What follows belongs to an exercise in optimizing a design on an open flow for small area; a production flow would make more cautious choices.
In this exercise RTL edits were held to simulation tests only and were not proved equivalent to the original.
Some runs may be left out. An edit can pass the tests and still lose a function that they never use.

<file path="design/flow/design.v">
module buzzer(clk, rst, pitch, note, buzz);
parameter CLK_HZ = 50_000_000;
localparam HALF = CLK_HZ / 2;
input clk;
input rst;
input [2:0] note;
input pitch;
output reg buzz;
reg [25:0] limiter;
reg [25:0] counter;
always @(*) begin
	case (note)
		1:  limiter = HALF / (pitch == 1 ? 523 : 261);  
		2:  limiter = HALF / (pitch == 1 ? 587 : 293);  
		3:  limiter = HALF / (pitch == 1 ? 622 : 311);  
		4:  limiter = HALF / (pitch == 1 ? 698 : 349);  
		5:  limiter = HALF / (pitch == 1 ? 784 : 392);  
		6:  limiter = HALF / (pitch == 1 ? 830 : 415);  
		7:  limiter = HALF / (pitch == 1 ? 932 : 466);  
		default: limiter = 0;
	endcase
end
always @(posedge clk) begin
	if (rst) begin
		counter = 0;
		buzz = 0;
	end else begin
	counter = counter + 1;
	if (counter >= limiter) begin
		if (limiter > 0)
			buzz = ~buzz;
		else
			buzz = 0;
		counter = 0;
	end
	end
end
endmodule
module musicbox(clk, rst, buzz);
input clk;
input rst;
output buzz;
parameter CLK_HZ = 100_000;
reg [25:0] counter;
parameter base_limiter = CLK_HZ / 4;	 
parameter delay = CLK_HZ * 3 / 100;		 
reg [29:0] limiter;
reg [6:0] index;
reg [2:0] note;
reg pitch;
reg [3:0] length;
reg [3:0] len;
reg [2:0] rom_note;
reg rom_pitch;
always @(*) begin
    begin
        case(index)
            0:  begin rom_note = 5;  rom_pitch = 0;  length = 2;  end
            1:  begin rom_note = 7;  rom_pitch = 0;  length = 1;  end
            2:  begin rom_note = 1;  rom_pitch = 1;  length = 1;  end
            3:  begin rom_note = 0;  rom_pitch = 0;  length = 1;  end
            4:  begin rom_note = 2;  rom_pitch = 1;  length = 2;  end
            5:  begin rom_note = 7;  rom_pitch = 0;  length = 9;  end
            6:  begin rom_note = 5;  rom_pitch = 0;  length = 2;  end
            7:  begin rom_note = 7;  rom_pitch = 0;  length = 1;  end
            8:  begin rom_note = 1;  rom_pitch = 1;  length = 1;  end
            9:  begin rom_note = 0;  rom_pitch = 0;  length = 1;  end
            10: begin rom_note = 2;  rom_pitch = 1;  length = 2;  end
            11: begin rom_note = 7;  rom_pitch = 0;  length = 9;  end
            12: begin rom_note = 7;  rom_pitch = 0;  length = 3;  end
            13: begin rom_note = 1;  rom_pitch = 1;  length = 3;  end
            14: begin rom_note = 2;  rom_pitch = 1;  length = 3;  end
            15: begin rom_note = 3;  rom_pitch = 1;  length = 3;  end
            16: begin rom_note = 2;  rom_pitch = 1;  length = 1;  end
            17: begin rom_note = 0;  rom_pitch = 0;  length = 1;  end
            18: begin rom_note = 1;  rom_pitch = 1;  length = 1;  end
            19: begin rom_note = 0;  rom_pitch = 0;  length = 1;  end
            20: begin rom_note = 4;  rom_pitch = 1;  length = 3;  end
            21: begin rom_note = 3;  rom_pitch = 1;  length = 3;  end
            22: begin rom_note = 2;  rom_pitch = 1;  length = 3;  end
            23: begin rom_note = 1;  rom_pitch = 1;  length = 3;  end
            24: begin rom_note = 7;  rom_pitch = 0;  length = 4;  end
			25: begin rom_note = 7;  rom_pitch = 0;  length = 3;  end
            26: begin rom_note = 1;  rom_pitch = 1;  length = 2;  end
            27: begin rom_note = 0;  rom_pitch = 0;  length = 1;  end
            28: begin rom_note = 7;  rom_pitch = 0;  length = 3;  end
            29: begin rom_note = 1;  rom_pitch = 1;  length = 2;  end
            30: begin rom_note = 0;  rom_pitch = 0;  length = 1;  end
            31: begin rom_note = 7;  rom_pitch = 0;  length = 2;  end
            32: begin rom_note = 4;  rom_pitch = 0;  length = 2;  end
            33: begin rom_note = 5;  rom_pitch = 0;  length = 3;  end
            34: begin rom_note = 7;  rom_pitch = 0;  length = 2;  end
            35: begin rom_note = 0;  rom_pitch = 0;  length = 1;  end
            36: begin rom_note = 5;  rom_pitch = 0;  length = 3;  end
            37: begin rom_note = 7;  rom_pitch = 0;  length = 2;  end
            38: begin rom_note = 0;  rom_pitch = 0;  length = 1;  end
            39: begin rom_note = 5;  rom_pitch = 0;  length = 2;  end
            40: begin rom_note = 7;  rom_pitch = 0;  length = 5;  end
            41: begin rom_note = 1;  rom_pitch = 1;  length = 2;  end
            42: begin rom_note = 0;  rom_pitch = 0;  length = 1;  end
            43: begin rom_note = 7;  rom_pitch = 0;  length = 3;  end
            44: begin rom_note = 1;  rom_pitch = 1;  length = 2;  end
            45: begin rom_note = 0;  rom_pitch = 0;  length = 1;  end
            46: begin rom_note = 7;  rom_pitch = 0;  length = 2;  end
            47: begin rom_note = 4;  rom_pitch = 0;  length = 2;  end
            48: begin rom_note = 5;  rom_pitch = 0;  length = 3;  end
            49: begin rom_note = 7;  rom_pitch = 0;  length = 2;  end
            50: begin rom_note = 0;  rom_pitch = 0;  length = 1;  end
            51: begin rom_note = 5;  rom_pitch = 0;  length = 3;  end
            52: begin rom_note = 7;  rom_pitch = 0;  length = 2;  end
            53: begin rom_note = 0;  rom_pitch = 0;  length = 1;  end
            54: begin rom_note = 7;  rom_pitch = 0;  length = 1;  end
            55: begin rom_note = 1;  rom_pitch = 1;  length = 1;  end
            56: begin rom_note = 3;  rom_pitch = 1;  length = 3;  end
            57: begin rom_note = 5;  rom_pitch = 0;  length = 1;  end
            58: begin rom_note = 4;  rom_pitch = 0;  length = 1;  end
            59: begin rom_note = 5;  rom_pitch = 0;  length = 1;  end
            60: begin rom_note = 7;  rom_pitch = 0;  length = 1;  end
            61: begin rom_note = 4;  rom_pitch = 0;  length = 1;  end
            62: begin rom_note = 0;  rom_pitch = 0;  length = 1;  end
            63: begin rom_note = 5;  rom_pitch = 0;  length = 1;  end
            64: begin rom_note = 4;  rom_pitch = 0;  length = 1;  end
            65: begin rom_note = 5;  rom_pitch = 0;  length = 1;  end
            66: begin rom_note = 7;  rom_pitch = 0;  length = 1;  end
            67: begin rom_note = 1;  rom_pitch = 0;  length = 1;  end
            68: begin rom_note = 0;  rom_pitch = 0;  length = 1;  end
            69: begin rom_note = 4;  rom_pitch = 0;  length = 1;  end
            70: begin rom_note = 3;  rom_pitch = 0;  length = 1;  end
            71: begin rom_note = 2;  rom_pitch = 0;  length = 1;  end
            72: begin rom_note = 3;  rom_pitch = 0;  length = 1;  end
            73: begin rom_note = 4;  rom_pitch = 0;  length = 1;  end
            74: begin rom_note = 3;  rom_pitch = 0;  length = 1;  end
            75: begin rom_note = 4;  rom_pitch = 0;  length = 1;  end
            76: begin rom_note = 5;  rom_pitch = 0;  length = 1;  end
            77: begin rom_note = 1;  rom_pitch = 0;  length = 1;  end
            78: begin rom_note = 0;  rom_pitch = 0;  length = 1;  end
            79: begin rom_note = 4;  rom_pitch = 0;  length = 1;  end
            80: begin rom_note = 3;  rom_pitch = 0;  length = 1;  end
            81: begin rom_note = 4;  rom_pitch = 0;  length = 1;  end
            82: begin rom_note = 5;  rom_pitch = 0;  length = 1;  end
            83: begin rom_note = 1;  rom_pitch = 0;  length = 2;  end
            84: begin rom_note = 2;  rom_pitch = 0;  length = 2;  end
            85: begin rom_note = 3;  rom_pitch = 0;  length = 2;  end
            86: begin rom_note = 5;  rom_pitch = 0;  length = 1;  end
            87: begin rom_note = 4;  rom_pitch = 0;  length = 1;  end
            88: begin rom_note = 5;  rom_pitch = 0;  length = 1;  end
            89: begin rom_note = 7;  rom_pitch = 0;  length = 1;  end
            90: begin rom_note = 4;  rom_pitch = 0;  length = 1;  end
            91: begin rom_note = 0;  rom_pitch = 0;  length = 1;  end
            92: begin rom_note = 5;  rom_pitch = 0;  length = 1;  end
            93: begin rom_note = 4;  rom_pitch = 0;  length = 1;  end
            94: begin rom_note = 5;  rom_pitch = 0;  length = 1;  end
            95: begin rom_note = 7;  rom_pitch = 0;  length = 2;  end
            96: begin rom_note = 1;  rom_pitch = 0;  length = 1;  end
            97: begin rom_note = 0;  rom_pitch = 0;  length = 1;  end
            98: begin rom_note = 5;  rom_pitch = 0;  length = 1;  end
            99: begin rom_note = 4;  rom_pitch = 0;  length = 1;  end
           100: begin rom_note = 3;  rom_pitch = 0;  length = 1;  end
           101: begin rom_note = 4;  rom_pitch = 0;  length = 1;  end
           102: begin rom_note = 3;  rom_pitch = 0;  length = 1;  end
           103: begin rom_note = 4;  rom_pitch = 0;  length = 1;  end
           104: begin rom_note = 5;  rom_pitch = 0;  length = 1;  end
           105: begin rom_note = 4;  rom_pitch = 0;  length = 2;  end
           106: begin rom_note = 5;  rom_pitch = 0;  length = 1;  end
           107: begin rom_note = 7;  rom_pitch = 0;  length = 1;  end
           108: begin rom_note = 7;  rom_pitch = 0;  length = 1;  end
           109: begin rom_note = 3;  rom_pitch = 1;  length = 1;  end
           110: begin rom_note = 3;  rom_pitch = 1;  length = 1;  end
           111: begin rom_note = 2;  rom_pitch = 1;  length = 1;  end
           112: begin rom_note = 2;  rom_pitch = 1;  length = 1;  end
           113: begin rom_note = 1;  rom_pitch = 1;  length = 1;  end
           114: begin rom_note = 7;  rom_pitch = 0;  length = 1;  end
            default: begin rom_note = 0;  rom_pitch = 0;  length = 6; end
        endcase
    end
    if (len >= length) begin
        note = 0;
        pitch = 0;
    end else begin
        note = rom_note;
        pitch = rom_pitch;
    end
end
always @(posedge clk) begin
    if (rst) begin
        counter = 0;
        len = 0;
        index = 0;
    end else if (index > 115) begin
        index = 0;
    end else begin
		counter = counter + 1;
		if (len >= length) begin
			if (counter >= delay) begin
				counter = 0;
				len = 0;
                index = index + 1;
			end
		end else begin
			if (counter >= base_limiter) begin
				counter = 0;
				len = len + 1;
			end
		end
    end
end
buzzer #(.CLK_HZ(CLK_HZ)) bz1(clk, rst, pitch, note, buzz);
endmodule
</file>
<file path="design/flow/run.sh">
#!/bin/bash
# synth_recipe.tcl (not shown) runs the flow's synth.tcl, then flattens the netlist and writes it again
# the make line also repeats each setting of config.mk as NAME=value (left out here)
make -C /OpenROAD-flow-scripts/flow DESIGN_CONFIG=/design/flow/config.mk WORK_HOME=/design/flow/orfs CLKGATE_MAP_FILE= SYNTH_SCRIPT=/design/flow/synth_recipe.tcl finish
</file>
<file path="design/flow/config.mk">
export PLATFORM = sky130hd
export DESIGN_NAME = musicbox
export DESIGN_NICKNAME = musicbox
export VERILOG_FILES = /design/flow/design.v
export SDC_FILE = /design/flow/constraint.sdc
export NUM_CORES = 4
export LEC_CHECK = 0
export CAP_MARGIN = 20
export CORE_MARGIN = 2
export CORE_UTILIZATION = 40
export SLEW_MARGIN = 20
</file>
<file path="design/flow/constraint.sdc">
create_clock -name core_clock -period 100.0 [get_ports {clk}]
set_input_delay 20.0000 -clock core_clock [delete_from_list [all_inputs] [get_ports {clk}]]
set_output_delay 20.0000 -clock core_clock [all_outputs]
set_load 0.01 [all_outputs]
</file>
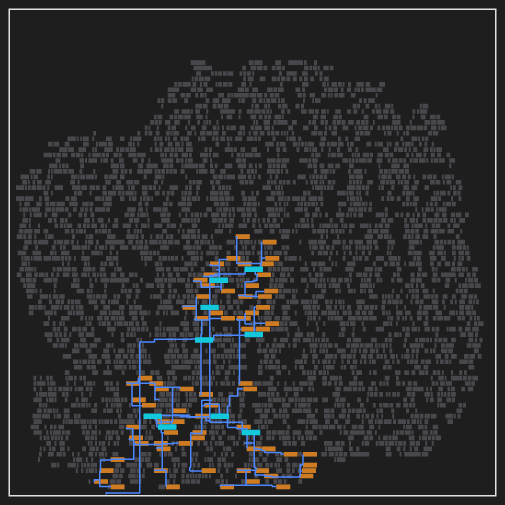
Fig. 1. Clock distribution (run 1).
(2 px per um)
[blue] clock wires | length: 1070 um
[orange] flip-flops | count: 72
[cyan] cells driving clock nets | count: 9
flops lie: bottom middle

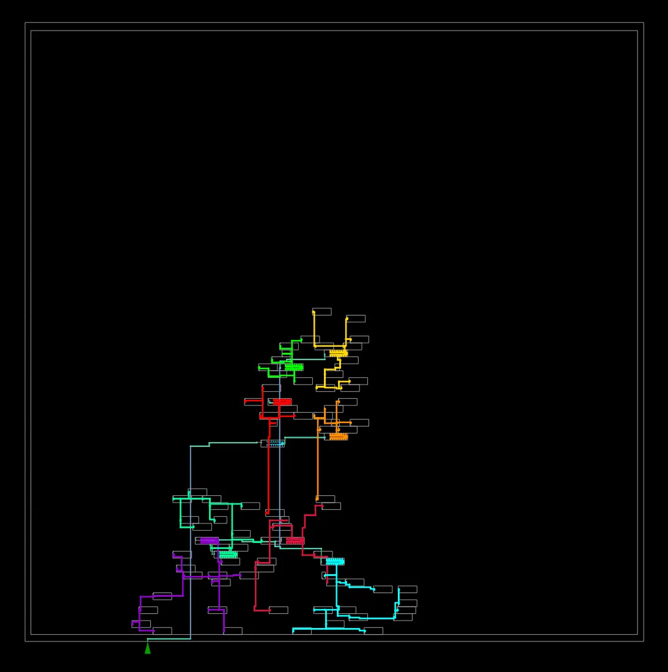
Fig. 2. The clock tree on the layout (run 1).
FF+latch count: 72
clock sink count: 72
root buf cell: clkbuf_16

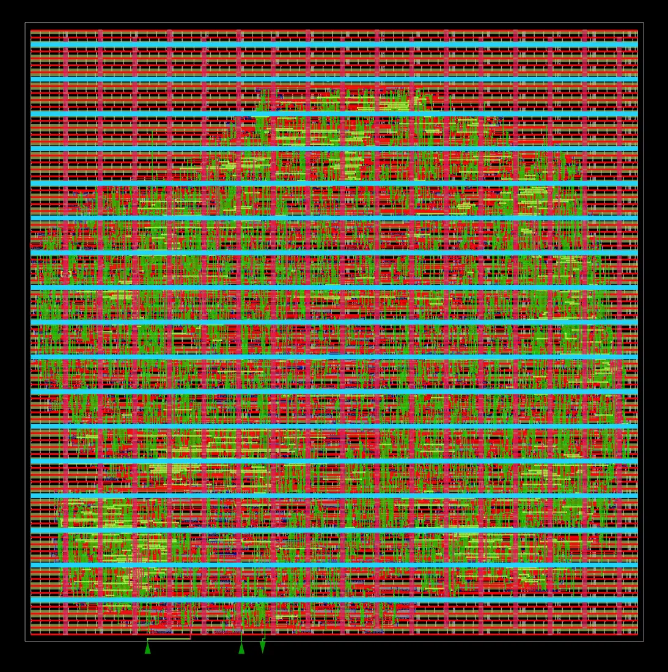
Fig. 3. The whole layout, all layers (run 1).
IO Count: 3
die height: 243 um
Final Instance Count excl. Fillers: 3993
die area: 0.0588 mm^2
fin util: 42.1%

==> impl_metrics.tcl, run 1 <==
set metrics [dict create \
    status "complete, no violations" \
    synthCells 3319 \
    crit_path_max_incr_delay_ns 0.78 \
    hold-path-cell-count 1 \
    wl_per_cell_um 17.6 \
    synth_most_common_cell "nor2_1" \
    grt_max_degree 50 \
    taps 756 \
    final_common_cell "nor2_1" \
    inv_count 79 \
    grt_pass1_wl_mm 115 \
    cts_made_buffers 9 \
    synth.area.mux_share_pct 2.30 \
    setup_tns_ns 0 \
    num_rows 87 \
    crit_top_cell "a21oi_1" \
    crit_slowest_cell "o21a_2" \
    required_ns 100.26 \
    ys_seq_elements 72 \
    synth_top_cells_by_count "nor2_1, nand2_1, a21oi_1, ha_1, o21ai_0" \
    path_class "flip-flop to flip-flop" \
    place_area_mm2 0.0234 \
    fin_crit_sh_pct 75.3 \
    crit_family "compound AO/OA/AOI/OAI gates" \
    min-delay-start "counter[24]$_SDFFE_PP0N_" \
    yosys.area.top_type "ha_1" \
    place_ws_ns 25.71 \
    post-place-cells 3977 \
    path_depth 337 \
    synth_top_family_by_area "compound AO/OA/AOI/OAI gates" \
    synth_cell_types 124 \
    post_cts_resized 0 \
    multi_input_area_mm2 0.0205 \
    route.detailed.drc 0 \
    fillers 5939 \
    num-multi-input-gates 3038 \
    routed_wl_mm 70.1 \
    grt_overflow 0 \
    cts_max_path_buffers 2 \
    cts_tree "yes" \
    synth_top_area_share_pct 13.4 \
    initial_core_util_pct 40.4 \
    regArea_mm2 0.00144 \
    synthArstFlopShare_pct 0 \
    worst-r2r-cell-count 337 \
    synth-edff-count 0 \
    endpoint "bz1.counter[7]$_SDFF_PP0_" \
    diodes 0 \
    maxSlewHeadroom_pct 33.3 \
    antenna_left 0 \
    yosysWarnings 2 \
    r2r_slack_ns 24.71 \
    post_cts_buffers 0 \
    min_path_type "flip-flop to flip-flop" \
    areaGrowthSynthToFinish_pct 4.21 \
    place_congestion 0.909 \
    avgViaCountPerCell 6.11 \
    die_x_um 243 \
    cp.buffers_inverters 6 \
    drt_iter0_drc 2075 \
    max_cap_violations 0 \
    cp-start-kind "flip-flop" \
    arrival_ns 75.55 \
    port_buffers 2 \
    final_nets 3477 \
    synth-simple-area-share_pct 31.2 \
    drt_first_pass_iters 7 \
    hold_viol 0 \
    grt_pass1_vias 22400 \
    htree_levels 3 \
    clk_latency_ns 0.34 \
    layout-drive-gt1-share_pct 6.02 \
    synth_ff_type "dfxtp_1" \
    worst_pin_slew_ns 0.976 \
    avgSynthCellArea_um2 6.86 \
    cts.clk_slew.worst_paths_ns 0.06 \
    hold_buffers 0 \
    hold_path_end "counter[24]$_SDFFE_PP0N_" \
    fin_skew_ns 0.00812 \
    dominant_cells "multi-input combinational cells" \
    grt_use_total_pct 22.8 \
    layout_common_cells "nor2_1, nand2_1, a21oi_1" \
    final_area_mm2 0.0237 \
    fin_crit_ns 75.29 \
    netlist_area_mm2 0.0228 \
    finalSetupViolations 0 \
    r2r_end "bz1.counter[7]$_SDFF_PP0_" \
    cp-startpoint "len[0]$_SDFFE_PP0P_" \
    clkbuf_count 11 \
    setup_ws_ns 24.71 \
    sh_seq_area_pct 6.08 \
    cp_max_fo 33 \
    hpwlAfterDp_mm 53.8 \
    rsz0062_at_grt "no" \
    synth_area_leaders "ha_1, dfxtp_1, a21oi_1" \
    synth.yosys.seq_area_share_pct 6.33 \
    coreArea_mm2 0.0563 \
    synth-compound-area-share_pct 33.2 \
    multi_input_area_share_pct 86.5 \
    antenna_found_initial 0 \
    synth-xor-area-share_pct 9.62 \
    clock_cell_area_share_pct 1.19 \
    via_count 24400 \
    nonClkBufAreaFrac_pct 1.03 \
    worstReg2RegStart "len[0]$_SDFFE_PP0P_" \
    setup.worst_path.end_class "flip-flop" \
    slew_viol_final 0 \
    synthAdderAreaFrac_pct 13.4 \
    hold_slack_ns 0.499 \
    buffers 32 \
    fmax_mhz 13.3 \
]
==> run 1: metal layers <==
metal | routed length, um | global-route usage [%]
met1 | 33400 | 31.8
met2 | 31600 | 38.2
met3 | 3760 | 1.76
met4 | 1320 | 5.07
met5 | 0 | 0
==> run 1: cells by family (layout without fill, tap and decap cells) <==
group	count (synthesis)	count (layout)
compound gates	1102	1102
xor+xnor	249	249
fa+ha+maj	243	243
buf+inv	217	127
flops	72	72
mux	46	46
other cells	2	10
simple gates	1388	1388
==> run 1: sequential cells by signal, indices dropped and copies added (netlist names) <==
name,cells
index,7
counter,26
bz1.counter,26
bz1.buzz,1
rom_note,3
len,4
length,4
rom_pitch,1
Fig. 4: run 1, register map, names as in the netlist
(2 px per um) Other sequential cells in the stronger gray, the rest of the logic in the fainter gray.
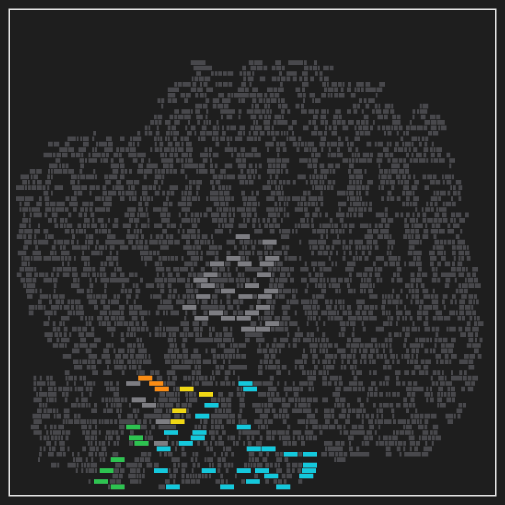

--- run 2 (changed files replaced; the others as in run 1) ---
==> design/flow/design.v <==
module songrom(a, y);
input [7:0] a;
output [4:0] y;
wire n14, n15, n16, n17, n18, n19, n20,
    n21, n22, n23, n24, n25, n26, n27, n28,
    n29, n30, n31, n32, n33, n34, n35, n36,
    n37, n38, n39, n40, n41, n42, n43, n44,
    n45, n46, n47, n48, n49, n50, n51, n52,
    n53, n54, n55, n56, n57, n58, n59, n60,
    n61, n62, n63, n64, n65, n66, n67, n68,
    n69, n70, n71, n72, n73, n74, n75, n76,
    n77, n78, n79, n80, n81, n82, n84, n85,
    n86, n87, n88, n89, n90, n91, n92, n93,
    n94, n95, n96, n97, n98, n99, n100,
    n101, n102, n103, n104, n105, n106, n107,
    n108, n109, n110, n111, n112, n113, n114,
    n115, n116, n117, n118, n119, n120, n121,
    n122, n123, n124, n125, n126, n127, n128,
    n129, n130, n131, n132, n133, n134, n135,
    n136, n137, n138, n139, n140, n141, n142,
    n143, n144, n145, n146, n147, n148, n149,
    n150, n152, n153, n154, n155, n157, n158,
    n159, n160, n161, n162, n163, n164, n165,
    n166, n168, n169, n170, n171, n172, n173,
    n174, n175, n176, n177, n178, n179, n180,
    n181, n182, n183, n184, n185, n186, n187,
    n188, n189, n190, n191, n192, n193, n194,
    n195, n196, n197, n198, n199, n200, n201;
  assign n14 = ~a[6] & a[3];
  assign n15 = a[4] & a[2];
  assign n16 = a[5] & ~n15;
  assign n17 = n14 & ~n16;
  assign n18 = a[3] & a[1];
  assign n19 = ~a[3] & ~a[1];
  assign n20 = ~n18 & ~n19;
  assign n21 = a[6] & a[0];
  assign n22 = a[2] & ~a[1];
  assign n23 = ~n18 & ~n22;
  assign n24 = a[0] & n23;
  assign n25 = ~a[2] & ~n20;
  assign n26 = ~n24 & n25;
  assign n27 = n21 & n26;
  assign n28 = a[5] & a[4];
  assign n29 = a[3] & ~n28;
  assign n30 = ~n21 & ~n29;
  assign n31 = n22 & ~n30;
  assign n32 = a[2] & a[1];
  assign n33 = a[0] & n32;
  assign n34 = ~n28 & n33;
  assign n35 = ~a[6] & n34;
  assign n36 = ~a[2] & a[0];
  assign n37 = ~n19 & n36;
  assign n38 = n23 & ~n37;
  assign n39 = ~n35 & ~n38;
  assign n40 = ~n31 & n39;
  assign n41 = ~n27 & n40;
  assign n42 = ~n20 & ~n41;
  assign n43 = ~a[4] & n41;
  assign n44 = a[0] & n22;
  assign n45 = ~n29 & n44;
  assign n46 = a[5] & a[3];
  assign n47 = n32 & n46;
  assign n48 = a[6] & ~n47;
  assign n49 = ~n45 & n48;
  assign n50 = ~n43 & n49;
  assign n51 = ~n42 & n50;
  assign n52 = a[2] & ~a[0];
  assign n53 = ~n22 & ~n52;
  assign n54 = a[1] & a[0];
  assign n55 = ~a[5] & a[2];
  assign n56 = n54 & ~n55;
  assign n57 = ~a[3] & ~n56;
  assign n58 = n53 & n57;
  assign n59 = ~n51 & ~n58;
  assign n60 = ~n17 & n59;
  assign n61 = ~a[7] & ~n60;
  assign n62 = ~a[3] & n22;
  assign n63 = ~a[0] & n62;
  assign n64 = ~a[4] & n46;
  assign n65 = ~n33 & ~n64;
  assign n66 = ~n63 & n65;
  assign n67 = ~n34 & ~n66;
  assign n68 = ~a[4] & n24;
  assign n69 = ~a[1] & n46;
  assign n70 = ~a[5] & a[3];
  assign n71 = a[1] & n70;
  assign n72 = ~n69 & ~n71;
  assign n73 = ~a[2] & ~n54;
  assign n74 = ~n72 & n73;
  assign n75 = ~n68 & ~n74;
  assign n76 = ~n67 & n75;
  assign n77 = a[7] & ~a[6];
  assign n78 = ~a[0] & n20;
  assign n79 = ~n44 & ~n78;
  assign n80 = ~a[4] & ~n79;
  assign n81 = n77 & ~n80;
  assign n82 = ~n76 & n81;
  assign y[4] = n61 | n82;
  assign n84 = ~a[3] & n55;
  assign n85 = n32 & ~n84;
  assign n86 = a[0] & n85;
  assign n87 = ~n24 & ~n85;
  assign n88 = a[4] & ~n87;
  assign n89 = ~n86 & n88;
  assign n90 = ~a[2] & ~a[0];
  assign n91 = a[5] & ~a[1];
  assign n92 = ~a[4] & ~n91;
  assign n93 = ~n46 & ~n92;
  assign n94 = n90 & ~n93;
  assign n95 = ~a[4] & a[3];
  assign n96 = a[2] & n95;
  assign n97 = ~n46 & ~n96;
  assign n98 = n54 & ~n97;
  assign n99 = a[5] & a[0];
  assign n100 = a[4] & ~n99;
  assign n101 = n62 & ~n100;
  assign n102 = n44 & n70;
  assign n103 = ~n101 & ~n102;
  assign n104 = ~n98 & n103;
  assign n105 = ~n94 & n104;
  assign n106 = ~n89 & n105;
  assign n107 = n77 & ~n106;
  assign n108 = a[7] & ~n107;
  assign n109 = ~a[4] & ~a[0];
  assign n110 = ~a[4] & ~n59;
  assign n111 = ~a[6] & ~a[5];
  assign n112 = ~n41 & ~n111;
  assign n113 = ~n110 & n112;
  assign n114 = n109 & n113;
  assign n115 = n23 & n52;
  assign n116 = ~n19 & ~n115;
  assign n117 = n111 & ~n116;
  assign n118 = n45 & n117;
  assign n119 = ~n14 & n32;
  assign n120 = n59 & n119;
  assign n121 = ~n118 & ~n120;
  assign n122 = ~n114 & n121;
  assign n123 = ~n108 & ~n122;
  assign n124 = ~n64 & ~n100;
  assign n125 = n33 & ~n124;
  assign n126 = ~n16 & ~n33;
  assign n127 = n96 & n126;
  assign n128 = ~n125 & ~n127;
  assign n129 = ~a[4] & ~n44;
  assign n130 = n46 & ~n129;
  assign n131 = n22 & ~n46;
  assign n132 = n109 & n131;
  assign n133 = n77 & ~n132;
  assign n134 = ~n130 & n133;
  assign n135 = ~n128 & n134;
  assign n136 = ~n55 & ~n71;
  assign n137 = n76 & n136;
  assign n138 = a[7] & ~n137;
  assign n139 = ~a[1] & ~a[0];
  assign n140 = a[4] & ~n139;
  assign n141 = ~n22 & n46;
  assign n142 = ~n140 & n141;
  assign n143 = ~a[3] & n28;
  assign n144 = ~n73 & n143;
  assign n145 = ~a[7] & ~n144;
  assign n146 = ~n142 & n145;
  assign n147 = ~a[6] & ~n32;
  assign n148 = ~n146 & n147;
  assign n149 = ~n138 & n148;
  assign n150 = ~n135 & ~n149;
  assign y[3] = n123 | ~n150;
  assign n152 = n69 & n140;
  assign n153 = n113 & ~n152;
  assign n154 = ~a[7] & ~n117;
  assign n155 = ~n153 & n154;
  assign y[2] = n107 | n155;
  assign n157 = ~a[6] & a[5];
  assign n158 = n61 & ~n157;
  assign n159 = n26 & ~n106;
  assign n160 = n106 & n115;
  assign n161 = n134 & ~n160;
  assign n162 = ~n159 & n161;
  assign n163 = ~n158 & ~n162;
  assign n164 = ~n155 & ~n163;
  assign n165 = ~a[4] & n120;
  assign n166 = n155 & n165;
  assign y[1] = n164 | n166;
  assign n168 = ~n73 & ~n126;
  assign n169 = n14 & ~n168;
  assign n170 = ~n113 & n169;
  assign n171 = ~a[5] & ~a[0];
  assign n172 = ~a[6] & ~n99;
  assign n173 = ~n171 & n172;
  assign n174 = ~n53 & ~n173;
  assign n175 = ~a[2] & ~n99;
  assign n176 = ~n139 & n175;
  assign n177 = ~a[3] & ~n176;
  assign n178 = ~n174 & n177;
  assign n179 = a[4] & n32;
  assign n180 = ~n28 & n52;
  assign n181 = ~n179 & ~n180;
  assign n182 = ~n24 & n181;
  assign n183 = a[6] & ~n62;
  assign n184 = ~n182 & n183;
  assign n185 = ~n178 & ~n184;
  assign n186 = ~n170 & n185;
  assign n187 = n64 & n90;
  assign n188 = ~n44 & ~n54;
  assign n189 = a[4] & n70;
  assign n190 = ~n188 & n189;
  assign n191 = ~n187 & ~n190;
  assign n192 = n77 & n191;
  assign n193 = ~n186 & n192;
  assign n194 = ~a[6] & ~n45;
  assign n195 = n191 & n194;
  assign n196 = a[7] & ~n195;
  assign n197 = n186 & ~n196;
  assign n198 = a[6] & ~n84;
  assign n199 = a[7] & ~n198;
  assign n200 = n80 & n199;
  assign n201 = ~n197 & ~n200;
  assign y[0] = n193 | ~n201;
endmodule
module musicbox(clk, rst, buzz);
input clk;
input rst;
output reg buzz;
reg [7:0] pos;
reg gap;
reg [14:0] cnt;
reg [7:0] bcnt;
wire [3:0] code;
wire last;
wire [4:0] rom;
songrom r(.a(pos), .y(rom));
assign {code,last} = rom;
wire tb = ~gap & (cnt[0] & ~cnt[1] & ~cnt[2] & cnt[4] & cnt[5] & ~cnt[6] & cnt[7] & cnt[8] & cnt[9] & cnt[10] & cnt[11] & cnt[12] & cnt[13] & cnt[14]);
wire wrap = (pos[1] & pos[2] & pos[6] & pos[7]);
wire tg = gap & (~cnt[3] & cnt[5] & cnt[6] & ~cnt[7] & cnt[8] & cnt[9] & cnt[10] & cnt[11]);
wire clr = rst | tb | tg | wrap;
wire pclr = rst | wrap;
wire adv = tg | (tb & ~last);
wire silent = gap | (code == 4'd0);
reg bterm;
always @(*) begin
  case(code)
    4'd1: bterm = (~bcnt[0] & bcnt[1] & bcnt[2] & ~bcnt[3] & ~bcnt[5] & ~bcnt[6] & bcnt[7]);
    4'd2: bterm = (~bcnt[3] & ~bcnt[4] & ~bcnt[5] & bcnt[6] & bcnt[7]);
    4'd3: bterm = (~bcnt[0] & bcnt[2] & bcnt[3] & bcnt[4] & ~bcnt[5] & ~bcnt[6]);
    4'd4: bterm = (bcnt[0] & bcnt[2] & ~bcnt[4] & bcnt[5] & ~bcnt[6] & bcnt[7]);
    4'd5: bterm = (bcnt[0] & bcnt[2] & ~bcnt[3] & ~bcnt[5] & bcnt[6] & ~bcnt[7]);
    4'd6: bterm = (bcnt[1] & bcnt[3] & bcnt[5] & bcnt[6] & ~bcnt[7]);
    4'd7: bterm = (bcnt[0] & ~bcnt[1] & bcnt[3] & bcnt[5] & bcnt[6] & bcnt[7]);
    4'd8: bterm = (~bcnt[2] & ~bcnt[4] & ~bcnt[5] & bcnt[6] & bcnt[7]);
    4'd9: bterm = (bcnt[0] & bcnt[1] & bcnt[2] & bcnt[3] & ~bcnt[6] & bcnt[7]);
    4'd10: bterm = (bcnt[2] & ~bcnt[3] & ~bcnt[5] & ~bcnt[6] & ~bcnt[7]);
    default: bterm = 1'b0;
  endcase
end
wire bclr = rst | silent | bterm;
always @(posedge clk) begin
  cnt <= clr ? 15'd0 : {cnt[13:0] ^ 14'd16383, (cnt[14] ^ cnt[0])};
  gap <= ~rst & (gap ? ~tg : (tb & last));
  pos <= pclr ? 8'd0 : pos + {7'd0, adv};
  bcnt <= bclr ? 8'd0 : {bcnt[6:0] ^ 7'd127, (bcnt[7] ^ bcnt[2])};
  buzz <= ~(rst | silent) & (buzz ^ bterm);
end
endmodule
==> design/flow/config.mk <==
export PLATFORM = sky130hd
export DESIGN_NAME = musicbox
export DESIGN_NICKNAME = musicbox
export VERILOG_FILES = /design/flow/design.v
export SDC_FILE = /design/flow/constraint.sdc
export NUM_CORES = 4
export LEC_CHECK = 0
export ABC_AREA = 1
export CAP_MARGIN = 20
export CORE_MARGIN = 2
export CORE_UTILIZATION = 60
export SLEW_MARGIN = 20
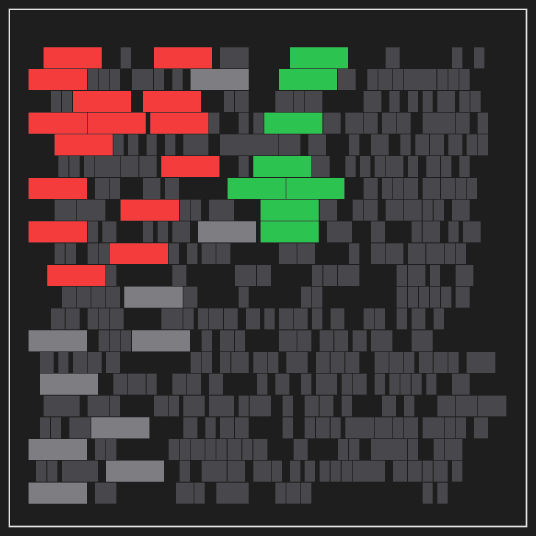
Fig. 5. Register map, names as in the netlist (run 2).
(8 px per um) Other sequential cells in the stronger gray, the rest of the logic in the fainter gray.
[green] `bcnt` | sequential cells: 8
[red] `cnt` | sequential cells: 15 | where: top left
not colored: 10

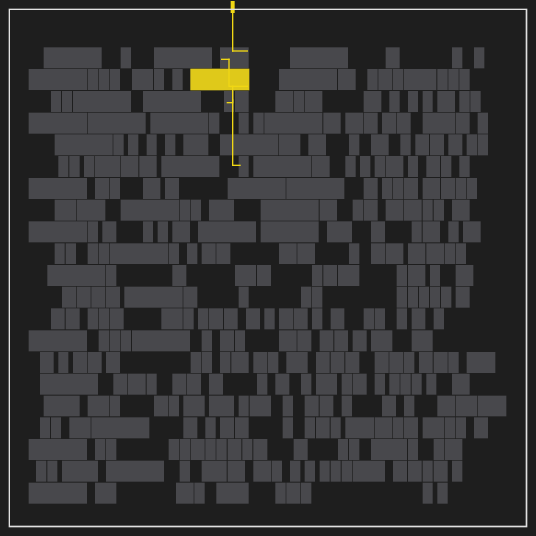
Fig. 6. Wires at chosen ports, followed through buffers (run 2).
(8 px per um)
[yellow] `buzz` | bits: 1 | direction: output | edge: top | end cells: 1 | buffers: 1 | wire: 25.2 um

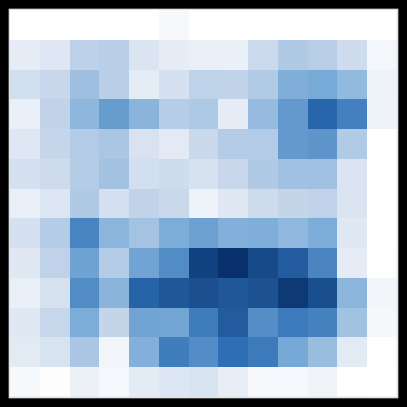
Fig. 7. Routed metal per tile (run 2).
(6 px per um) 13 x 13 tiles, from white (low) to dark blue (high), scaled to the fullest tile. Values are wire area over tile area, all layers added.
emptiest ninth of the die: top middle
mean over tiles: 0.20
tiles over half the peak: 22%
densest ninth of the die: bottom middle

==> run 2 against run 1 <==
Effect of this change: still clean; fmax grew to 3.5 times the previous value; first-iteration DRC count fell by 86%; flip-flop and latch count down 39; design area is 90% lower; routed wire length down 93%; clock skew decreased by 0.0047 ns; core utilization rose by 25 points; worst setup slack better by 54 ns; register-to-register slack improved by 72 ns.
==> impl_metrics.tcl, run 2 <==
set metrics [dict create \
    synth_ff_type "dfxtp_1" \
    netlist_area_mm2 0.00219 \
    hold_path_end "cnt[2]$_SDFF_PP0_" \
    synth_most_common_cell "nand2_1" \
    hold-path-cell-count 1 \
    num_rows 21 \
    path_class "flip-flop to output port" \
    htree_levels 2 \
    synth_top_cells_by_count "nand2_1, nor2_1, nand3_1, dfxtp_1, inv_1" \
    synthArstFlopShare_pct 0 \
    port_buffers 2 \
    largest-register "cnt" \
    crit_path_max_incr_delay_ns 0.54 \
    min-delay-start "cnt[1]$_SDFF_PP0_" \
    die_x_um 64.5 \
    antenna_left 0 \
    cp-start-kind "flip-flop" \
    grt_pass1_wl_mm 8.96 \
    cts_tree "yes" \
    hold_buffers 0 \
    maxSlewHeadroom_pct 64.2 \
    synth.area.mux_share_pct 0 \
    dr_wl_met3_um 398 \
    rsz0062_at_grt "no" \
    synthCells 342 \
    final_nets 347 \
    grt_max_degree 16 \
    slew_viol_final 0 \
    routed_wl_mm 5.05 \
    fin_skew_ns 0.00337 \
    hold_viol 0 \
    grt_overflow 0 \
    cp-startpoint "buzz$_DFF_P_" \
    hold_slack_ns 0.427 \
    diodes 0 \
    avgViaCountPerCell 5.77 \
    synth-xor-area-share_pct 0.799 \
    setup.worst_path.end_class "output port" \
    layout-drive-gt1-share_pct 14.9 \
    status "complete, no violations" \
    largest_reg_flops 15 \
    io_pins 3 \
    multi_input_area_mm2 0.00133 \
    crit_family "buffers and inverters" \
    clk_latency_ns 0.33 \
    required_ns 80.00 \
    yosys.area.top_type "dfxtp_1" \
    cp.buffers_inverters 1 \
    via_count 2243 \
    fillers 345 \
    synth_top_family_by_area "simple AND/OR/NAND/NOR gates" \
    synth_area_leaders "dfxtp_1, nand2_1, nor2_1" \
    wl_per_cell_um 13.0 \
    post_cts_buffers 0 \
    post_cts_resized 0 \
    ys_seq_elements 33 \
    cp_max_fo 3 \
    crit_slowest_cell "clkdlybuf4s50_1" \
    max_cap_violations 0 \
    synth-edff-count 0 \
    coreArea_mm2 0.00342 \
    synth-compound-area-share_pct 13.2 \
    r2r_end "pos[6]$_SDFF_PP0_" \
    arrival_ns 1.23 \
    antenna_found_initial 0 \
    cts_max_path_buffers 2 \
    cts_made_buffers 5 \
    top_layer_used "met4" \
    cts.sinks 33 \
]
-- run 2: stage by stage --
stage                     util [%]  setup slack, ns  instance area (um^2)
after floorplan                  -            79.35                  2190
after global placement        65.2            78.78                  2230
after detailed placement      65.2            78.76                  2230
after CTS                     66.7            78.74                  2280
after global routing          66.7            78.70                  2280
final                         66.7            78.77                  2280
-- run 2: area by class of cell --
class / count / share of cell area [%]
clock buffers: 6 / 1.81
clock inverters: 2 / 0.439
inverters: 42 / 6.92
multi-input cells: 258 / 58.5
flip-flops and latches: 33 / 29.0
well taps: 46 / 2.52
repair buffers: 2 / 0.878
-- run 2: worst max path at each step --
stage	endpoint	cells past startpoint
after floorplan	cnt[10]$_SDFF_PP0_	4
after global placement	cnt[2]$_SDFF_PP0_	4
after detailed placement	cnt[13]$_SDFF_PP0_	4
after CTS	buzz	1
after global routing	buzz	1
final	buzz	1
Fig. 8: run 2, the clock tree on the layout
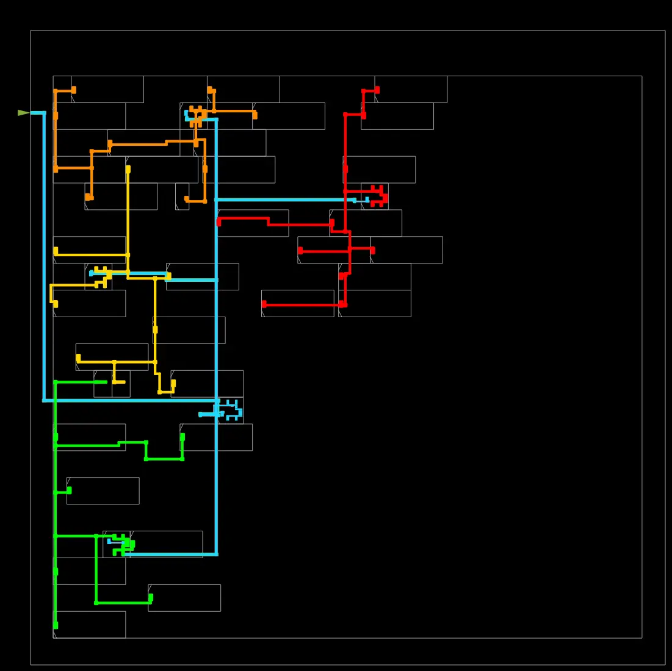

==> run 3: a larger rewrite; changed files in full <==
removed: design/flow/run.sh
==> design/flow/design.v <==
module musicbox(clk, rst, buzz);
  input clk;
  wire clk;
  input rst;
  wire rst;
  output buzz;
  reg buzz;
  wire _000_;
  wire _001_;
  wire _002_;
  wire _003_;
  wire _004_;
  wire _005_;
  wire _006_;
  wire _007_;
  wire _008_;
  wire _009_;
  wire _010_;
  wire _011_;
  wire _012_;
  wire _013_;
  wire _014_;
  wire _015_;
  wire _016_;
  wire _017_;
  wire _018_;
  wire _019_;
  wire _020_;
  wire _021_;
  wire _022_;
  wire _023_;
  wire _024_;
  wire _025_;
  wire _026_;
  wire _027_;
  wire _028_;
  wire _029_;
  wire _030_;
  wire _031_;
  wire _032_;
  wire _033_;
  wire _034_;
  wire _035_;
  wire _036_;
  wire _037_;
  wire _038_;
  wire _039_;
  wire _040_;
  wire _041_;
  wire _042_;
  wire _043_;
  wire _044_;
  wire _045_;
  wire _046_;
  wire _047_;
  wire _048_;
  wire _049_;
  wire _050_;
  wire _051_;
  wire _052_;
  wire _053_;
  wire _054_;
  wire _055_;
  wire _056_;
  wire _057_;
  wire _058_;
  wire _059_;
  wire _060_;
  wire _061_;
  wire _062_;
  wire _063_;
  wire _064_;
  wire _065_;
  wire _066_;
  wire _067_;
  wire _068_;
  wire _069_;
  wire _070_;
  wire _071_;
  wire _072_;
  wire _073_;
  wire _074_;
  wire _075_;
  wire _076_;
  wire _077_;
  wire _078_;
  wire _079_;
  wire _080_;
  wire _081_;
  wire _082_;
  wire _083_;
  wire _084_;
  wire _085_;
  wire _086_;
  wire _087_;
  wire _088_;
  wire _089_;
  wire _090_;
  wire _091_;
  wire _092_;
  wire _093_;
  wire _094_;
  wire _095_;
  wire _096_;
  wire _097_;
  wire _098_;
  wire _099_;
  wire _100_;
  wire _101_;
  wire _102_;
  wire _103_;
  wire _104_;
  wire _105_;
  wire _106_;
  wire _107_;
  wire _108_;
  wire _109_;
  wire _110_;
  wire _111_;
  wire _112_;
  wire _113_;
  wire _114_;
  wire _115_;
  wire _116_;
  wire _117_;
  wire _118_;
  wire _119_;
  wire _120_;
  wire _121_;
  wire _122_;
  wire _123_;
  wire _124_;
  wire _125_;
  wire _126_;
  wire _127_;
  wire _128_;
  wire _129_;
  wire _130_;
  wire _131_;
  wire _132_;
  wire _133_;
  wire _134_;
  wire _135_;
  wire _136_;
  wire _137_;
  wire _138_;
  wire _139_;
  wire _140_;
  wire _141_;
  wire _142_;
  wire _143_;
  wire _144_;
  wire _145_;
  wire _146_;
  wire _147_;
  wire _148_;
  wire _149_;
  wire _150_;
  wire _151_;
  wire _152_;
  wire _153_;
  wire _154_;
  wire _155_;
  wire _156_;
  wire _157_;
  wire _158_;
  wire _159_;
  wire _160_;
  wire _161_;
  wire _162_;
  wire _163_;
  wire _164_;
  wire _165_;
  wire _166_;
  wire _167_;
  wire _168_;
  wire _169_;
  wire _170_;
  wire _171_;
  wire _172_;
  wire _173_;
  wire _174_;
  wire _175_;
  wire _176_;
  wire _177_;
  wire _178_;
  wire _179_;
  wire _180_;
  wire _181_;
  wire _182_;
  wire _183_;
  wire _184_;
  wire _185_;
  wire _186_;
  wire _187_;
  wire _188_;
  wire _189_;
  wire _190_;
  wire _191_;
  wire _192_;
  wire _193_;
  wire _194_;
  wire _195_;
  wire _196_;
  wire _197_;
  wire _198_;
  wire _199_;
  wire _200_;
  wire _201_;
  wire _202_;
  wire _203_;
  wire _204_;
  wire _205_;
  wire _206_;
  wire _207_;
  wire _208_;
  wire _209_;
  wire _210_;
  wire _211_;
  wire _212_;
  wire _213_;
  wire _214_;
  wire _215_;
  wire _216_;
  wire _217_;
  wire _218_;
  wire _219_;
  wire _220_;
  wire _221_;
  wire _222_;
  wire _223_;
  wire _224_;
  wire _225_;
  wire _226_;
  wire _227_;
  wire _228_;
  wire _229_;
  wire _230_;
  wire _231_;
  wire _232_;
  wire _233_;
  wire _234_;
  wire _235_;
  wire _236_;
  wire _237_;
  wire _238_;
  wire _239_;
  wire _240_;
  wire _241_;
  wire _242_;
  wire _243_;
  wire _244_;
  wire _245_;
  wire _246_;
  wire _247_;
  wire _248_;
  wire _249_;
  wire _250_;
  wire _251_;
  wire _252_;
  wire _253_;
  wire _254_;
  wire _255_;
  wire _256_;
  wire _257_;
  wire _258_;
  wire _259_;
  wire _260_;
  wire _261_;
  wire _262_;
  wire _263_;
  wire _264_;
  wire _265_;
  wire _266_;
  wire _267_;
  wire _268_;
  wire _269_;
  wire _270_;
  wire _271_;
  wire _272_;
  wire _273_;
  wire _274_;
  wire _275_;
  wire _276_;
  wire _277_;
  wire _278_;
  wire _279_;
  wire _280_;
  wire _281_;
  wire _282_;
  wire _283_;
  wire _284_;
  wire _285_;
  wire _286_;
  wire _287_;
  wire _288_;
  wire _289_;
  wire _290_;
  wire _291_;
  wire _292_;
  wire _293_;
  wire _294_;
  wire _295_;
  wire _296_;
  wire _297_;
  wire _298_;
  wire _299_;
  wire _300_;
  wire _301_;
  wire _302_;
  wire _303_;
  wire _304_;
  wire _305_;
  wire _306_;
  wire _307_;
  wire _308_;
  wire _309_;
  wire _310_;
  wire _311_;
  wire _312_;
  wire _313_;
  wire _314_;
  wire _315_;
  wire _316_;
  wire _317_;
  wire _318_;
  wire _319_;
  wire _320_;
  wire _321_;
  wire _322_;
  wire _323_;
  wire _324_;
  wire _325_;
  wire _326_;
  wire _327_;
  wire _328_;
  wire _329_;
  wire _330_;
  wire _331_;
  wire _332_;
  wire _333_;
  wire _334_;
  wire _335_;
  wire _336_;
  wire _337_;
  wire _338_;
  wire _339_;
  wire _340_;
  wire _341_;
  wire _342_;
  wire _343_;
  wire _344_;
  wire _345_;
  wire _346_;
  wire _347_;
  reg [7:0] bcnt;
  reg [14:0] cnt;
  reg gap;
  reg [7:0] pos;
  assign _316_ = ~pos[7];
  assign _317_ = pos[3] & ~(pos[6]);
  assign _318_ = ~_317_;
  assign _319_ = pos[2] & pos[4];
  assign _320_ = pos[5] & ~(_319_);
  assign _321_ = _320_ | _318_;
  assign _322_ = pos[2] & ~(pos[1]);
  assign _323_ = ~_322_;
  assign _324_ = pos[5] & pos[4];
  assign _325_ = pos[3] & ~(_324_);
  assign _326_ = ~(_325_ | _323_);
  assign _327_ = ~pos[0];
  assign _328_ = ~pos[4];
  assign _329_ = pos[2] & pos[1];
  assign _330_ = _329_ & ~(_328_);
  assign _331_ = _327_ & ~(_330_);
  assign _332_ = ~pos[3];
  assign _333_ = pos[0] & ~(pos[2]);
  assign _334_ = ~_333_;
  assign _335_ = ~pos[5];
  assign _336_ = pos[1] & pos[0];
  assign _337_ = _336_ | _335_;
  assign _338_ = _334_ & ~(_337_);
  assign _339_ = _332_ & ~(_338_);
  assign _340_ = _339_ | _331_;
  assign _341_ = ~pos[2];
  assign _342_ = pos[5] & pos[3];
  assign _343_ = ~(pos[4] | pos[0]);
  assign _344_ = ~(_343_ & pos[1]);
  assign _345_ = _344_ & ~(_342_);
  assign _346_ = _341_ & ~(_345_);
  assign _347_ = ~(pos[1] | pos[4]);
  assign _033_ = ~_347_;
  assign _034_ = pos[2] & ~(pos[3]);
  assign _035_ = ~(pos[5] | pos[2]);
  assign _036_ = ~(_035_ | _034_);
  assign _037_ = ~(_036_ | _033_);
  assign _038_ = _336_ & ~(pos[5]);
  assign _039_ = _334_ & ~(_038_);
  assign _040_ = pos[4] & ~(_039_);
  assign _041_ = _040_ | _037_;
  assign _042_ = _041_ | _346_;
  assign _043_ = _340_ & ~(_042_);
  assign _044_ = _326_ & ~(_043_);
  assign _045_ = pos[1] | pos[3];
  assign _046_ = pos[0] & ~(_045_);
  assign _047_ = ~pos[6];
  assign _048_ = pos[1] & pos[3];
  assign _049_ = _048_ & _333_;
  assign _050_ = _049_ | _047_;
  assign _051_ = ~(_050_ | _046_);
  assign _052_ = _342_ & _329_;
  assign _053_ = ~(_048_ | _333_);
  assign _054_ = _328_ & ~(_053_);
  assign _055_ = ~(_054_ | _052_);
  assign _056_ = ~(_055_ & _051_);
  assign _057_ = _056_ | _044_;
  assign _058_ = ~(_034_ & _335_);
  assign _059_ = _336_ & ~(_058_);
  assign _060_ = ~(pos[2] | pos[3]);
  assign _061_ = _060_ & ~(_336_);
  assign _062_ = _061_ | _059_;
  assign _063_ = _057_ & ~(_062_);
  assign _064_ = _063_ & _321_;
  assign _065_ = _316_ & ~(_064_);
  assign _066_ = pos[5] & ~(pos[6]);
  assign _067_ = _065_ & ~(_066_);
  assign _068_ = pos[0] | ~(pos[2]);
  assign _069_ = ~_329_;
  assign _070_ = _048_ & ~(pos[5]);
  assign _071_ = _069_ & ~(_070_);
  assign _072_ = _068_ & ~(_071_);
  assign _073_ = pos[5] & ~(pos[1]);
  assign _074_ = _073_ & ~(pos[2]);
  assign _075_ = _074_ & ~(_332_);
  assign _076_ = _034_ & ~(pos[0]);
  assign _077_ = _076_ & ~(pos[1]);
  assign _078_ = _077_ | _054_;
  assign _079_ = _078_ | _075_;
  assign _080_ = _079_ | _072_;
  assign _081_ = ~(pos[2] | pos[0]);
  assign _082_ = _070_ & ~(_081_);
  assign _083_ = pos[6] | ~(pos[7]);
  assign _084_ = _083_ | _082_;
  assign _085_ = _084_ | ~(_080_);
  assign _086_ = _085_ & ~(_065_);
  assign _087_ = _329_ & ~(_317_);
  assign _088_ = ~(pos[5] | pos[6]);
  assign _089_ = ~(_034_ & pos[0]);
  assign _090_ = _088_ & ~(_089_);
  assign _091_ = ~(_090_ | _087_);
  assign _092_ = _063_ & ~(_091_);
  assign _093_ = _328_ & ~(_063_);
  assign _094_ = _038_ & _319_;
  assign _095_ = pos[2] & ~(pos[4]);
  assign _096_ = _095_ & ~(_332_);
  assign _097_ = _038_ | ~(_337_);
  assign _098_ = _096_ & ~(_097_);
  assign _099_ = _098_ | _094_;
  assign _100_ = _047_ & ~(_099_);
  assign _101_ = _100_ | _051_;
  assign _102_ = _053_ | ~(_045_);
  assign _103_ = _102_ & ~(_326_);
  assign _104_ = _101_ & ~(_103_);
  assign _105_ = _104_ | _088_;
  assign _106_ = _105_ | _093_;
  assign _107_ = _343_ & ~(_106_);
  assign _108_ = ~(_107_ | _092_);
  assign _109_ = _033_ & ~(_070_);
  assign _110_ = _095_ | _327_;
  assign _111_ = ~(_110_ | _109_);
  assign _112_ = _342_ & _322_;
  assign _113_ = _112_ | pos[6];
  assign _114_ = _113_ | _111_;
  assign _115_ = ~(_114_ | _043_);
  assign _116_ = pos[7] & ~(_115_);
  assign _117_ = ~(_116_ | _108_);
  assign _118_ = _322_ & ~(_327_);
  assign _119_ = _328_ & ~(_118_);
  assign _120_ = _342_ & ~(_119_);
  assign _121_ = pos[1] | pos[0];
  assign _122_ = _342_ | _121_;
  assign _123_ = _095_ & ~(_122_);
  assign _124_ = _123_ | _083_;
  assign _125_ = _124_ | _120_;
  assign _126_ = _099_ & ~(_125_);
  assign _127_ = _342_ | _324_;
  assign _128_ = ~(pos[3] & pos[4]);
  assign _129_ = _121_ & ~(_128_);
  assign _130_ = _127_ & ~(_129_);
  assign _131_ = _316_ & ~(_130_);
  assign _132_ = _070_ | pos[6];
  assign _133_ = pos[2] & ~(_073_);
  assign _134_ = _133_ | _096_;
  assign _135_ = _134_ | _132_;
  assign _136_ = _135_ | _131_;
  assign _137_ = _086_ & ~(_136_);
  assign _138_ = _137_ | _126_;
  assign _139_ = ~(_138_ | _117_);
  assign _140_ = _139_ & _086_;
  assign _141_ = ~(_140_ | _037_);
  assign _142_ = pos[3] | pos[0];
  assign _143_ = _142_ | _141_;
  assign _144_ = _048_ & _346_;
  assign _145_ = _144_ | _125_;
  assign _146_ = _143_ & ~(_145_);
  assign _147_ = _146_ | _067_;
  assign _148_ = _045_ & ~(_076_);
  assign _149_ = _088_ & ~(_148_);
  assign _150_ = _106_ & ~(_149_);
  assign _151_ = _316_ & ~(_150_);
  assign _152_ = ~(_151_ | _116_);
  assign _153_ = ~_152_;
  assign _154_ = ~(_153_ & _140_);
  assign _155_ = _154_ | _147_;
  assign _156_ = rst | gap;
  assign _157_ = _155_ & ~(_156_);
  assign _158_ = ~bcnt[0];
  assign _159_ = ~(bcnt[1] & bcnt[3]);
  assign _160_ = _159_ | _158_;
  assign _161_ = _160_ | _086_;
  assign _162_ = bcnt[3] | bcnt[5];
  assign _163_ = _140_ & ~(_162_);
  assign _164_ = bcnt[0] | ~(bcnt[1]);
  assign _165_ = _163_ & ~(_164_);
  assign _166_ = _161_ & ~(_165_);
  assign _167_ = _147_ & ~(_166_);
  assign _168_ = ~bcnt[5];
  assign _169_ = _139_ | _168_;
  assign _170_ = bcnt[0] & ~(_169_);
  assign _171_ = ~bcnt[4];
  assign _172_ = _171_ & ~(_147_);
  assign _173_ = _172_ & _170_;
  assign _174_ = _173_ | _167_;
  assign _175_ = bcnt[6] | ~(bcnt[2]);
  assign _176_ = _175_ | _152_;
  assign _177_ = _174_ & ~(_176_);
  assign _178_ = ~bcnt[6];
  assign _179_ = _096_ & _087_;
  assign _180_ = ~(_179_ | _146_);
  assign _181_ = ~(_152_ & bcnt[3]);
  assign _182_ = _181_ | _180_;
  assign _183_ = ~bcnt[1];
  assign _184_ = ~(_170_ & _183_);
  assign _185_ = _184_ | _182_;
  assign _186_ = bcnt[2] | bcnt[5];
  assign _187_ = _186_ | _086_;
  assign _188_ = _187_ | _152_;
  assign _189_ = _188_ & ~(_163_);
  assign _190_ = _172_ & ~(_189_);
  assign _191_ = _185_ & ~(_190_);
  assign _192_ = _191_ | _178_;
  assign _193_ = ~(_192_ & bcnt[7]);
  assign _194_ = _193_ | _177_;
  assign _195_ = ~(bcnt[0] & bcnt[2]);
  assign _196_ = _195_ | _178_;
  assign _197_ = _196_ | _162_;
  assign _198_ = _197_ | _152_;
  assign _199_ = _198_ | _139_;
  assign _200_ = _199_ | _180_;
  assign _201_ = _159_ | _178_;
  assign _202_ = _201_ | _169_;
  assign _203_ = _175_ | _162_;
  assign _204_ = ~(_203_ | _086_);
  assign _205_ = _202_ & ~(_204_);
  assign _206_ = _205_ | _153_;
  assign _207_ = _180_ & ~(_206_);
  assign _208_ = _207_ | bcnt[7];
  assign _209_ = _200_ & ~(_208_);
  assign _210_ = _194_ & ~(_209_);
  assign _211_ = bcnt[5] | ~(bcnt[4]);
  assign _212_ = ~(_211_ | _175_);
  assign _213_ = ~(_212_ & _140_);
  assign _214_ = _213_ | _182_;
  assign _215_ = _158_ & ~(_214_);
  assign _216_ = _215_ | _210_;
  assign _217_ = ~(_216_ ^ buzz);
  assign _000_ = _157_ & ~(_217_);
  assign _218_ = pos[4] & ~(pos[5]);
  assign _219_ = _047_ & ~(_218_);
  assign _220_ = _058_ & ~(_219_);
  assign _221_ = _220_ | _316_;
  assign _222_ = _095_ & ~(_335_);
  assign _223_ = _336_ & ~(_035_);
  assign _224_ = _223_ | _318_;
  assign _225_ = _224_ | _222_;
  assign _226_ = _106_ & ~(_225_);
  assign _227_ = ~(_336_ & pos[5]);
  assign _228_ = _066_ & ~(_068_);
  assign _229_ = _227_ & ~(_228_);
  assign _230_ = _341_ & ~(_121_);
  assign _231_ = _230_ | _074_;
  assign _232_ = _229_ & ~(_231_);
  assign _233_ = _332_ & ~(_232_);
  assign _234_ = _233_ | _090_;
  assign _235_ = ~(_234_ | _226_);
  assign _236_ = _235_ & ~(_347_);
  assign _237_ = _236_ ^ _343_;
  assign _238_ = _237_ | _221_;
  assign _239_ = pos[0] | ~(pos[1]);
  assign _240_ = _342_ & ~(_239_);
  assign _241_ = _083_ | _118_;
  assign _242_ = ~(_241_ | _240_);
  assign _243_ = _242_ & ~(_111_);
  assign _244_ = _323_ & ~(_096_);
  assign _245_ = _244_ | _327_;
  assign _246_ = _081_ | _326_;
  assign _247_ = _246_ | _050_;
  assign _248_ = _245_ & ~(_247_);
  assign _249_ = _248_ | pos[7];
  assign _250_ = _235_ & ~(_249_);
  assign _251_ = _250_ | _243_;
  assign _252_ = _238_ & ~(_251_);
  assign _253_ = ~(cnt[10] & cnt[11]);
  assign _254_ = cnt[8] & cnt[9];
  assign _255_ = ~(_254_ & cnt[5]);
  assign _256_ = _255_ | _253_;
  assign _257_ = cnt[1] | ~(cnt[4]);
  assign _258_ = cnt[2] | ~(cnt[13]);
  assign _259_ = _258_ | _257_;
  assign _260_ = ~(cnt[14] & cnt[0]);
  assign _261_ = cnt[6] | ~(cnt[7]);
  assign _262_ = gap | ~(cnt[12]);
  assign _263_ = _262_ | _261_;
  assign _264_ = _263_ | _260_;
  assign _265_ = _264_ | _259_;
  assign _266_ = _265_ | _256_;
  assign _267_ = ~(_266_ | _252_);
  assign _268_ = _267_ | gap;
  assign _269_ = cnt[3] | ~(cnt[6]);
  assign _270_ = cnt[7] | ~(gap);
  assign _271_ = _270_ | _269_;
  assign _272_ = ~(_271_ | _256_);
  assign _273_ = _272_ | rst;
  assign _001_ = _268_ & ~(_273_);
  assign _274_ = ~_272_;
  assign _275_ = gap | cnt[6];
  assign _276_ = ~(cnt[12] & cnt[7]);
  assign _277_ = _276_ | _260_;
  assign _278_ = _277_ | _259_;
  assign _279_ = _278_ | _256_;
  assign _280_ = _279_ | _275_;
  assign _281_ = _252_ & ~(_280_);
  assign _282_ = _274_ & ~(_281_);
  assign _283_ = pos[0] & ~(_282_);
  assign _284_ = _283_ & ~(_069_);
  assign _285_ = _284_ | pos[3];
  assign _286_ = ~(pos[7] & pos[6]);
  assign _287_ = _329_ & ~(_286_);
  assign _288_ = ~(_287_ | rst);
  assign _289_ = ~_288_;
  assign _290_ = _285_ & ~(_289_);
  assign _291_ = _284_ & ~(_332_);
  assign _002_ = _290_ & ~(_291_);
  assign _292_ = _252_ & ~(_266_);
  assign _293_ = _274_ & ~(_292_);
  assign _294_ = _293_ | _327_;
  assign _295_ = pos[1] & ~(_294_);
  assign _296_ = _295_ | pos[2];
  assign _297_ = _296_ & ~(_289_);
  assign _003_ = _297_ & ~(_284_);
  assign _298_ = _283_ | pos[1];
  assign _299_ = _289_ | _295_;
  assign _004_ = _298_ & ~(_299_);
  assign _300_ = _282_ ^ pos[0];
  assign _005_ = ~(_300_ | _289_);
  assign _301_ = _289_ | _272_;
  assign _302_ = _301_ | ~(_266_);
  assign _006_ = ~(_302_ | cnt[12]);
  assign _007_ = ~(_302_ | cnt[11]);
  assign _008_ = ~(_302_ | cnt[10]);
  assign _009_ = ~(_302_ | cnt[9]);
  assign _010_ = ~(_302_ | cnt[8]);
  assign _011_ = ~(_302_ | cnt[7]);
  assign _012_ = ~(_302_ | cnt[6]);
  assign _013_ = _288_ & ~(cnt[5]);
  assign _014_ = ~(_302_ | cnt[4]);
  assign _015_ = ~(_302_ | cnt[3]);
  assign _016_ = ~(_302_ | cnt[2]);
  assign _017_ = ~(_302_ | cnt[1]);
  assign _018_ = ~(_302_ | cnt[0]);
  assign _303_ = ~(cnt[14] ^ cnt[0]);
  assign _019_ = ~(_303_ | _302_);
  assign _304_ = _216_ | ~(_157_);
  assign _020_ = _168_ & ~(_304_);
  assign _021_ = _171_ & ~(_304_);
  assign _022_ = ~(_304_ | bcnt[3]);
  assign _023_ = _178_ & ~(_304_);
  assign _024_ = ~(_302_ | cnt[13]);
  assign _305_ = _291_ & _324_;
  assign _306_ = _305_ & ~(_047_);
  assign _307_ = _316_ & ~(_306_);
  assign _025_ = _288_ & ~(_307_);
  assign _026_ = ~(_304_ | bcnt[2]);
  assign _027_ = _183_ & ~(_304_);
  assign _028_ = _158_ & ~(_304_);
  assign _308_ = ~(bcnt[7] ^ bcnt[2]);
  assign _029_ = ~(_308_ | _304_);
  assign _309_ = _288_ & ~(_305_);
  assign _310_ = ~(rst | pos[6]);
  assign _311_ = _310_ & ~(_309_);
  assign _312_ = _309_ & ~(_047_);
  assign _030_ = _312_ | _311_;
  assign _313_ = _291_ & ~(_328_);
  assign _314_ = _335_ & ~(_313_);
  assign _031_ = _309_ & ~(_314_);
  assign _315_ = _291_ ^ _328_;
  assign _032_ = _288_ & ~(_315_);
  always @(posedge clk)
    bcnt[0] <= _029_;
  always @(posedge clk)
    bcnt[1] <= _028_;
  always @(posedge clk)
    bcnt[2] <= _027_;
  always @(posedge clk)
    bcnt[3] <= _026_;
  always @(posedge clk)
    bcnt[4] <= _022_;
  always @(posedge clk)
    bcnt[5] <= _021_;
  always @(posedge clk)
    bcnt[6] <= _020_;
  always @(posedge clk)
    bcnt[7] <= _023_;
  always @(posedge clk)
    cnt[0] <= _019_;
  always @(posedge clk)
    cnt[1] <= _018_;
  always @(posedge clk)
    cnt[2] <= _017_;
  always @(posedge clk)
    cnt[3] <= _016_;
  always @(posedge clk)
    cnt[4] <= _015_;
  always @(posedge clk)
    cnt[5] <= _014_;
  always @(posedge clk)
    cnt[6] <= _013_;
  always @(posedge clk)
    cnt[7] <= _012_;
  always @(posedge clk)
    cnt[8] <= _011_;
  always @(posedge clk)
    cnt[9] <= _010_;
  always @(posedge clk)
    cnt[10] <= _009_;
  always @(posedge clk)
    cnt[11] <= _008_;
  always @(posedge clk)
    cnt[12] <= _007_;
  always @(posedge clk)
    cnt[13] <= _006_;
  always @(posedge clk)
    cnt[14] <= _024_;
  always @(posedge clk)
    pos[0] <= _005_;
  always @(posedge clk)
    pos[1] <= _004_;
  always @(posedge clk)
    pos[2] <= _003_;
  always @(posedge clk)
    pos[3] <= _002_;
  always @(posedge clk)
    pos[4] <= _032_;
  always @(posedge clk)
    pos[5] <= _031_;
  always @(posedge clk)
    pos[6] <= _030_;
  always @(posedge clk)
    pos[7] <= _025_;
  always @(posedge clk)
    buzz <= _000_;
  always @(posedge clk)
    gap <= _001_;
endmodule
==> design/flow/flow/run.sh <==
#!/bin/bash
# Own layout flow: the standard synthesis, then the combinational logic between the
# standard synthesis's registers is re-mapped with a stronger ABC area script (registers,
# their names and cell types are kept as the standard synthesis made them), then the standard flow's
# standard layout from floorplan to finish.
set -euo pipefail
HERE=$(pwd)
YOSYS=${YOSYS_EXE:-/OpenROAD-flow-scripts/tools/install/yosys/bin/yosys}
LIB=$FLOW_HOME/platforms/sky130hd/lib/sky130_fd_sc_hd__tt_025C_1v80.lib
R=$HERE/orfs/results/sky130hd/musicbox/base

bash standard.sh synth > $HERE/flow_synth.log 2>&1
cp $R/1_2_yosys.v $HERE/std_synth.v

DU=""
for c in $(grep -o 'sky130_fd_sc_hd__\(probe\|lpflow\)[a-z0-9_]*' $FLOW_HOME/platforms/sky130hd/config.mk | sort -u); do DU="$DU -dont_use $c"; done
SEQ=$(echo $(grep -o 'sky130_fd_sc_hd__[a-z0-9_]*' $HERE/std_synth.v | sort -u | grep -E '__(df|edf|sdf|dl|sedf|conb)' || true))
cat > $HERE/resynth.abc <<EOS
strash; dc2; &get -n; &deepsyn -T ${RESYN_T:-60} -S 1; &put; strash; dch -f; map -a; topo
EOS
cat > $HERE/resynth.ys <<EOS
read_liberty -ignore_miss_func $LIB
read_verilog $HERE/std_synth.v
hierarchy -top musicbox
setattr -mod -set keep_hierarchy 1 $SEQ
flatten
opt_clean
abc -liberty $LIB $DU -script $HERE/resynth.abc
opt_clean -purge
rename -hide w:*.*
stat -liberty $LIB
select musicbox
write_verilog -noattr -noexpr -selected $HERE/resynth.v
EOS
$YOSYS -s $HERE/resynth.ys > $HERE/flow_resynth.log 2>&1
cp $HERE/resynth.v $R/1_2_yosys.v
rm -f $R/1_synth.odb $R/1_synth.sdc
bash standard.sh finish > $HERE/flow_finish.log 2>&1
==> design/flow/standard.sh <==
#!/bin/bash
# synth_recipe.tcl (not shown) runs the flow's synth.tcl, then flattens the netlist and writes it again
# the make line also repeats each setting of config.mk as NAME=value (left out here)
make -C /OpenROAD-flow-scripts/flow DESIGN_CONFIG=/design/flow/config.mk WORK_HOME=/design/flow/orfs CLKGATE_MAP_FILE= SYNTH_SCRIPT=/design/flow/synth_recipe.tcl "${@:-finish}"
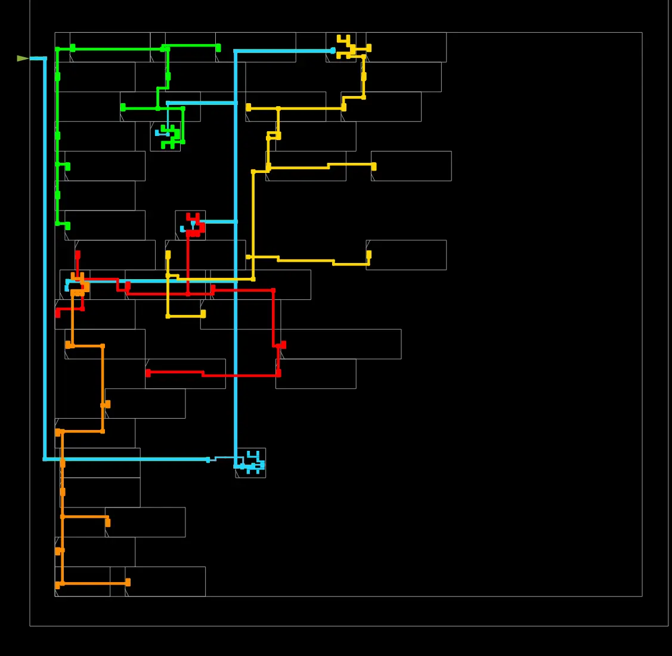
Fig. 9. The clock tree on the layout (run 3).
root buf cell: clkbuf_4
clock sink count: 33
total CTS buffers: 5

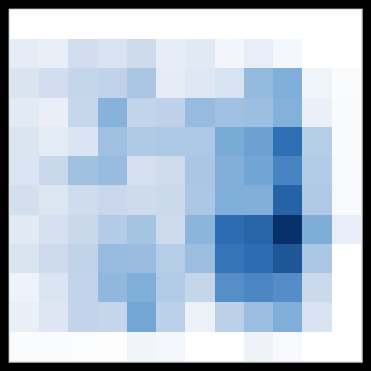
Fig. 10. Routed metal per tile (run 3).
(6 px per um) 12 x 12 tiles, from white (low) to dark blue (high), scaled to the fullest tile. Values are wire area over tile area, all layers added.
mean over tiles: 0.23
fullest tile: 0.91
densest ninth of the die: right middle
emptiest ninth of the die: top right
tiles over half the peak: 10%

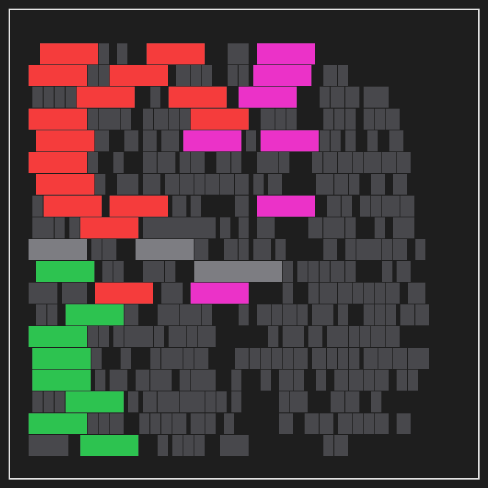
Fig. 11. Register map, names as in the netlist (run 3).
(8 px per um) Other sequential cells in the stronger gray, the rest of the logic in the fainter gray.
fin util: 69.1%
Seq area share: 34.9%
Storage cell area: 671 um^2

==> run 3 against run 2 <==
Effect of this change: clock skew increased by 0.011 ns; critical path type is now primary input to flip-flop; final cell count decreased by 19%; fmax decreased by 0.33%; routed wire length decreased by 8.4%; design area decreased by 16%; die area decreased by 18%; register-to-register slack got worse by 1.0 ns; worst setup slack got worse by 0.070 ns; flip-flop and latch count unchanged.
==> impl_metrics.tcl, run 3 <==
set metrics [dict create \
    status "complete, no violations" \
    grt_use_total_pct 30.3 \
    drt_first_pass_iters 5 \
    die_x_um 58.5 \
    fmax_mhz 46.9 \
    final_area_mm2 0.00192 \
    cp.buffers_inverters 1 \
    post_cts_resized 0 \
    yosysWarnings 1 \
    die_area_mm2 0.00342 \
    finalSetupViolations 0 \
    fin_crit_sh_pct 21.3 \
    largest_reg_flops 15 \
    use_met2_pct 48.0 \
    cp_max_fo 13 \
    setup_ws_ns 78.69 \
    hold_slack_ns 0.418 \
    areaGrowthSynthToFinish_pct 7.79 \
    routed_wl_mm 4.62 \
    crit_family "simple AND/OR/NAND/NOR gates" \
    die_h_um 58.5 \
    multi_input_area_um2 988 \
    rsz0062_at_grt "no" \
    via_count 1971 \
    antenna_left 0 \
    maxSlewHeadroom_pct 69.0 \
    crit_chain "clkdlybuf4s50_1 > a31oi_1 > nand3_1 > nor3_1" \
    setup.worst_path.end_class "flip-flop" \
    synthCells 274 \
    cts_max_path_buffers 2 \
    grt_max_degree 14 \
    antenna_found_initial 0 \
    met1_usage_pct 36.3 \
    final_nets 285 \
    path_class "primary input to flip-flop" \
    io_pins 3 \
    hpwlAfterDp_mm 3.49 \
    htree_levels 2 \
    worst_pin_slew_ns 0.464 \
    setup_tns_ns 0 \
    hold_buffers 0 \
    avgViaCountPerCell 6.26 \
    max_cap_violations 0 \
    num_rows 19 \
    hold_viol 0 \
    clk_latency_ns 0.34 \
    cts.clk_slew.worst_paths_ns 0.10 \
    grt_pass1_wl_mm 7.76 \
    use_met3_pct 7.25 \
    min_path_type "flip-flop to flip-flop" \
    m1WireLength_mm 1.91 \
    diodes 0 \
    crit_slowest_cell "clkdlybuf4s50_1" \
    port_buffers 2 \
    required_ns 100.26 \
    route.detailed.drc 0 \
    arrival_ns 21.57 \
    place_area_mm2 0.00184 \
    grt.busiest_layer "met2" \
    netlist_area_mm2 0.00178 \
    grt_overflow 0 \
    layout-drive-gt1-share_pct 3.17 \
    final_common_cell "nor2_1" \
    top_layer_used "met4" \
    layout_common_cells "nor2_1, nand2_1, clkinv_1" \
    cp-start-kind "primary input" \
    place_congestion 1.05 \
    avgSynthCellArea_um2 6.51 \
    routed-wl-met2_mm 2.13 \
    fin_skew_ns 0.0141 \
    fin_crit_ns 21.31 \
    initial_core_util_pct 64.1 \
    crit_path_max_incr_delay_ns 0.49 \
    cts_tree "yes" \
    place_ws_ns 78.33 \
    post_cts_buffers 0 \
    grt_pass1_vias 1778 \
    wl_per_cell_um 14.7 \
    slew_viol_final 0 \
    coreArea_mm2 0.00278 \
    largest-register "cnt" \
    fillers 234 \
    dr_wl_met3_um 354 \
    drt_iter0_drc 158 \
    r2r_slack_ns 95.33 \
]
[run 3: final timing paths]
kind / startpoint / end / cells after the start
hold reg to reg: cnt[11]$_DFF_P_ / cnt[12]$_DFF_P_ / 1
hold / removal: cnt[11]$_DFF_P_ / cnt[12]$_DFF_P_ / 1
setup / recovery: rst / cnt[0]$_DFF_P_ / 4
setup reg to reg: pos[1]$_DFF_P_ / bcnt[0]$_DFF_P_ / 25
[run 3: layout make-up]
class	instances	area share (%)
Clock buffer	8	4.17
Inverter	33	6.45
Multi-Input combinational cell	208	51.4
Sequential cell	33	34.9
Tap cell	31	2.02
Timing Repair Buffer	2	1.04
[run 3: through the flow]
step                instances
global route              315
detailed placement        307
finish                    315
floorplan                 274
CTS                       315
global placement          307
Fig. 12: run 3, wires at chosen ports, followed through buffers
(8 px per um)
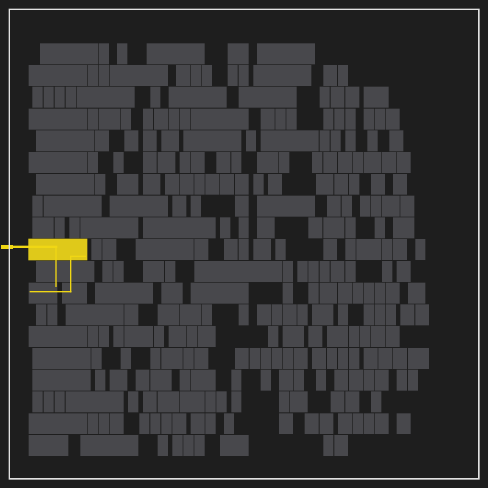

==> inputs of run 4 (changes only) <==
--- a/design/flow/config.mk
+++ b/design/flow/config.mk
@@ -11,2 +11,5 @@
 export CORE_UTILIZATION = 60
+export CTS_BUF_LIST = sky130_fd_sc_hd__clkbuf_8
+export CTS_CLUSTER_DIAMETER = 100
+export CTS_CLUSTER_SIZE = 50
 export SLEW_MARGIN = 20
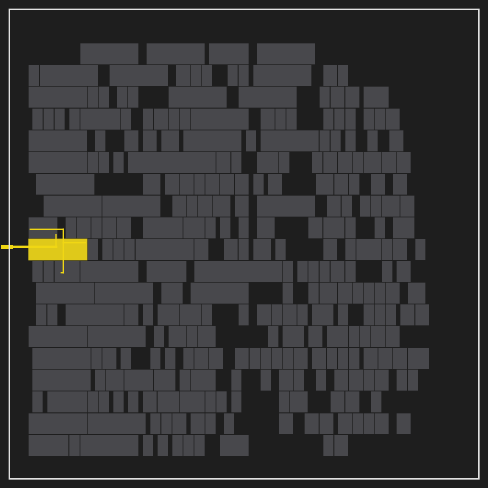
Fig. 13. Wires at chosen ports, followed through buffers (run 4).
(8 px per um)
[yellow] `buzz` | bits: 1 | direction: output | edge: left | end cells: 1 | buffers: 1 | wire: 19.2 um

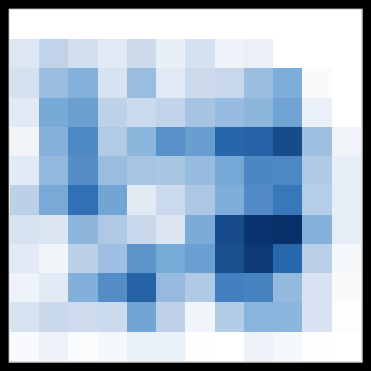
Fig. 14. Routed metal per tile (run 4).
(6 px per um) 12 x 12 tiles, from white (low) to dark blue (high), scaled to the fullest tile. Values are wire area over tile area, all layers added.
emptiest ninth of the die: top right
nearly empty tiles: 15%
mean over tiles: 0.26

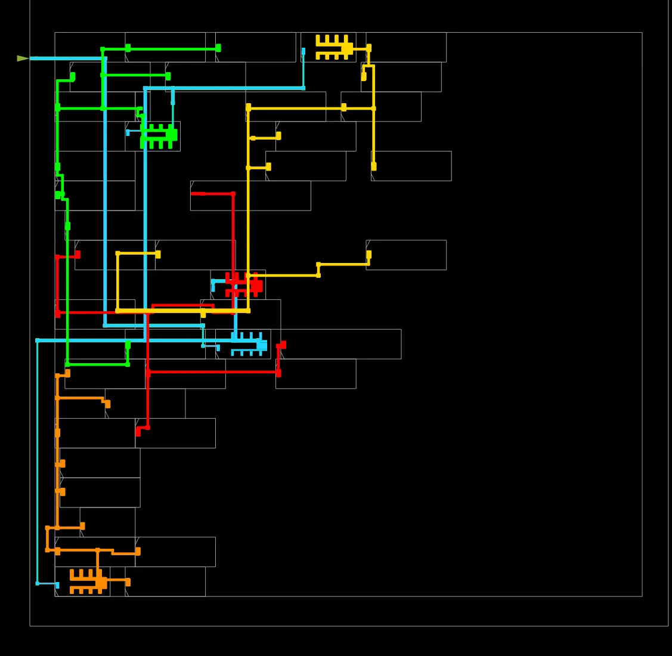
Fig. 15. The clock tree on the layout (run 4).
root buf cell: clkbuf_8
# H-tree levels: 2
FF+latch count: 33

==> run 4 against run 3 <==
Effect of this change: still clean on timing, DRC and antenna; flip-flop and latch count unchanged; worst hold slack improved by 0.0028 ns; synthesized area unchanged; count of clock-buffer cells in the layout decreased by 2; first-iteration DRC count increased by 13%; die area unchanged; critical endpoint is now cnt[10]$_DFF_P_.
==> impl_metrics.tcl, run 4 <==
set metrics [dict create \
    areaGrowthSynthToFinish_pct 9.82 \
    initial_core_util_pct 64.1 \
    port_buffers 2 \
    endpoint "cnt[10]$_DFF_P_" \
    rsz0062_at_grt "no" \
    post_cts_resized 0 \
    finalSetupViolations 0 \
    layout_common_cells "nor2_1, nand2_1, clkinv_1" \
    place_congestion 1.05 \
    grt_use_total_pct 33.8 \
    required_ns 100.20 \
    max_cap_violations 0 \
    layout-drive-gt1-share_pct 3.17 \
    cp_max_fo 13 \
    largest_reg_flops 15 \
    setup_tns_ns 0 \
    io_pins 3 \
    cts.sinks 33 \
    hold_buffers 0 \
    netlist_area_mm2 0.00178 \
    synthCells 274 \
    post_cts_buffers 0 \
    route.detailed.drc 0 \
    cp-startpoint "rst" \
    clk_latency_ns 0.29 \
    worst_pin_slew_ns 0.484 \
    hold_viol 0 \
    die_h_um 58.5 \
    hold_path_end "cnt[14]$_DFF_P_" \
    grt_overflow 0 \
    cts_max_path_buffers 2 \
    routed_wl_mm 5.12 \
    antenna_left 0 \
    cts.clk_slew.worst_paths_ns 0.07 \
    fin_crit_ns 21.40 \
    grt_pass1_wl_mm 8.58 \
    avgViaCountPerCell 6.40 \
    largest-register "cnt" \
    via_count 2016 \
    hold-path-cell-count 1 \
    arrival_ns 21.61 \
    hpwlAfterDp_mm 3.49 \
    final_nets 285 \
    grt_max_degree 14 \
    die_x_um 58.5 \
    antenna_found_initial 0 \
    cts_tree "yes" \
    fin_crit_sh_pct 21.4 \
    grt_pass1_vias 1887 \
    drt_first_pass_iters 5 \
    status "complete, no violations" \
    maxSlewHeadroom_pct 67.7 \
    r2r_slack_ns 95.25 \
    min_path_type "flip-flop to flip-flop" \
    avgSynthCellArea_um2 6.51 \
    worstReg2RegStart "pos[1]$_DFF_P_" \
    fin_skew_ns 0.0116 \
    drt_iter0_drc 178 \
    r2r_end "bcnt[0]$_DFF_P_" \
    cts_made_buffers 5 \
    yosysWarnings 1 \
    final_common_cell "nor2_1" \
    coreArea_mm2 0.00278 \
    slew_viol_final 0 \
    fmax_mhz 46.7 \
    worst-r2r-cell-count 25 \
    cp-start-kind "primary input" \
    setup.worst_path.end_class "flip-flop" \
    min-delay-start "cnt[13]$_DFF_P_" \
    diodes 0 \
    path_class "primary input to flip-flop" \
    num_rows 19 \
    die_area_mm2 0.00342 \
    wl_per_cell_um 16.3 \
]
==> run 4: metal layers <==
layer  part of all wire [%]  up-vias  routed length (um)  GRT usage (%)
met3                    9.1       35                 466           7.91
met2                     48      144                2450           57.6
li1                       -      964                   -              -
met1                     38      873                1970           38.3
met5                      0        -                   0              0
met4                    4.6        0                 238           19.9
==> run 4: per-stage QoR <==
step	worst slack, ns	instances	cell area, um^2	hold slack [ns]	util (%)
after floorplan	79.12	274	1780	0.392	-
after global placement	78.42	307	1840	0.396	66.2
after detailed placement	78.33	307	1840	0.407	66.2
after CTS	78.64	315	1960	0.423	70.4
after global routing	78.45	315	1960	0.426	70.4
final	78.60	315	1960	0.420	70.4
==> run 4: final cells by class <==
class                   count  area (um^2)
repair buffers              2         20.0
clock buffers               6         82.6
inverters                  33          124
multi-input cells         208          988
flip-flops and latches     33          671
fillers                   223          823
clock inverters             2         33.8
well taps                  31         38.8
==> run 4: worst max-delay path: stages <==
cell	delay, ns
clkdlybuf4s50_1	0.49
a31oi_1	0.40
nand3_1	0.45
nor2_1	0.26
Fig. 16: run 4, register map, names as in the netlist
(8 px per um) Other sequential cells in the stronger gray, the rest of the logic in the fainter gray.
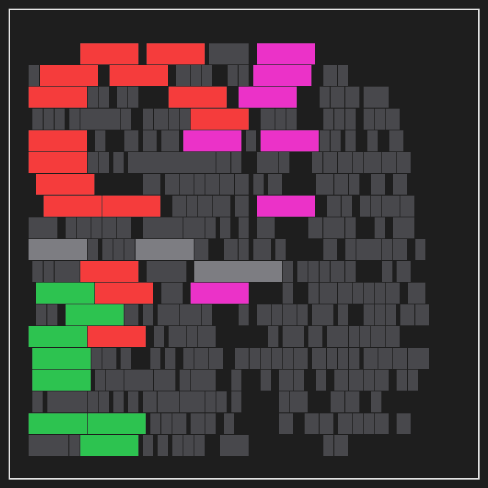

==> inputs of run 5 (changes only) <==
--- a/design/flow/flow/run.sh
+++ b/design/flow/flow/run.sh
@@ -37,2 +37,6 @@
 rm -f $R/1_synth.odb $R/1_synth.sdc
-bash standard.sh finish > $HERE/flow_finish.log 2>&1
+if [[ -f $HERE/flow/cts_args.txt ]]; then
+  bash standard.sh "CTS_ARGS=$(cat $HERE/flow/cts_args.txt)" finish > $HERE/flow_finish.log 2>&1
+else
+  bash standard.sh finish > $HERE/flow_finish.log 2>&1
+fi
==> design/flow/flow/cts_args.txt (new file) <==
-repair_clock_nets -dont_use_dummy_load -buf_list sky130_fd_sc_hd__clkbuf_8 -root_buf sky130_fd_sc_hd__clkbuf_8 -sink_clustering_enable -sink_clustering_size 50 -sink_clustering_max_diameter 500
--- a/design/flow/config.mk
+++ b/design/flow/config.mk
@@ -11,5 +11,2 @@
 export CORE_UTILIZATION = 60
-export CTS_BUF_LIST = sky130_fd_sc_hd__clkbuf_8
-export CTS_CLUSTER_DIAMETER = 100
-export CTS_CLUSTER_SIZE = 50
 export SLEW_MARGIN = 20
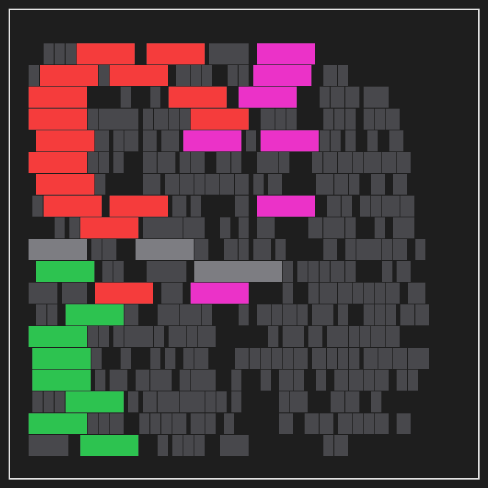
Fig. 17. Register map, names as in the netlist (run 5).
(8 px per um) Other sequential cells in the stronger gray, the rest of the logic in the fainter gray.
[red] `cnt` | sequential cells: 15 | where: top left
[magenta] `pos` | sequential cells: 7
[green] `bcnt` | sequential cells: 8 | where: bottom left
not colored: 3

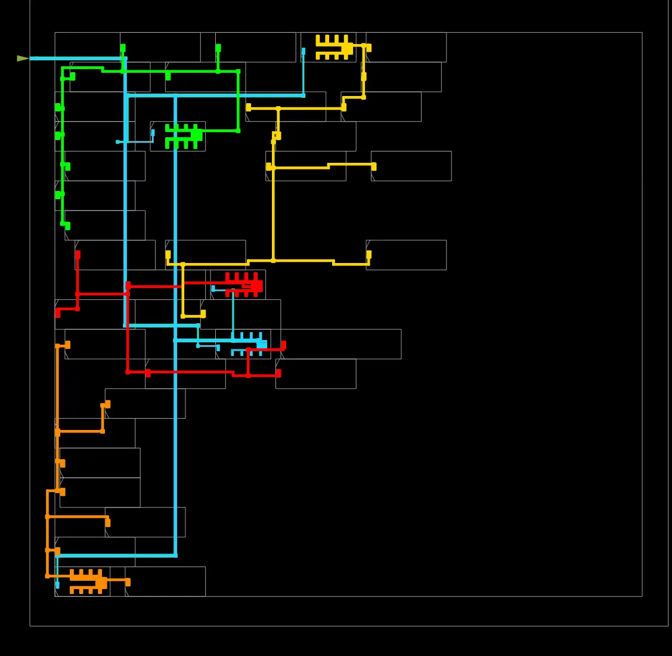
Fig. 18. The clock tree on the layout (run 5).

==> run 5 against run 4 <==
Effect of this change: register-to-register slack gained 0.08 ns; routed wire length shrank 8.6%; synthesized cell count is the same; worst setup slack gained 0.047 ns; critical path type unchanged; critical endpoint is now cnt[0]$_DFF_P_.
==> impl_metrics.tcl, run 5 <==
set metrics [dict create \
    status "complete, no violations" \
    crit_chain "clkdlybuf4s50_1 > a31oi_1 > nand3_1 > nor3_1" \
    wl_per_cell_um 15.0 \
    avgViaCountPerCell 6.29 \
    place_area_mm2 0.00184 \
    clk_latency_ns 0.28 \
    diodes 0 \
    worst-r2r-cell-count 25 \
    fmax_mhz 46.8 \
    r2r_slack_ns 95.33 \
    min_path_type "flip-flop to flip-flop" \
    setup_tns_ns 0 \
    maxSlewHeadroom_pct 66.8 \
    cts_max_path_buffers 2 \
    cts.sinks 33 \
    synthCells 274 \
    htree_levels 2 \
    post-place-cells 307 \
    cp-startpoint "rst" \
    fin_crit_sh_pct 21.4 \
    r2r_end "bcnt[0]$_DFF_P_" \
    cts_tree "yes" \
    hold-path-cell-count 1 \
    netlist_area_mm2 0.00178 \
    port_buffers 2 \
    worst_pin_slew_ns 0.496 \
    cts_made_buffers 5 \
    post_cts_resized 0 \
    routed_wl_mm 4.68 \
    areaGrowthSynthToFinish_pct 7.16 \
    final_nets 285 \
    drt_first_pass_iters 6 \
    die_area_mm2 0.00342 \
    fin_skew_ns 0.0152 \
    avgSynthCellArea_um2 6.51 \
    drt_iter0_drc 150 \
    largest_reg_flops 15 \
    endpoint "cnt[0]$_DFF_P_" \
    final_common_cell "nor2_1" \
    cp_max_fo 13 \
    post_cts_buffers 0 \
    num_rows 19 \
    grt_pass1_vias 1779 \
    crit_slowest_cell "clkdlybuf4s50_1" \
    crit_family "simple AND/OR/NAND/NOR gates" \
    rsz0062_at_grt "no" \
    yosysWarnings 1 \
    grt_pass1_wl_mm 7.84 \
    grt_max_degree 14 \
    path_class "primary input to flip-flop" \
    arrival_ns 21.56 \
    io_pins 3 \
    cp-start-kind "primary input" \
    layout-drive-gt1-share_pct 2.49 \
    path_depth 4 \
    fillers 234 \
    hold_path_end "cnt[14]$_DFF_P_" \
    antenna_left 0 \
    max_cap_violations 0 \
    crit_path_max_incr_delay_ns 0.49 \
    setup.worst_path.end_class "flip-flop" \
    cp.buffers_inverters 1 \
    finalSetupViolations 0 \
    coreArea_mm2 0.00278 \
    slew_viol_final 0 \
    layout_common_cells "nor2_1, nand2_1, clkinv_1" \
    initial_core_util_pct 64.1 \
    cts.clk_slew.worst_paths_ns 0.07 \
    fin_crit_ns 21.36 \
    place_congestion 1.05 \
    worstReg2RegStart "pos[1]$_DFF_P_" \
    hold_buffers 0 \
    min-delay-start "cnt[13]$_DFF_P_" \
]
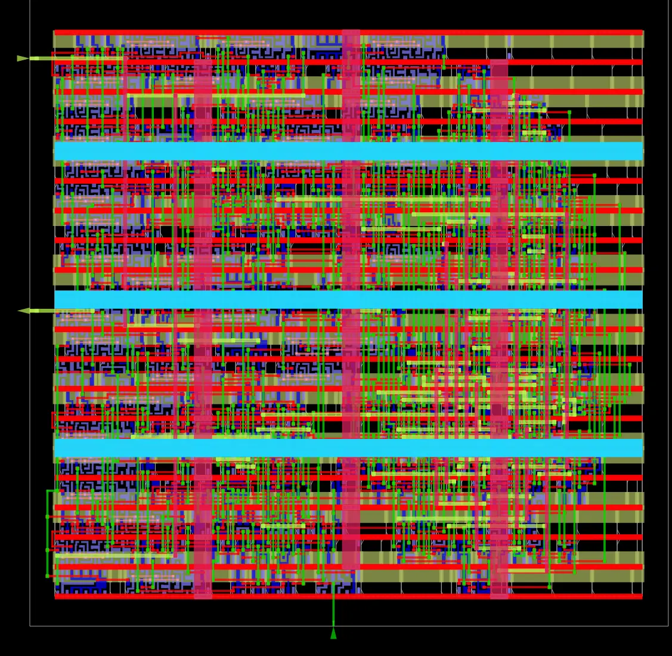
Fig. 19. The whole layout, all layers (run 5).
Horiz. Die Dim: 58.5 um
final non-filler cell area: 0.00191 mm^2
die height: 58.5 um
fin util: 68.7%

run 5: area by class of cell:
class / instances / area, um^2 / share of cell area [%]
clock buffers: 5 / 68.8 / 3.60
well taps: 31 / 38.8 / 2.03
inverters: 33 / 124 / 6.48
multi-input cells: 208 / 988 / 51.7
flip-flops and latches: 33 / 671 / 35.1
repair buffers: 2 / 20.0 / 1.05
run 5: stage by stage:
step	setup slack, ns	hold slack, ns
global placement	78.42	0.396
global route	78.42	0.424
detailed placement	78.33	0.407
CTS	78.63	0.418
floorplan	79.12	0.392
finish	78.64	0.416
run 5: metal layers:
metal | up-vias | GRT usage, % | part of all wire, %
li1 | 964 | - | -
met1 | 862 | 36.6 | 41
met2 | 109 | 48.5 | 46
met3 | 29 | 7.91 | 7.5
met4 | 0 | 20.9 | 5.6
met5 | - | 0 | 0
Fig. 20: run 5, routed metal per tile
(6 px per um) 12 x 12 tiles, from white (low) to dark blue (high), scaled to the fullest tile. Values are wire area over tile area, all layers added.
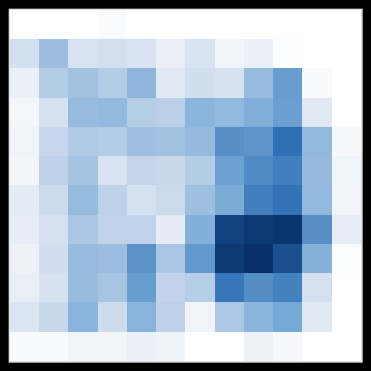

==> inputs of run 6 (changes only) <==
==> design/flow/flow/cts_args.txt (replaced) <==
-repair_clock_nets -dont_use_dummy_load -buf_list sky130_fd_sc_hd__clkbuf_4 -root_buf sky130_fd_sc_hd__clkbuf_4 -sink_clustering_enable -sink_clustering_size 12 -sink_clustering_max_diameter 100
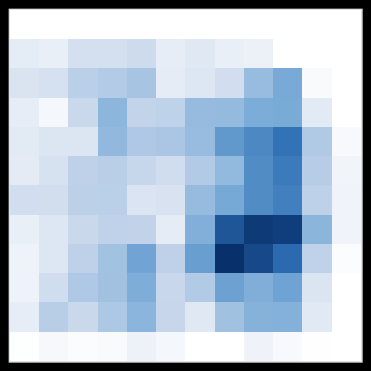
Fig. 21. Routed metal per tile (run 6).
(6 px per um) 12 x 12 tiles, from white (low) to dark blue (high), scaled to the fullest tile. Values are wire area over tile area, all layers added.
Wirelength per Cell: 14.7 um
gr usage total: 30.3%
Vias: 1948
final wirelength: 4.60 mm

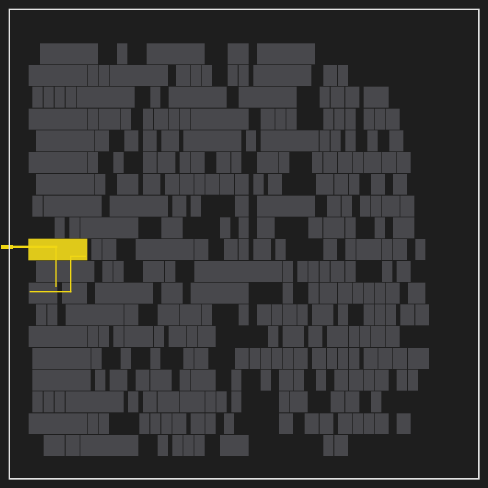
Fig. 22. Wires at chosen ports, followed through buffers (run 6).
(8 px per um)
Port Buffers: 2

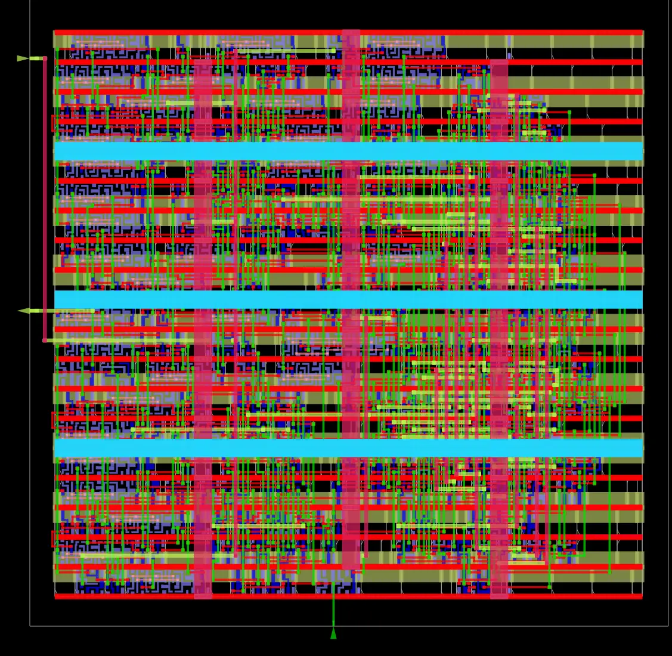
Fig. 23. The whole layout, all layers (run 6).
final non-filler cell area: 0.00188 mm^2
fin util: 67.6%
Rows: 19
die area: 0.00342 mm^2
Final Instance Count excl. Fillers: 312

==> run 6 against run 5 <==
Effect of this change: still clean; flip-flop and latch count stayed put; core utilization down 1.1 points; via count decreased by 0.81%; worst hold slack improved by 0.0014 ns; clock skew is 0.0080 ns higher; worst setup slack gained 0.035 ns; synthesized area unchanged; critical endpoint unchanged.
==> impl_metrics.tcl, run 6 <==
set metrics [dict create \
    die_h_um 58.5 \
    hold_slack_ns 0.417 \
    fin_crit_ns 21.32 \
    htree_levels 2 \
    clockRootBuffer "clkbuf_4" \
    multi_input_area_um2 988 \
    worst_pin_slew_ns 0.488 \
    buffers 2 \
    cts.sinks 33 \
    m1WireLength_mm 1.85 \
    hold_buffers 0 \
    max_cap_violations 0 \
    antenna_found_initial 0 \
    drt_first_pass_iters 5 \
    design.seq.count 33 \
    multi_input_area_share_pct 52.6 \
    grt_overflow 0 \
    final_nets 285 \
    use_met2_pct 47.5 \
    cts_tree "yes" \
    die_x_um 58.5 \
    grt_pass1_wl_mm 7.73 \
    grt_pass1_vias 1764 \
    num-multi-input-gates 208 \
    post_cts_resized 0 \
    use_met3_pct 7.25 \
    inv_count 33 \
    place_area_mm2 0.00184 \
    antenna_left 0 \
    met1_usage_pct 36.2 \
    diodes 0 \
    grt.busiest_layer "met2" \
    maxSlewHeadroom_pct 67.3 \
    arrival_ns 21.59 \
    grt_max_degree 14 \
    cts_max_path_buffers 2 \
    place_congestion 1.05 \
    final_common_cell "nor2_1" \
    cp_max_fo 13 \
    netlist_area_mm2 0.00178 \
    setup_tns_ns 0 \
    dr_wl_met3_um 336 \
    fmax_mhz 46.9 \
    hpwlAfterDp_mm 3.49 \
    post_cts_buffers 0 \
    yosysWarnings 1 \
    nonClkBufAreaFrac_pct 1.07 \
    min_path_type "flip-flop to flip-flop" \
    status "complete, no violations" \
    clk_latency_ns 0.34 \
    coreArea_mm2 0.00278 \
    route.detailed.drc 0 \
    fin_skew_ns 0.0232 \
    clkbuf_count 5 \
    routed-wl-met2_mm 2.10 \
    finalSetupViolations 0 \
    layout-drive-gt1-share_pct 2.49 \
    initial_core_util_pct 64.1 \
    regArea_um2 671 \
    post-place-cells 307 \
    setup.worst_path.end_class "flip-flop" \
    io_pins 3 \
]
## run 6: changes by cell type in the layout (fill, tap and decap cells not counted)
cell,previous run,this run
clkbuf_4,0,5
clkbuf_8,5,0
## run 6: path summary, 6_finish.rpt
| check | from | endpoint | slack, ns | cells after the start |
|---|---|---|---|---|
| worst min register to register | cnt[11]$_DFF_P_ | cnt[12]$_DFF_P_ | 0.42 | 1 |
| worst min-delay path | cnt[11]$_DFF_P_ | cnt[12]$_DFF_P_ | 0.42 | 1 |
| worst max-delay path | rst | cnt[0]$_DFF_P_ | 78.68 | 4 |
| worst max register to register | pos[1]$_DFF_P_ | bcnt[0]$_DFF_P_ | 95.36 | 25 |
## run 6: critical path, stage by stage
cell             delay [ns]
clkdlybuf4s50_1        0.50
a31oi_1                0.40
nand3_1                0.43
nor3_1                 0.25
## run 6: per-stage QoR
| stage | setup WS, ns |
|---|---|
| finish | 78.68 |
| global route | 78.50 |
| CTS | 78.70 |
| detailed placement | 78.33 |
| global placement | 78.42 |
| floorplan | 79.12 |
Fig. 24: run 6, clock distribution
(8 px per um)
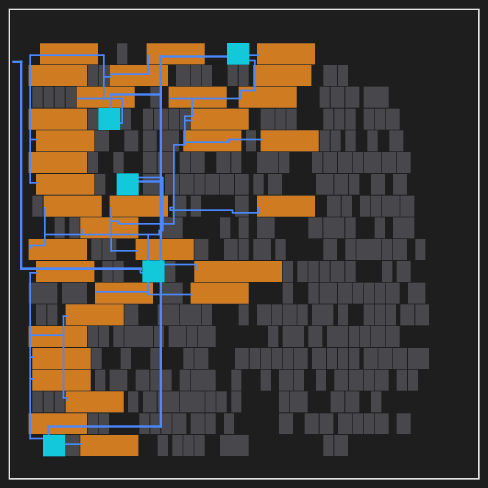

==> inputs of run 7 (changes only) <==
==> design/flow/run.sh (new file) <==
#!/bin/bash
# synth_recipe.tcl (not shown) runs the flow's synth.tcl, then flattens the netlist and writes it again
# the make line also repeats each setting of config.mk as NAME=value (left out here)
make -C /OpenROAD-flow-scripts/flow DESIGN_CONFIG=/design/flow/config.mk WORK_HOME=/design/flow/orfs CLKGATE_MAP_FILE= SYNTH_SCRIPT=/design/flow/synth_recipe.tcl finish
removed: design/flow/flow/run.sh
removed: design/flow/flow/cts_args.txt
removed: design/flow/standard.sh
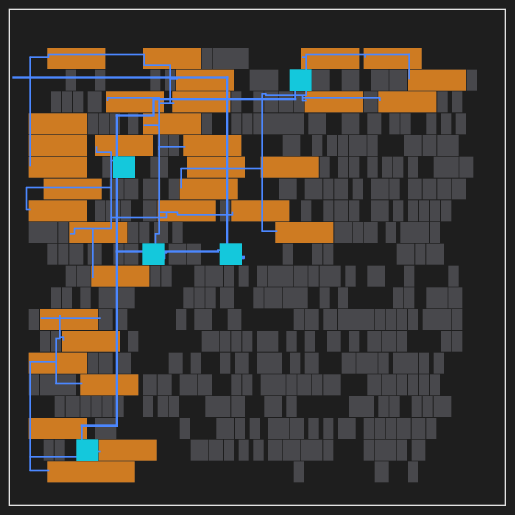
Fig. 25. Clock distribution (run 7).
(8 px per um)
clock latency on the worst-skew pair: 0.33 ns

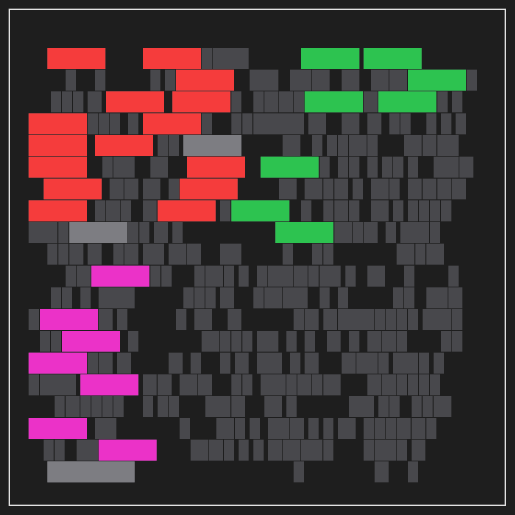
Fig. 26. Register map, names as in the netlist (run 7).
(8 px per um) Other sequential cells in the stronger gray, the rest of the logic in the fainter gray.
[red] `cnt` | sequential cells: 15
[green] `bcnt` | sequential cells: 8
[magenta] `pos` | sequential cells: 7

==> run 7 against run 6 <==
Effect of this change: routed wire length rose by 3.0%; count of clock-buffer cells in the layout grew 1; register-to-register slack gained 1.1 ns; core utilization fell by 0.93 points; worst setup slack improved by 0.11 ns; synthesized area increased by 12%; first-iteration DRC count increased by 85%; sequential share of layout area decreased by 3.5 points; die area increased by 12%; design area up 11%.
==> impl_metrics.tcl, run 7 <==
set metrics [dict create \
    status "complete, no violations" \
    synth_top_family_by_area "simple AND/OR/NAND/NOR gates" \
    initial_core_util_pct 64.1 \
    synth-compound-area-share_pct 13.3 \
    regArea_um2 671 \
    instances_no_fill 355 \
    synth_cell_types 33 \
    num_rows 20 \
    fin_util_pct 66.6 \
    fillers 304 \
    final_common_cell "nand2_1" \
    crit_path_max_incr_delay_ns 0.50 \
    post-place-cells 347 \
    place_congestion 0.955 \
    routed-wl-met2_mm 1.99 \
    top_layer_used "met4" \
    maxSlewHeadroom_pct 65.6 \
    layout_common_cells "nand2_1, nor2_1, inv_1" \
    cts_tree "yes" \
    crit_chain "clkdlybuf4s50_1 > inv_1 > o21ai_0 > inv_1 > nand2_1 > nor2_1" \
    grt.busiest_layer "met2" \
    fmax_mhz 47.1 \
    synth.yosys.seq_area_share_pct 33.4 \
    synth-xor-area-share_pct 0.437 \
    avgSynthCellArea_um2 6.51 \
    crit_top_cell "inv_1" \
    hpwlAfterDp_mm 3.60 \
    multi_input_area_mm2 0.00113 \
    diodes 0 \
    fin_crit_sh_pct 21.2 \
    synth-edff-count 1 \
    layout-drive-gt1-share_pct 12.5 \
    synthCells 308 \
    max_cap_violations 0 \
    worst_pin_slew_ns 0.516 \
    areaGrowthSynthToFinish_pct 3.93 \
    met1_usage_pct 38.6 \
    drt_iter0_drc 240 \
    hold_viol 0 \
    min_path_type "flip-flop to flip-flop" \
    yosysWarnings 1 \
    crit_slowest_cell "clkdlybuf4s50_1" \
    slew_viol_final 0 \
    place_ws_ns 78.43 \
    avgViaCountPerCell 5.63 \
    grt_max_degree 16 \
    use_met2_pct 41.1 \
    cts.sinks 33 \
    use_met3_pct 7.45 \
    setup.worst_path.end_class "flip-flop" \
    cts.clk_slew.worst_paths_ns 0.10 \
    synth_top_cells_by_count "nand2_1, nor2_1, inv_1, dfxtp_1, nand3_1" \
    via_count 1998 \
    grt_pass1_vias 1697 \
    antenna_left 0 \
    die_x_um 61.8 \
    synth_area_leaders "dfxtp_1, nand2_1, nor2_1" \
    synthArstFlopShare_pct 0 \
    hold_slack_ns 0.418 \
    synthAdderAreaFrac_pct 1.87 \
    synth_most_common_cell "nand2_1" \
    grt_use_total_pct 27.6 \
    dr_wl_met3_um 428 \
    cp_max_fo 14 \
    antenna_found_initial 0 \
    final_nets 315 \
    post_cts_buffers 0 \
    wl_per_cell_um 13.3 \
    netlist_area_mm2 0.00201 \
    yosys.area.top_type "dfxtp_1" \
    htree_levels 2 \
    io_pins 3 \
    die_h_um 61.8 \
    setup_tns_ns 0 \
    path_class "primary input to flip-flop" \
    synth-simple-area-share_pct 40.7 \
    largest_reg_flops 15 \
    m1WireLength_mm 2.22 \
    routed_wl_mm 4.74 \
]
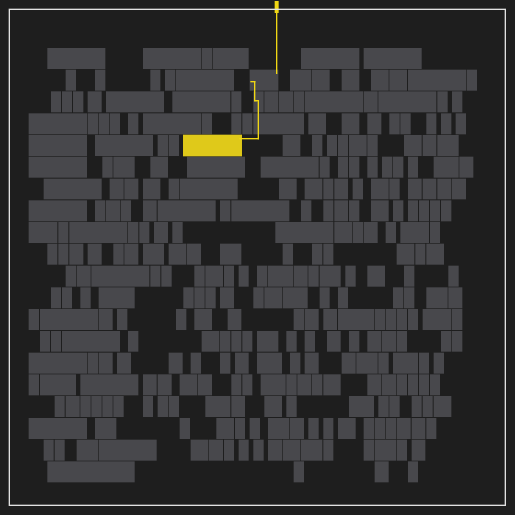
Fig. 27. Wires at chosen ports, followed through buffers (run 7).
(8 px per um)

## run 7: worst paths after layout
path | cells after the start | to | startpoint | slack (ns)
max | 6 | cnt[7]$_DFF_P_ | rst | 78.78
max reg2reg | 25 | pos[4]$_DFF_P_ | pos[5]$_DFF_P_ | 96.46
min reg2reg | 1 | cnt[11]$_DFF_P_ | cnt[10]$_DFF_P_ | 0.42
min | 1 | cnt[11]$_DFF_P_ | cnt[10]$_DFF_P_ | 0.42
## run 7: layout make-up
class                   instances  area share [%]
clock inverters                 2           0.480
repair buffers                  2           0.960
well taps                      44            2.64
multi-input cells             227            54.3
clock buffers                   6            1.98
flip-flops and latches         33            32.2
inverters                      41            7.50
## run 7: cells by family after synthesis
| family | Yosys count |
|---|---|
| flip-flops | 33 |
| AND/OR/NAND/NOR | 181 |
| AO/OA/AOI/OAI | 42 |
| XOR/XNOR | 1 |
| adder cells (fa/ha/maj) | 3 |
| buffers and inverters | 48 |
## run 7: critical path, delay by kind of cell
kind	cells	cell delay (ns)
AOI/OAI and AO/OA	1	0.19
buffers and inverters	3	0.78
and+or+nand+nor	2	0.46
Fig. 28: run 7, routed metal per tile
(6 px per um) 12 x 12 tiles, from white (low) to dark blue (high), scaled to the fullest tile. Values are wire area over tile area, all layers added.
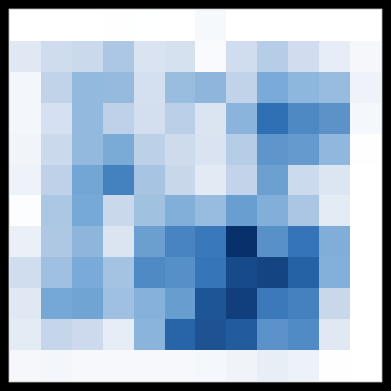

==> inputs of run 8 (changes only) <==
==> design/flow/flow/run.sh (new file) <==
#!/bin/bash
# Own layout flow: the standard synthesis, then the combinational logic between the
# standard synthesis's registers is re-mapped with stronger ABC area scripts (the registers,
# their instance names and cell types stay as the standard synthesis made them), then the standard flow's
# standard layout from floorplan to finish. Each tool writes its full output to a log here.
set -euo pipefail
HERE=$(pwd)
YOSYS=${YOSYS_EXE:-/OpenROAD-flow-scripts/tools/install/yosys/bin/yosys}
LIB=$FLOW_HOME/platforms/sky130hd/lib/sky130_fd_sc_hd__tt_025C_1v80.lib
R=$HERE/orfs/results/sky130hd/musicbox/base
T=${RESYN_T:-60}

bash standard.sh synth > $HERE/flow_synth.log 2>&1
cp $R/1_2_yosys.v $HERE/std_synth.v

DU=""
for c in $(grep -o 'sky130_fd_sc_hd__\(probe\|lpflow\)[a-z0-9_]*' $FLOW_HOME/platforms/sky130hd/config.mk | sort -u); do DU="$DU -dont_use $c"; done
SEQ=$(echo $(grep -o 'sky130_fd_sc_hd__[a-z0-9_]*' $HERE/std_synth.v | sort -u | grep -E '__(df|edf|sdf|dl|sedf|conb)' || true))

# candidate ABC scripts; the smallest result is used
SCRIPTS=(
  "strash; dc2; &get -n; &deepsyn -T $T -S 1; &put; strash; amap; topo"
  "strash; dc2; &get -n; &deepsyn -T $T -S 2; &put; strash; amap; topo"
  "strash; dc2; &get -n; &deepsyn -T $T -S 3; &put; strash; dch -f; map -a; topo"
  "strash; dc2; &get -n; &deepsyn -T $T -S 4; &put; strash; amap; topo"
)
for i in 0 1 2 3; do
  echo "${SCRIPTS[$i]}" > $HERE/resynth_$i.abc
  cat > $HERE/resynth_$i.ys <<EOS
read_liberty -ignore_miss_func $LIB
read_verilog $HERE/std_synth.v
hierarchy -top musicbox
setattr -mod -set keep_hierarchy 1 $SEQ
flatten
opt_clean
abc -liberty $LIB $DU -script $HERE/resynth_$i.abc
opt_clean -purge
rename -hide w:*.*
select musicbox
tee -o $HERE/resynth_$i.stat stat -liberty $LIB
write_verilog -noattr -noexpr -selected $HERE/resynth_$i.v
EOS
  ( $YOSYS -s $HERE/resynth_$i.ys > $HERE/flow_resynth_$i.log 2>&1 || true ) &
done
wait
BEST=""; BA=""
for i in 0 1 2 3; do
  A=$(grep -h "Chip area for" $HERE/resynth_$i.stat 2>/dev/null | tail -1 | awk '{print $NF}')
  echo "script $i: area ${A:-failed}" >> $HERE/resynth_choice.log
  if [[ -n "$A" && -s $HERE/resynth_$i.v ]]; then
    if [[ -z "$BA" ]] || awk "BEGIN{exit !($A < $BA)}"; then BA=$A; BEST=$i; fi
  fi
done
STD=$(grep -h "Chip area" $HERE/orfs/reports/sky130hd/musicbox/base/synth_stat.txt | tail -1 | awk '{print $NF}')
echo "standard synthesis: $STD; best: ${BEST:-none} $BA" >> $HERE/resynth_choice.log
if [[ -n "$BEST" ]] && awk "BEGIN{exit !($BA < $STD)}"; then
  cp $HERE/resynth_$BEST.v $R/1_2_yosys.v
  rm -f $R/1_synth.odb $R/1_synth.sdc
fi
# extra ORFS variables for the layout steps, one VAR=value per line (e.g. CTS_ARGS)
EXTRA=()
if [[ -f $HERE/flow/extra_vars.txt ]]; then
  while IFS= read -r line; do [[ -n "$line" ]] && EXTRA+=("$line"); done < $HERE/flow/extra_vars.txt
fi
bash standard.sh "${EXTRA[@]}" finish > $HERE/flow_finish.log 2>&1
==> design/flow/flow/extra_vars.txt (new file) <==
CTS_ARGS=-repair_clock_nets -dont_use_dummy_load -buf_list sky130_fd_sc_hd__clkbuf_4 -root_buf sky130_fd_sc_hd__clkbuf_4 -sink_clustering_enable -sink_clustering_size 12 -sink_clustering_max_diameter 100
BUFFER_PORTS_ARGS=-buffer_cell sky130_fd_sc_hd__buf_1
==> design/flow/standard.sh (new file) <==
#!/bin/bash
# synth_recipe.tcl (not shown) runs the flow's synth.tcl, then flattens the netlist and writes it again
# the make line also repeats each setting of config.mk as NAME=value (left out here)
make -C /OpenROAD-flow-scripts/flow DESIGN_CONFIG=/design/flow/config.mk WORK_HOME=/design/flow/orfs CLKGATE_MAP_FILE= SYNTH_SCRIPT=/design/flow/synth_recipe.tcl "${@:-finish}"
removed: design/flow/run.sh
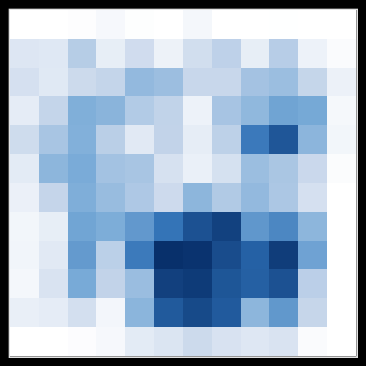
Fig. 29. Routed metal per tile (run 8).
(6 px per um) 12 x 12 tiles, from white (low) to dark blue (high), scaled to the fullest tile. Values are wire area over tile area, all layers added.
final wirelength: 4.26 mm
Vias: 1855

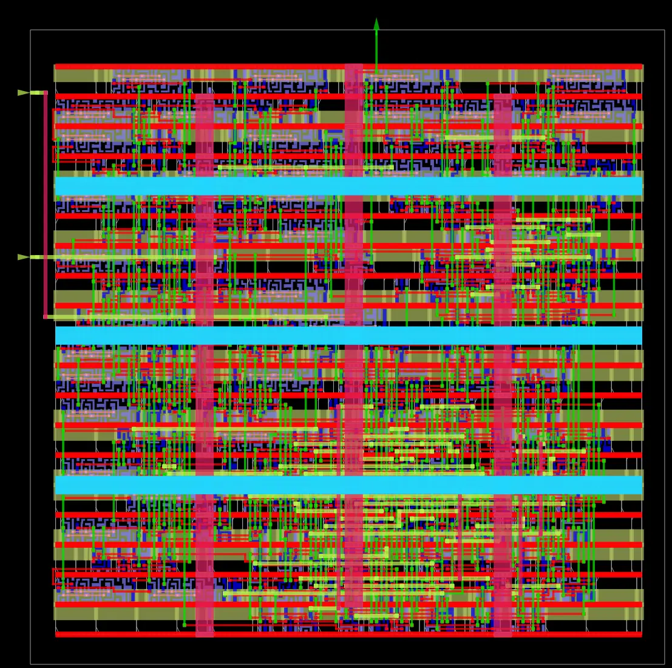
Fig. 30. The whole layout, all layers (run 8).
fin util: 65.9%
die area: 0.00333 mm^2
final non-filler cell area: 0.00182 mm^2

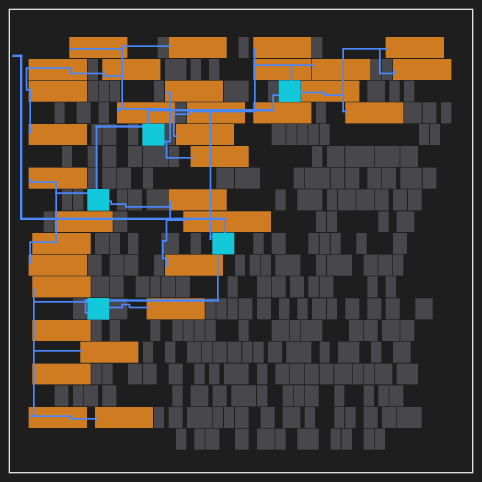
Fig. 31. Clock distribution (run 8).
(8 px per um)
[blue] clock wires | length: 340 um
[cyan] cells driving clock nets | count: 5
[orange] flip-flops | count: 33
flops lie: all over the die

==> run 8 against run 7 <==
Effect of this change: sequential share of layout area increased by 4.7 points; largest cell class unchanged; core utilization decreased by 0.76 points; critical endpoint is now cnt[0]$_DFF_P_; non-clock buffer count unchanged; worst setup slack improved by 0.34 ns; highest routed layer unchanged; clock skew increased by 0.010 ns.
==> impl_metrics.tcl, run 8 <==
set metrics [dict create \
    status "complete, no violations" \
    num_rows 19 \
    place_congestion 1.04 \
    slew_viol_final 0 \
    grt_max_degree 17 \
    largest-register "cnt" \
    max_cap_violations 0 \
    largest_reg_flops 15 \
    layout_common_cells "nor2_1, dfxtp_1, clkinv_1" \
    avgSynthCellArea_um2 6.82 \
    grt_use_total_pct 27.7 \
    fmax_mhz 47.9 \
    coreArea_mm2 0.00276 \
    hold_slack_ns 0.414 \
    netlist_area_mm2 0.00173 \
    met1_usage_pct 38.3 \
    clockRootBuffer "clkbuf_4" \
    synthCells 254 \
    place_area_mm2 0.00178 \
    fin_crit_ns 20.88 \
    layout-drive-gt1-share_pct 2.68 \
    avgViaCountPerCell 6.35 \
    grt.busiest_layer "met2" \
    yosysWarnings 1 \
    rsz0062_at_grt "no" \
    setup.worst_path.end_class "flip-flop" \
    wl_per_cell_um 14.6 \
    arrival_ns 21.12 \
    path_class "primary input to flip-flop" \
    path_depth 4 \
    route.detailed.drc 0 \
    cts.clk_slew.worst_paths_ns 0.09 \
    post-place-cells 287 \
    grt_overflow 0 \
    htree_levels 2 \
    hold_buffers 0 \
    cts_tree "yes" \
    antenna_left 0 \
    crit_slowest_cell "nand3_1" \
    die_h_um 57.7 \
    cts.sinks 33 \
    finalSetupViolations 0 \
    hold_viol 0 \
    hpwlAfterDp_mm 3.15 \
    setup_ws_ns 79.12 \
    initial_core_util_pct 62.8 \
    crit_path_max_incr_delay_ns 0.41 \
    diodes 0 \
    cp.buffers_inverters 1 \
    final_common_cell "nor2_1" \
    cp-start-kind "primary input" \
    post_cts_resized 0 \
    use_met2_pct 41.1 \
    crit_chain "buf_1 > a31oi_1 > nand3_1 > nor3b_1" \
    worst-r2r-cell-count 22 \
    setup_tns_ns 0 \
    post_cts_buffers 0 \
    drt_iter0_drc 182 \
    grt_pass1_vias 1658 \
    cts_max_path_buffers 2 \
    fin_skew_ns 0.0174 \
    crit_family "simple AND/OR/NAND/NOR gates" \
    grt_pass1_wl_mm 7.22 \
    required_ns 100.24 \
    use_met3_pct 8.26 \
    min_path_type "flip-flop to flip-flop" \
    place_ws_ns 78.80 \
    areaGrowthSynthToFinish_pct 4.84 \
    instances_no_fill 292 \
    hold-path-cell-count 1 \
    final_nets 265 \
    antenna_found_initial 0 \
    cp_max_fo 13 \
    fin_crit_sh_pct 20.9 \
    cts_made_buffers 5 \
    worst_pin_slew_ns 0.520 \
    port_buffers 2 \
    io_pins 3 \
    drt_first_pass_iters 5 \
    die_x_um 57.7 \
    clk_latency_ns 0.32 \
    maxSlewHeadroom_pct 65.3 \
]
==> run 8: final cells by class <==
type / instances / area, um^2
Tap cell: 31 / 38.8
Timing Repair Buffer: 2 / 7.51
Inverter: 30 / 113
Multi-Input combinational cell: 191 / 950
Fill cell: 266 / 941
Clock buffer: 5 / 37.5
Sequential cell: 33 / 671
==> run 8: metal layers <==
layer / vias to the layer above / routed length, um
met5: - / 0
met4: 0 / 69
met3: 10 / 425
met2: 111 / 1890
met1: 812 / 1870
li1: 922 / -
==> run 8: worst paths after layout <==
path,slack (ns),end,start
worst max-delay path,79.12,cnt[0]$_DFF_P_,rst
worst min-delay path,0.41,cnt[4]$_DFF_P_,cnt[3]$_DFF_P_
worst max register to register,95.76,bcnt[0]$_DFF_P_,pos[2]$_DFF_P_
worst min register to register,0.41,cnt[4]$_DFF_P_,cnt[3]$_DFF_P_

==> notes/layouts.md <==
Pictures saved along the way, in no particular order.

Clock distribution.
(8 px per um)
shot_01.png
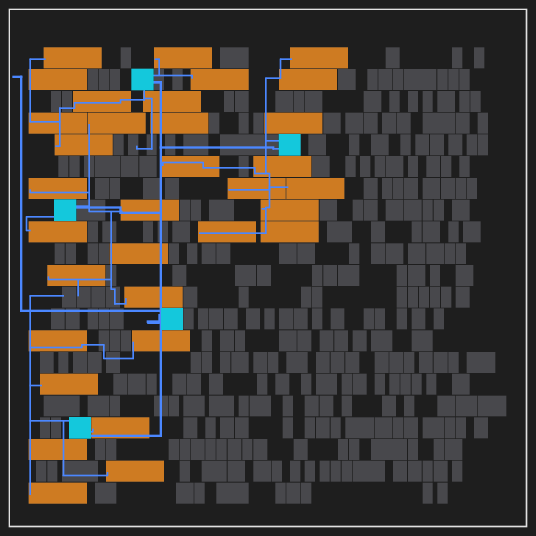
shot_02.png
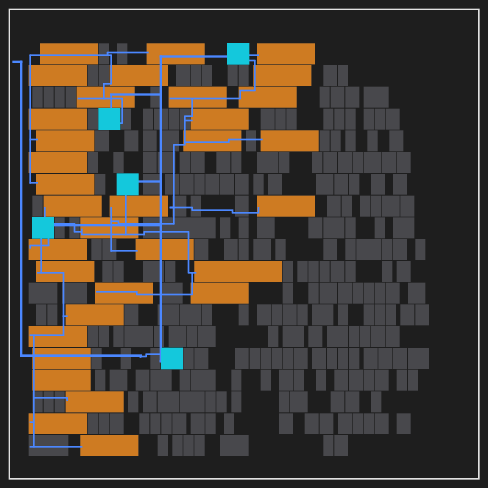
run 2 -> shot_01.png
run 3 -> shot_02.png

Key to shot_02.png:
[blue] clock wires | length: 367 um
[cyan] cells driving clock nets | count: 5
[orange] flip-flops | count: 33
routed clock nets: 6


## Gallery

The clock tree on the layout.
picture 1
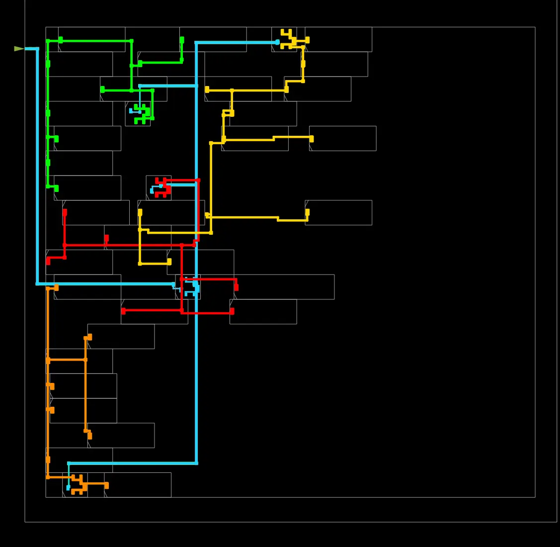
picture 2
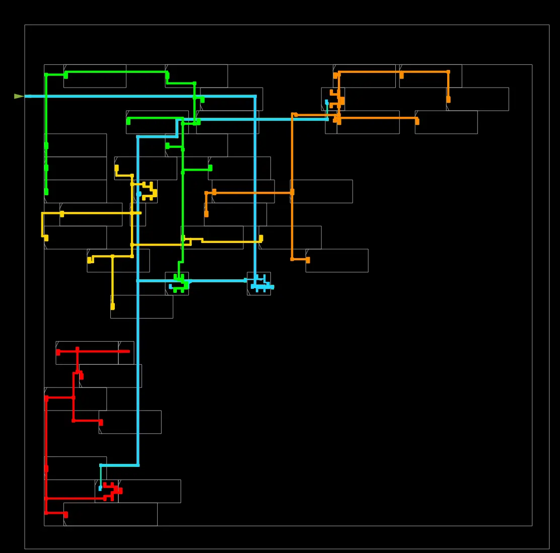
picture 3
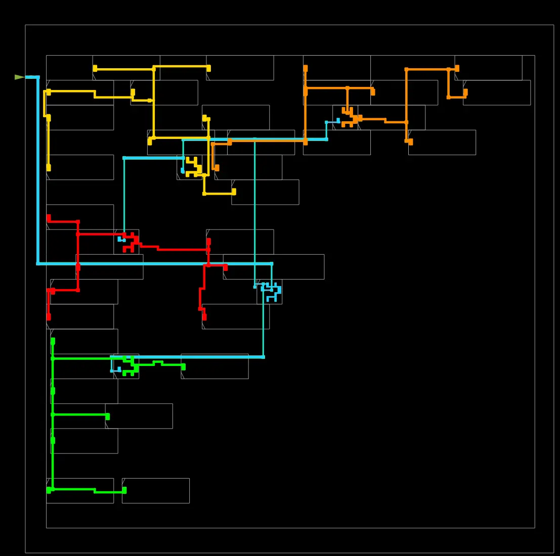
Picture 3 comes from run 8.
Picture 2 comes from run 7.
Picture 1 comes from run 6.

==> re-timing with driven ports <==
Ports are ideal in the flow. The routed layouts listed here were re-timed in OpenROAD.
Step 1 assumes that a clkbuf_16 drives the clock port and a buf_2 every other input.
Step 2 moves the port delays by t, midway between the first and last clock arrival at a register: inputs arrive t later, outputs are due t later. That takes back most of the time a late clock gives input paths.
Slacks: no drivers / after step 1 / after step 2; pairs: no drivers / after step 1.
| run | t, ns | setup WS [ns] | worst setup path after step 2 | cell pins on the clock port's net |
|---|---|---|---|---|
| run 1 | 0.374 | 24.710 / 24.710 / 24.710 | register to register | 1 |
| run 2 | 0.354 | 78.765 / 78.744 / 78.757 | input to register | 1 |
| run 3 | 0.354 | 78.695 / 78.697 / 78.343 | input to register | 1 |
| run 4 | 0.310 | 78.596 / 78.601 / 78.291 | input to register | 1 |
| run 5 | 0.301 | 78.642 / 78.646 / 78.345 | input to register | 1 |
| run 6 | 0.351 | 78.678 / 78.677 / 78.327 | input to register | 1 |
| run 7 | 0.352 | 78.784 / 78.770 / 78.434 | input to register | 1 |
| run 8 | 0.337 | 79.123 / 79.116 / 78.780 | input to register | 1 |
After both steps setup and hold are still met in every run listed. The setup slack of run 3, which loses most, moves by +0.002 ns with the drivers and by -0.352 ns with both steps.
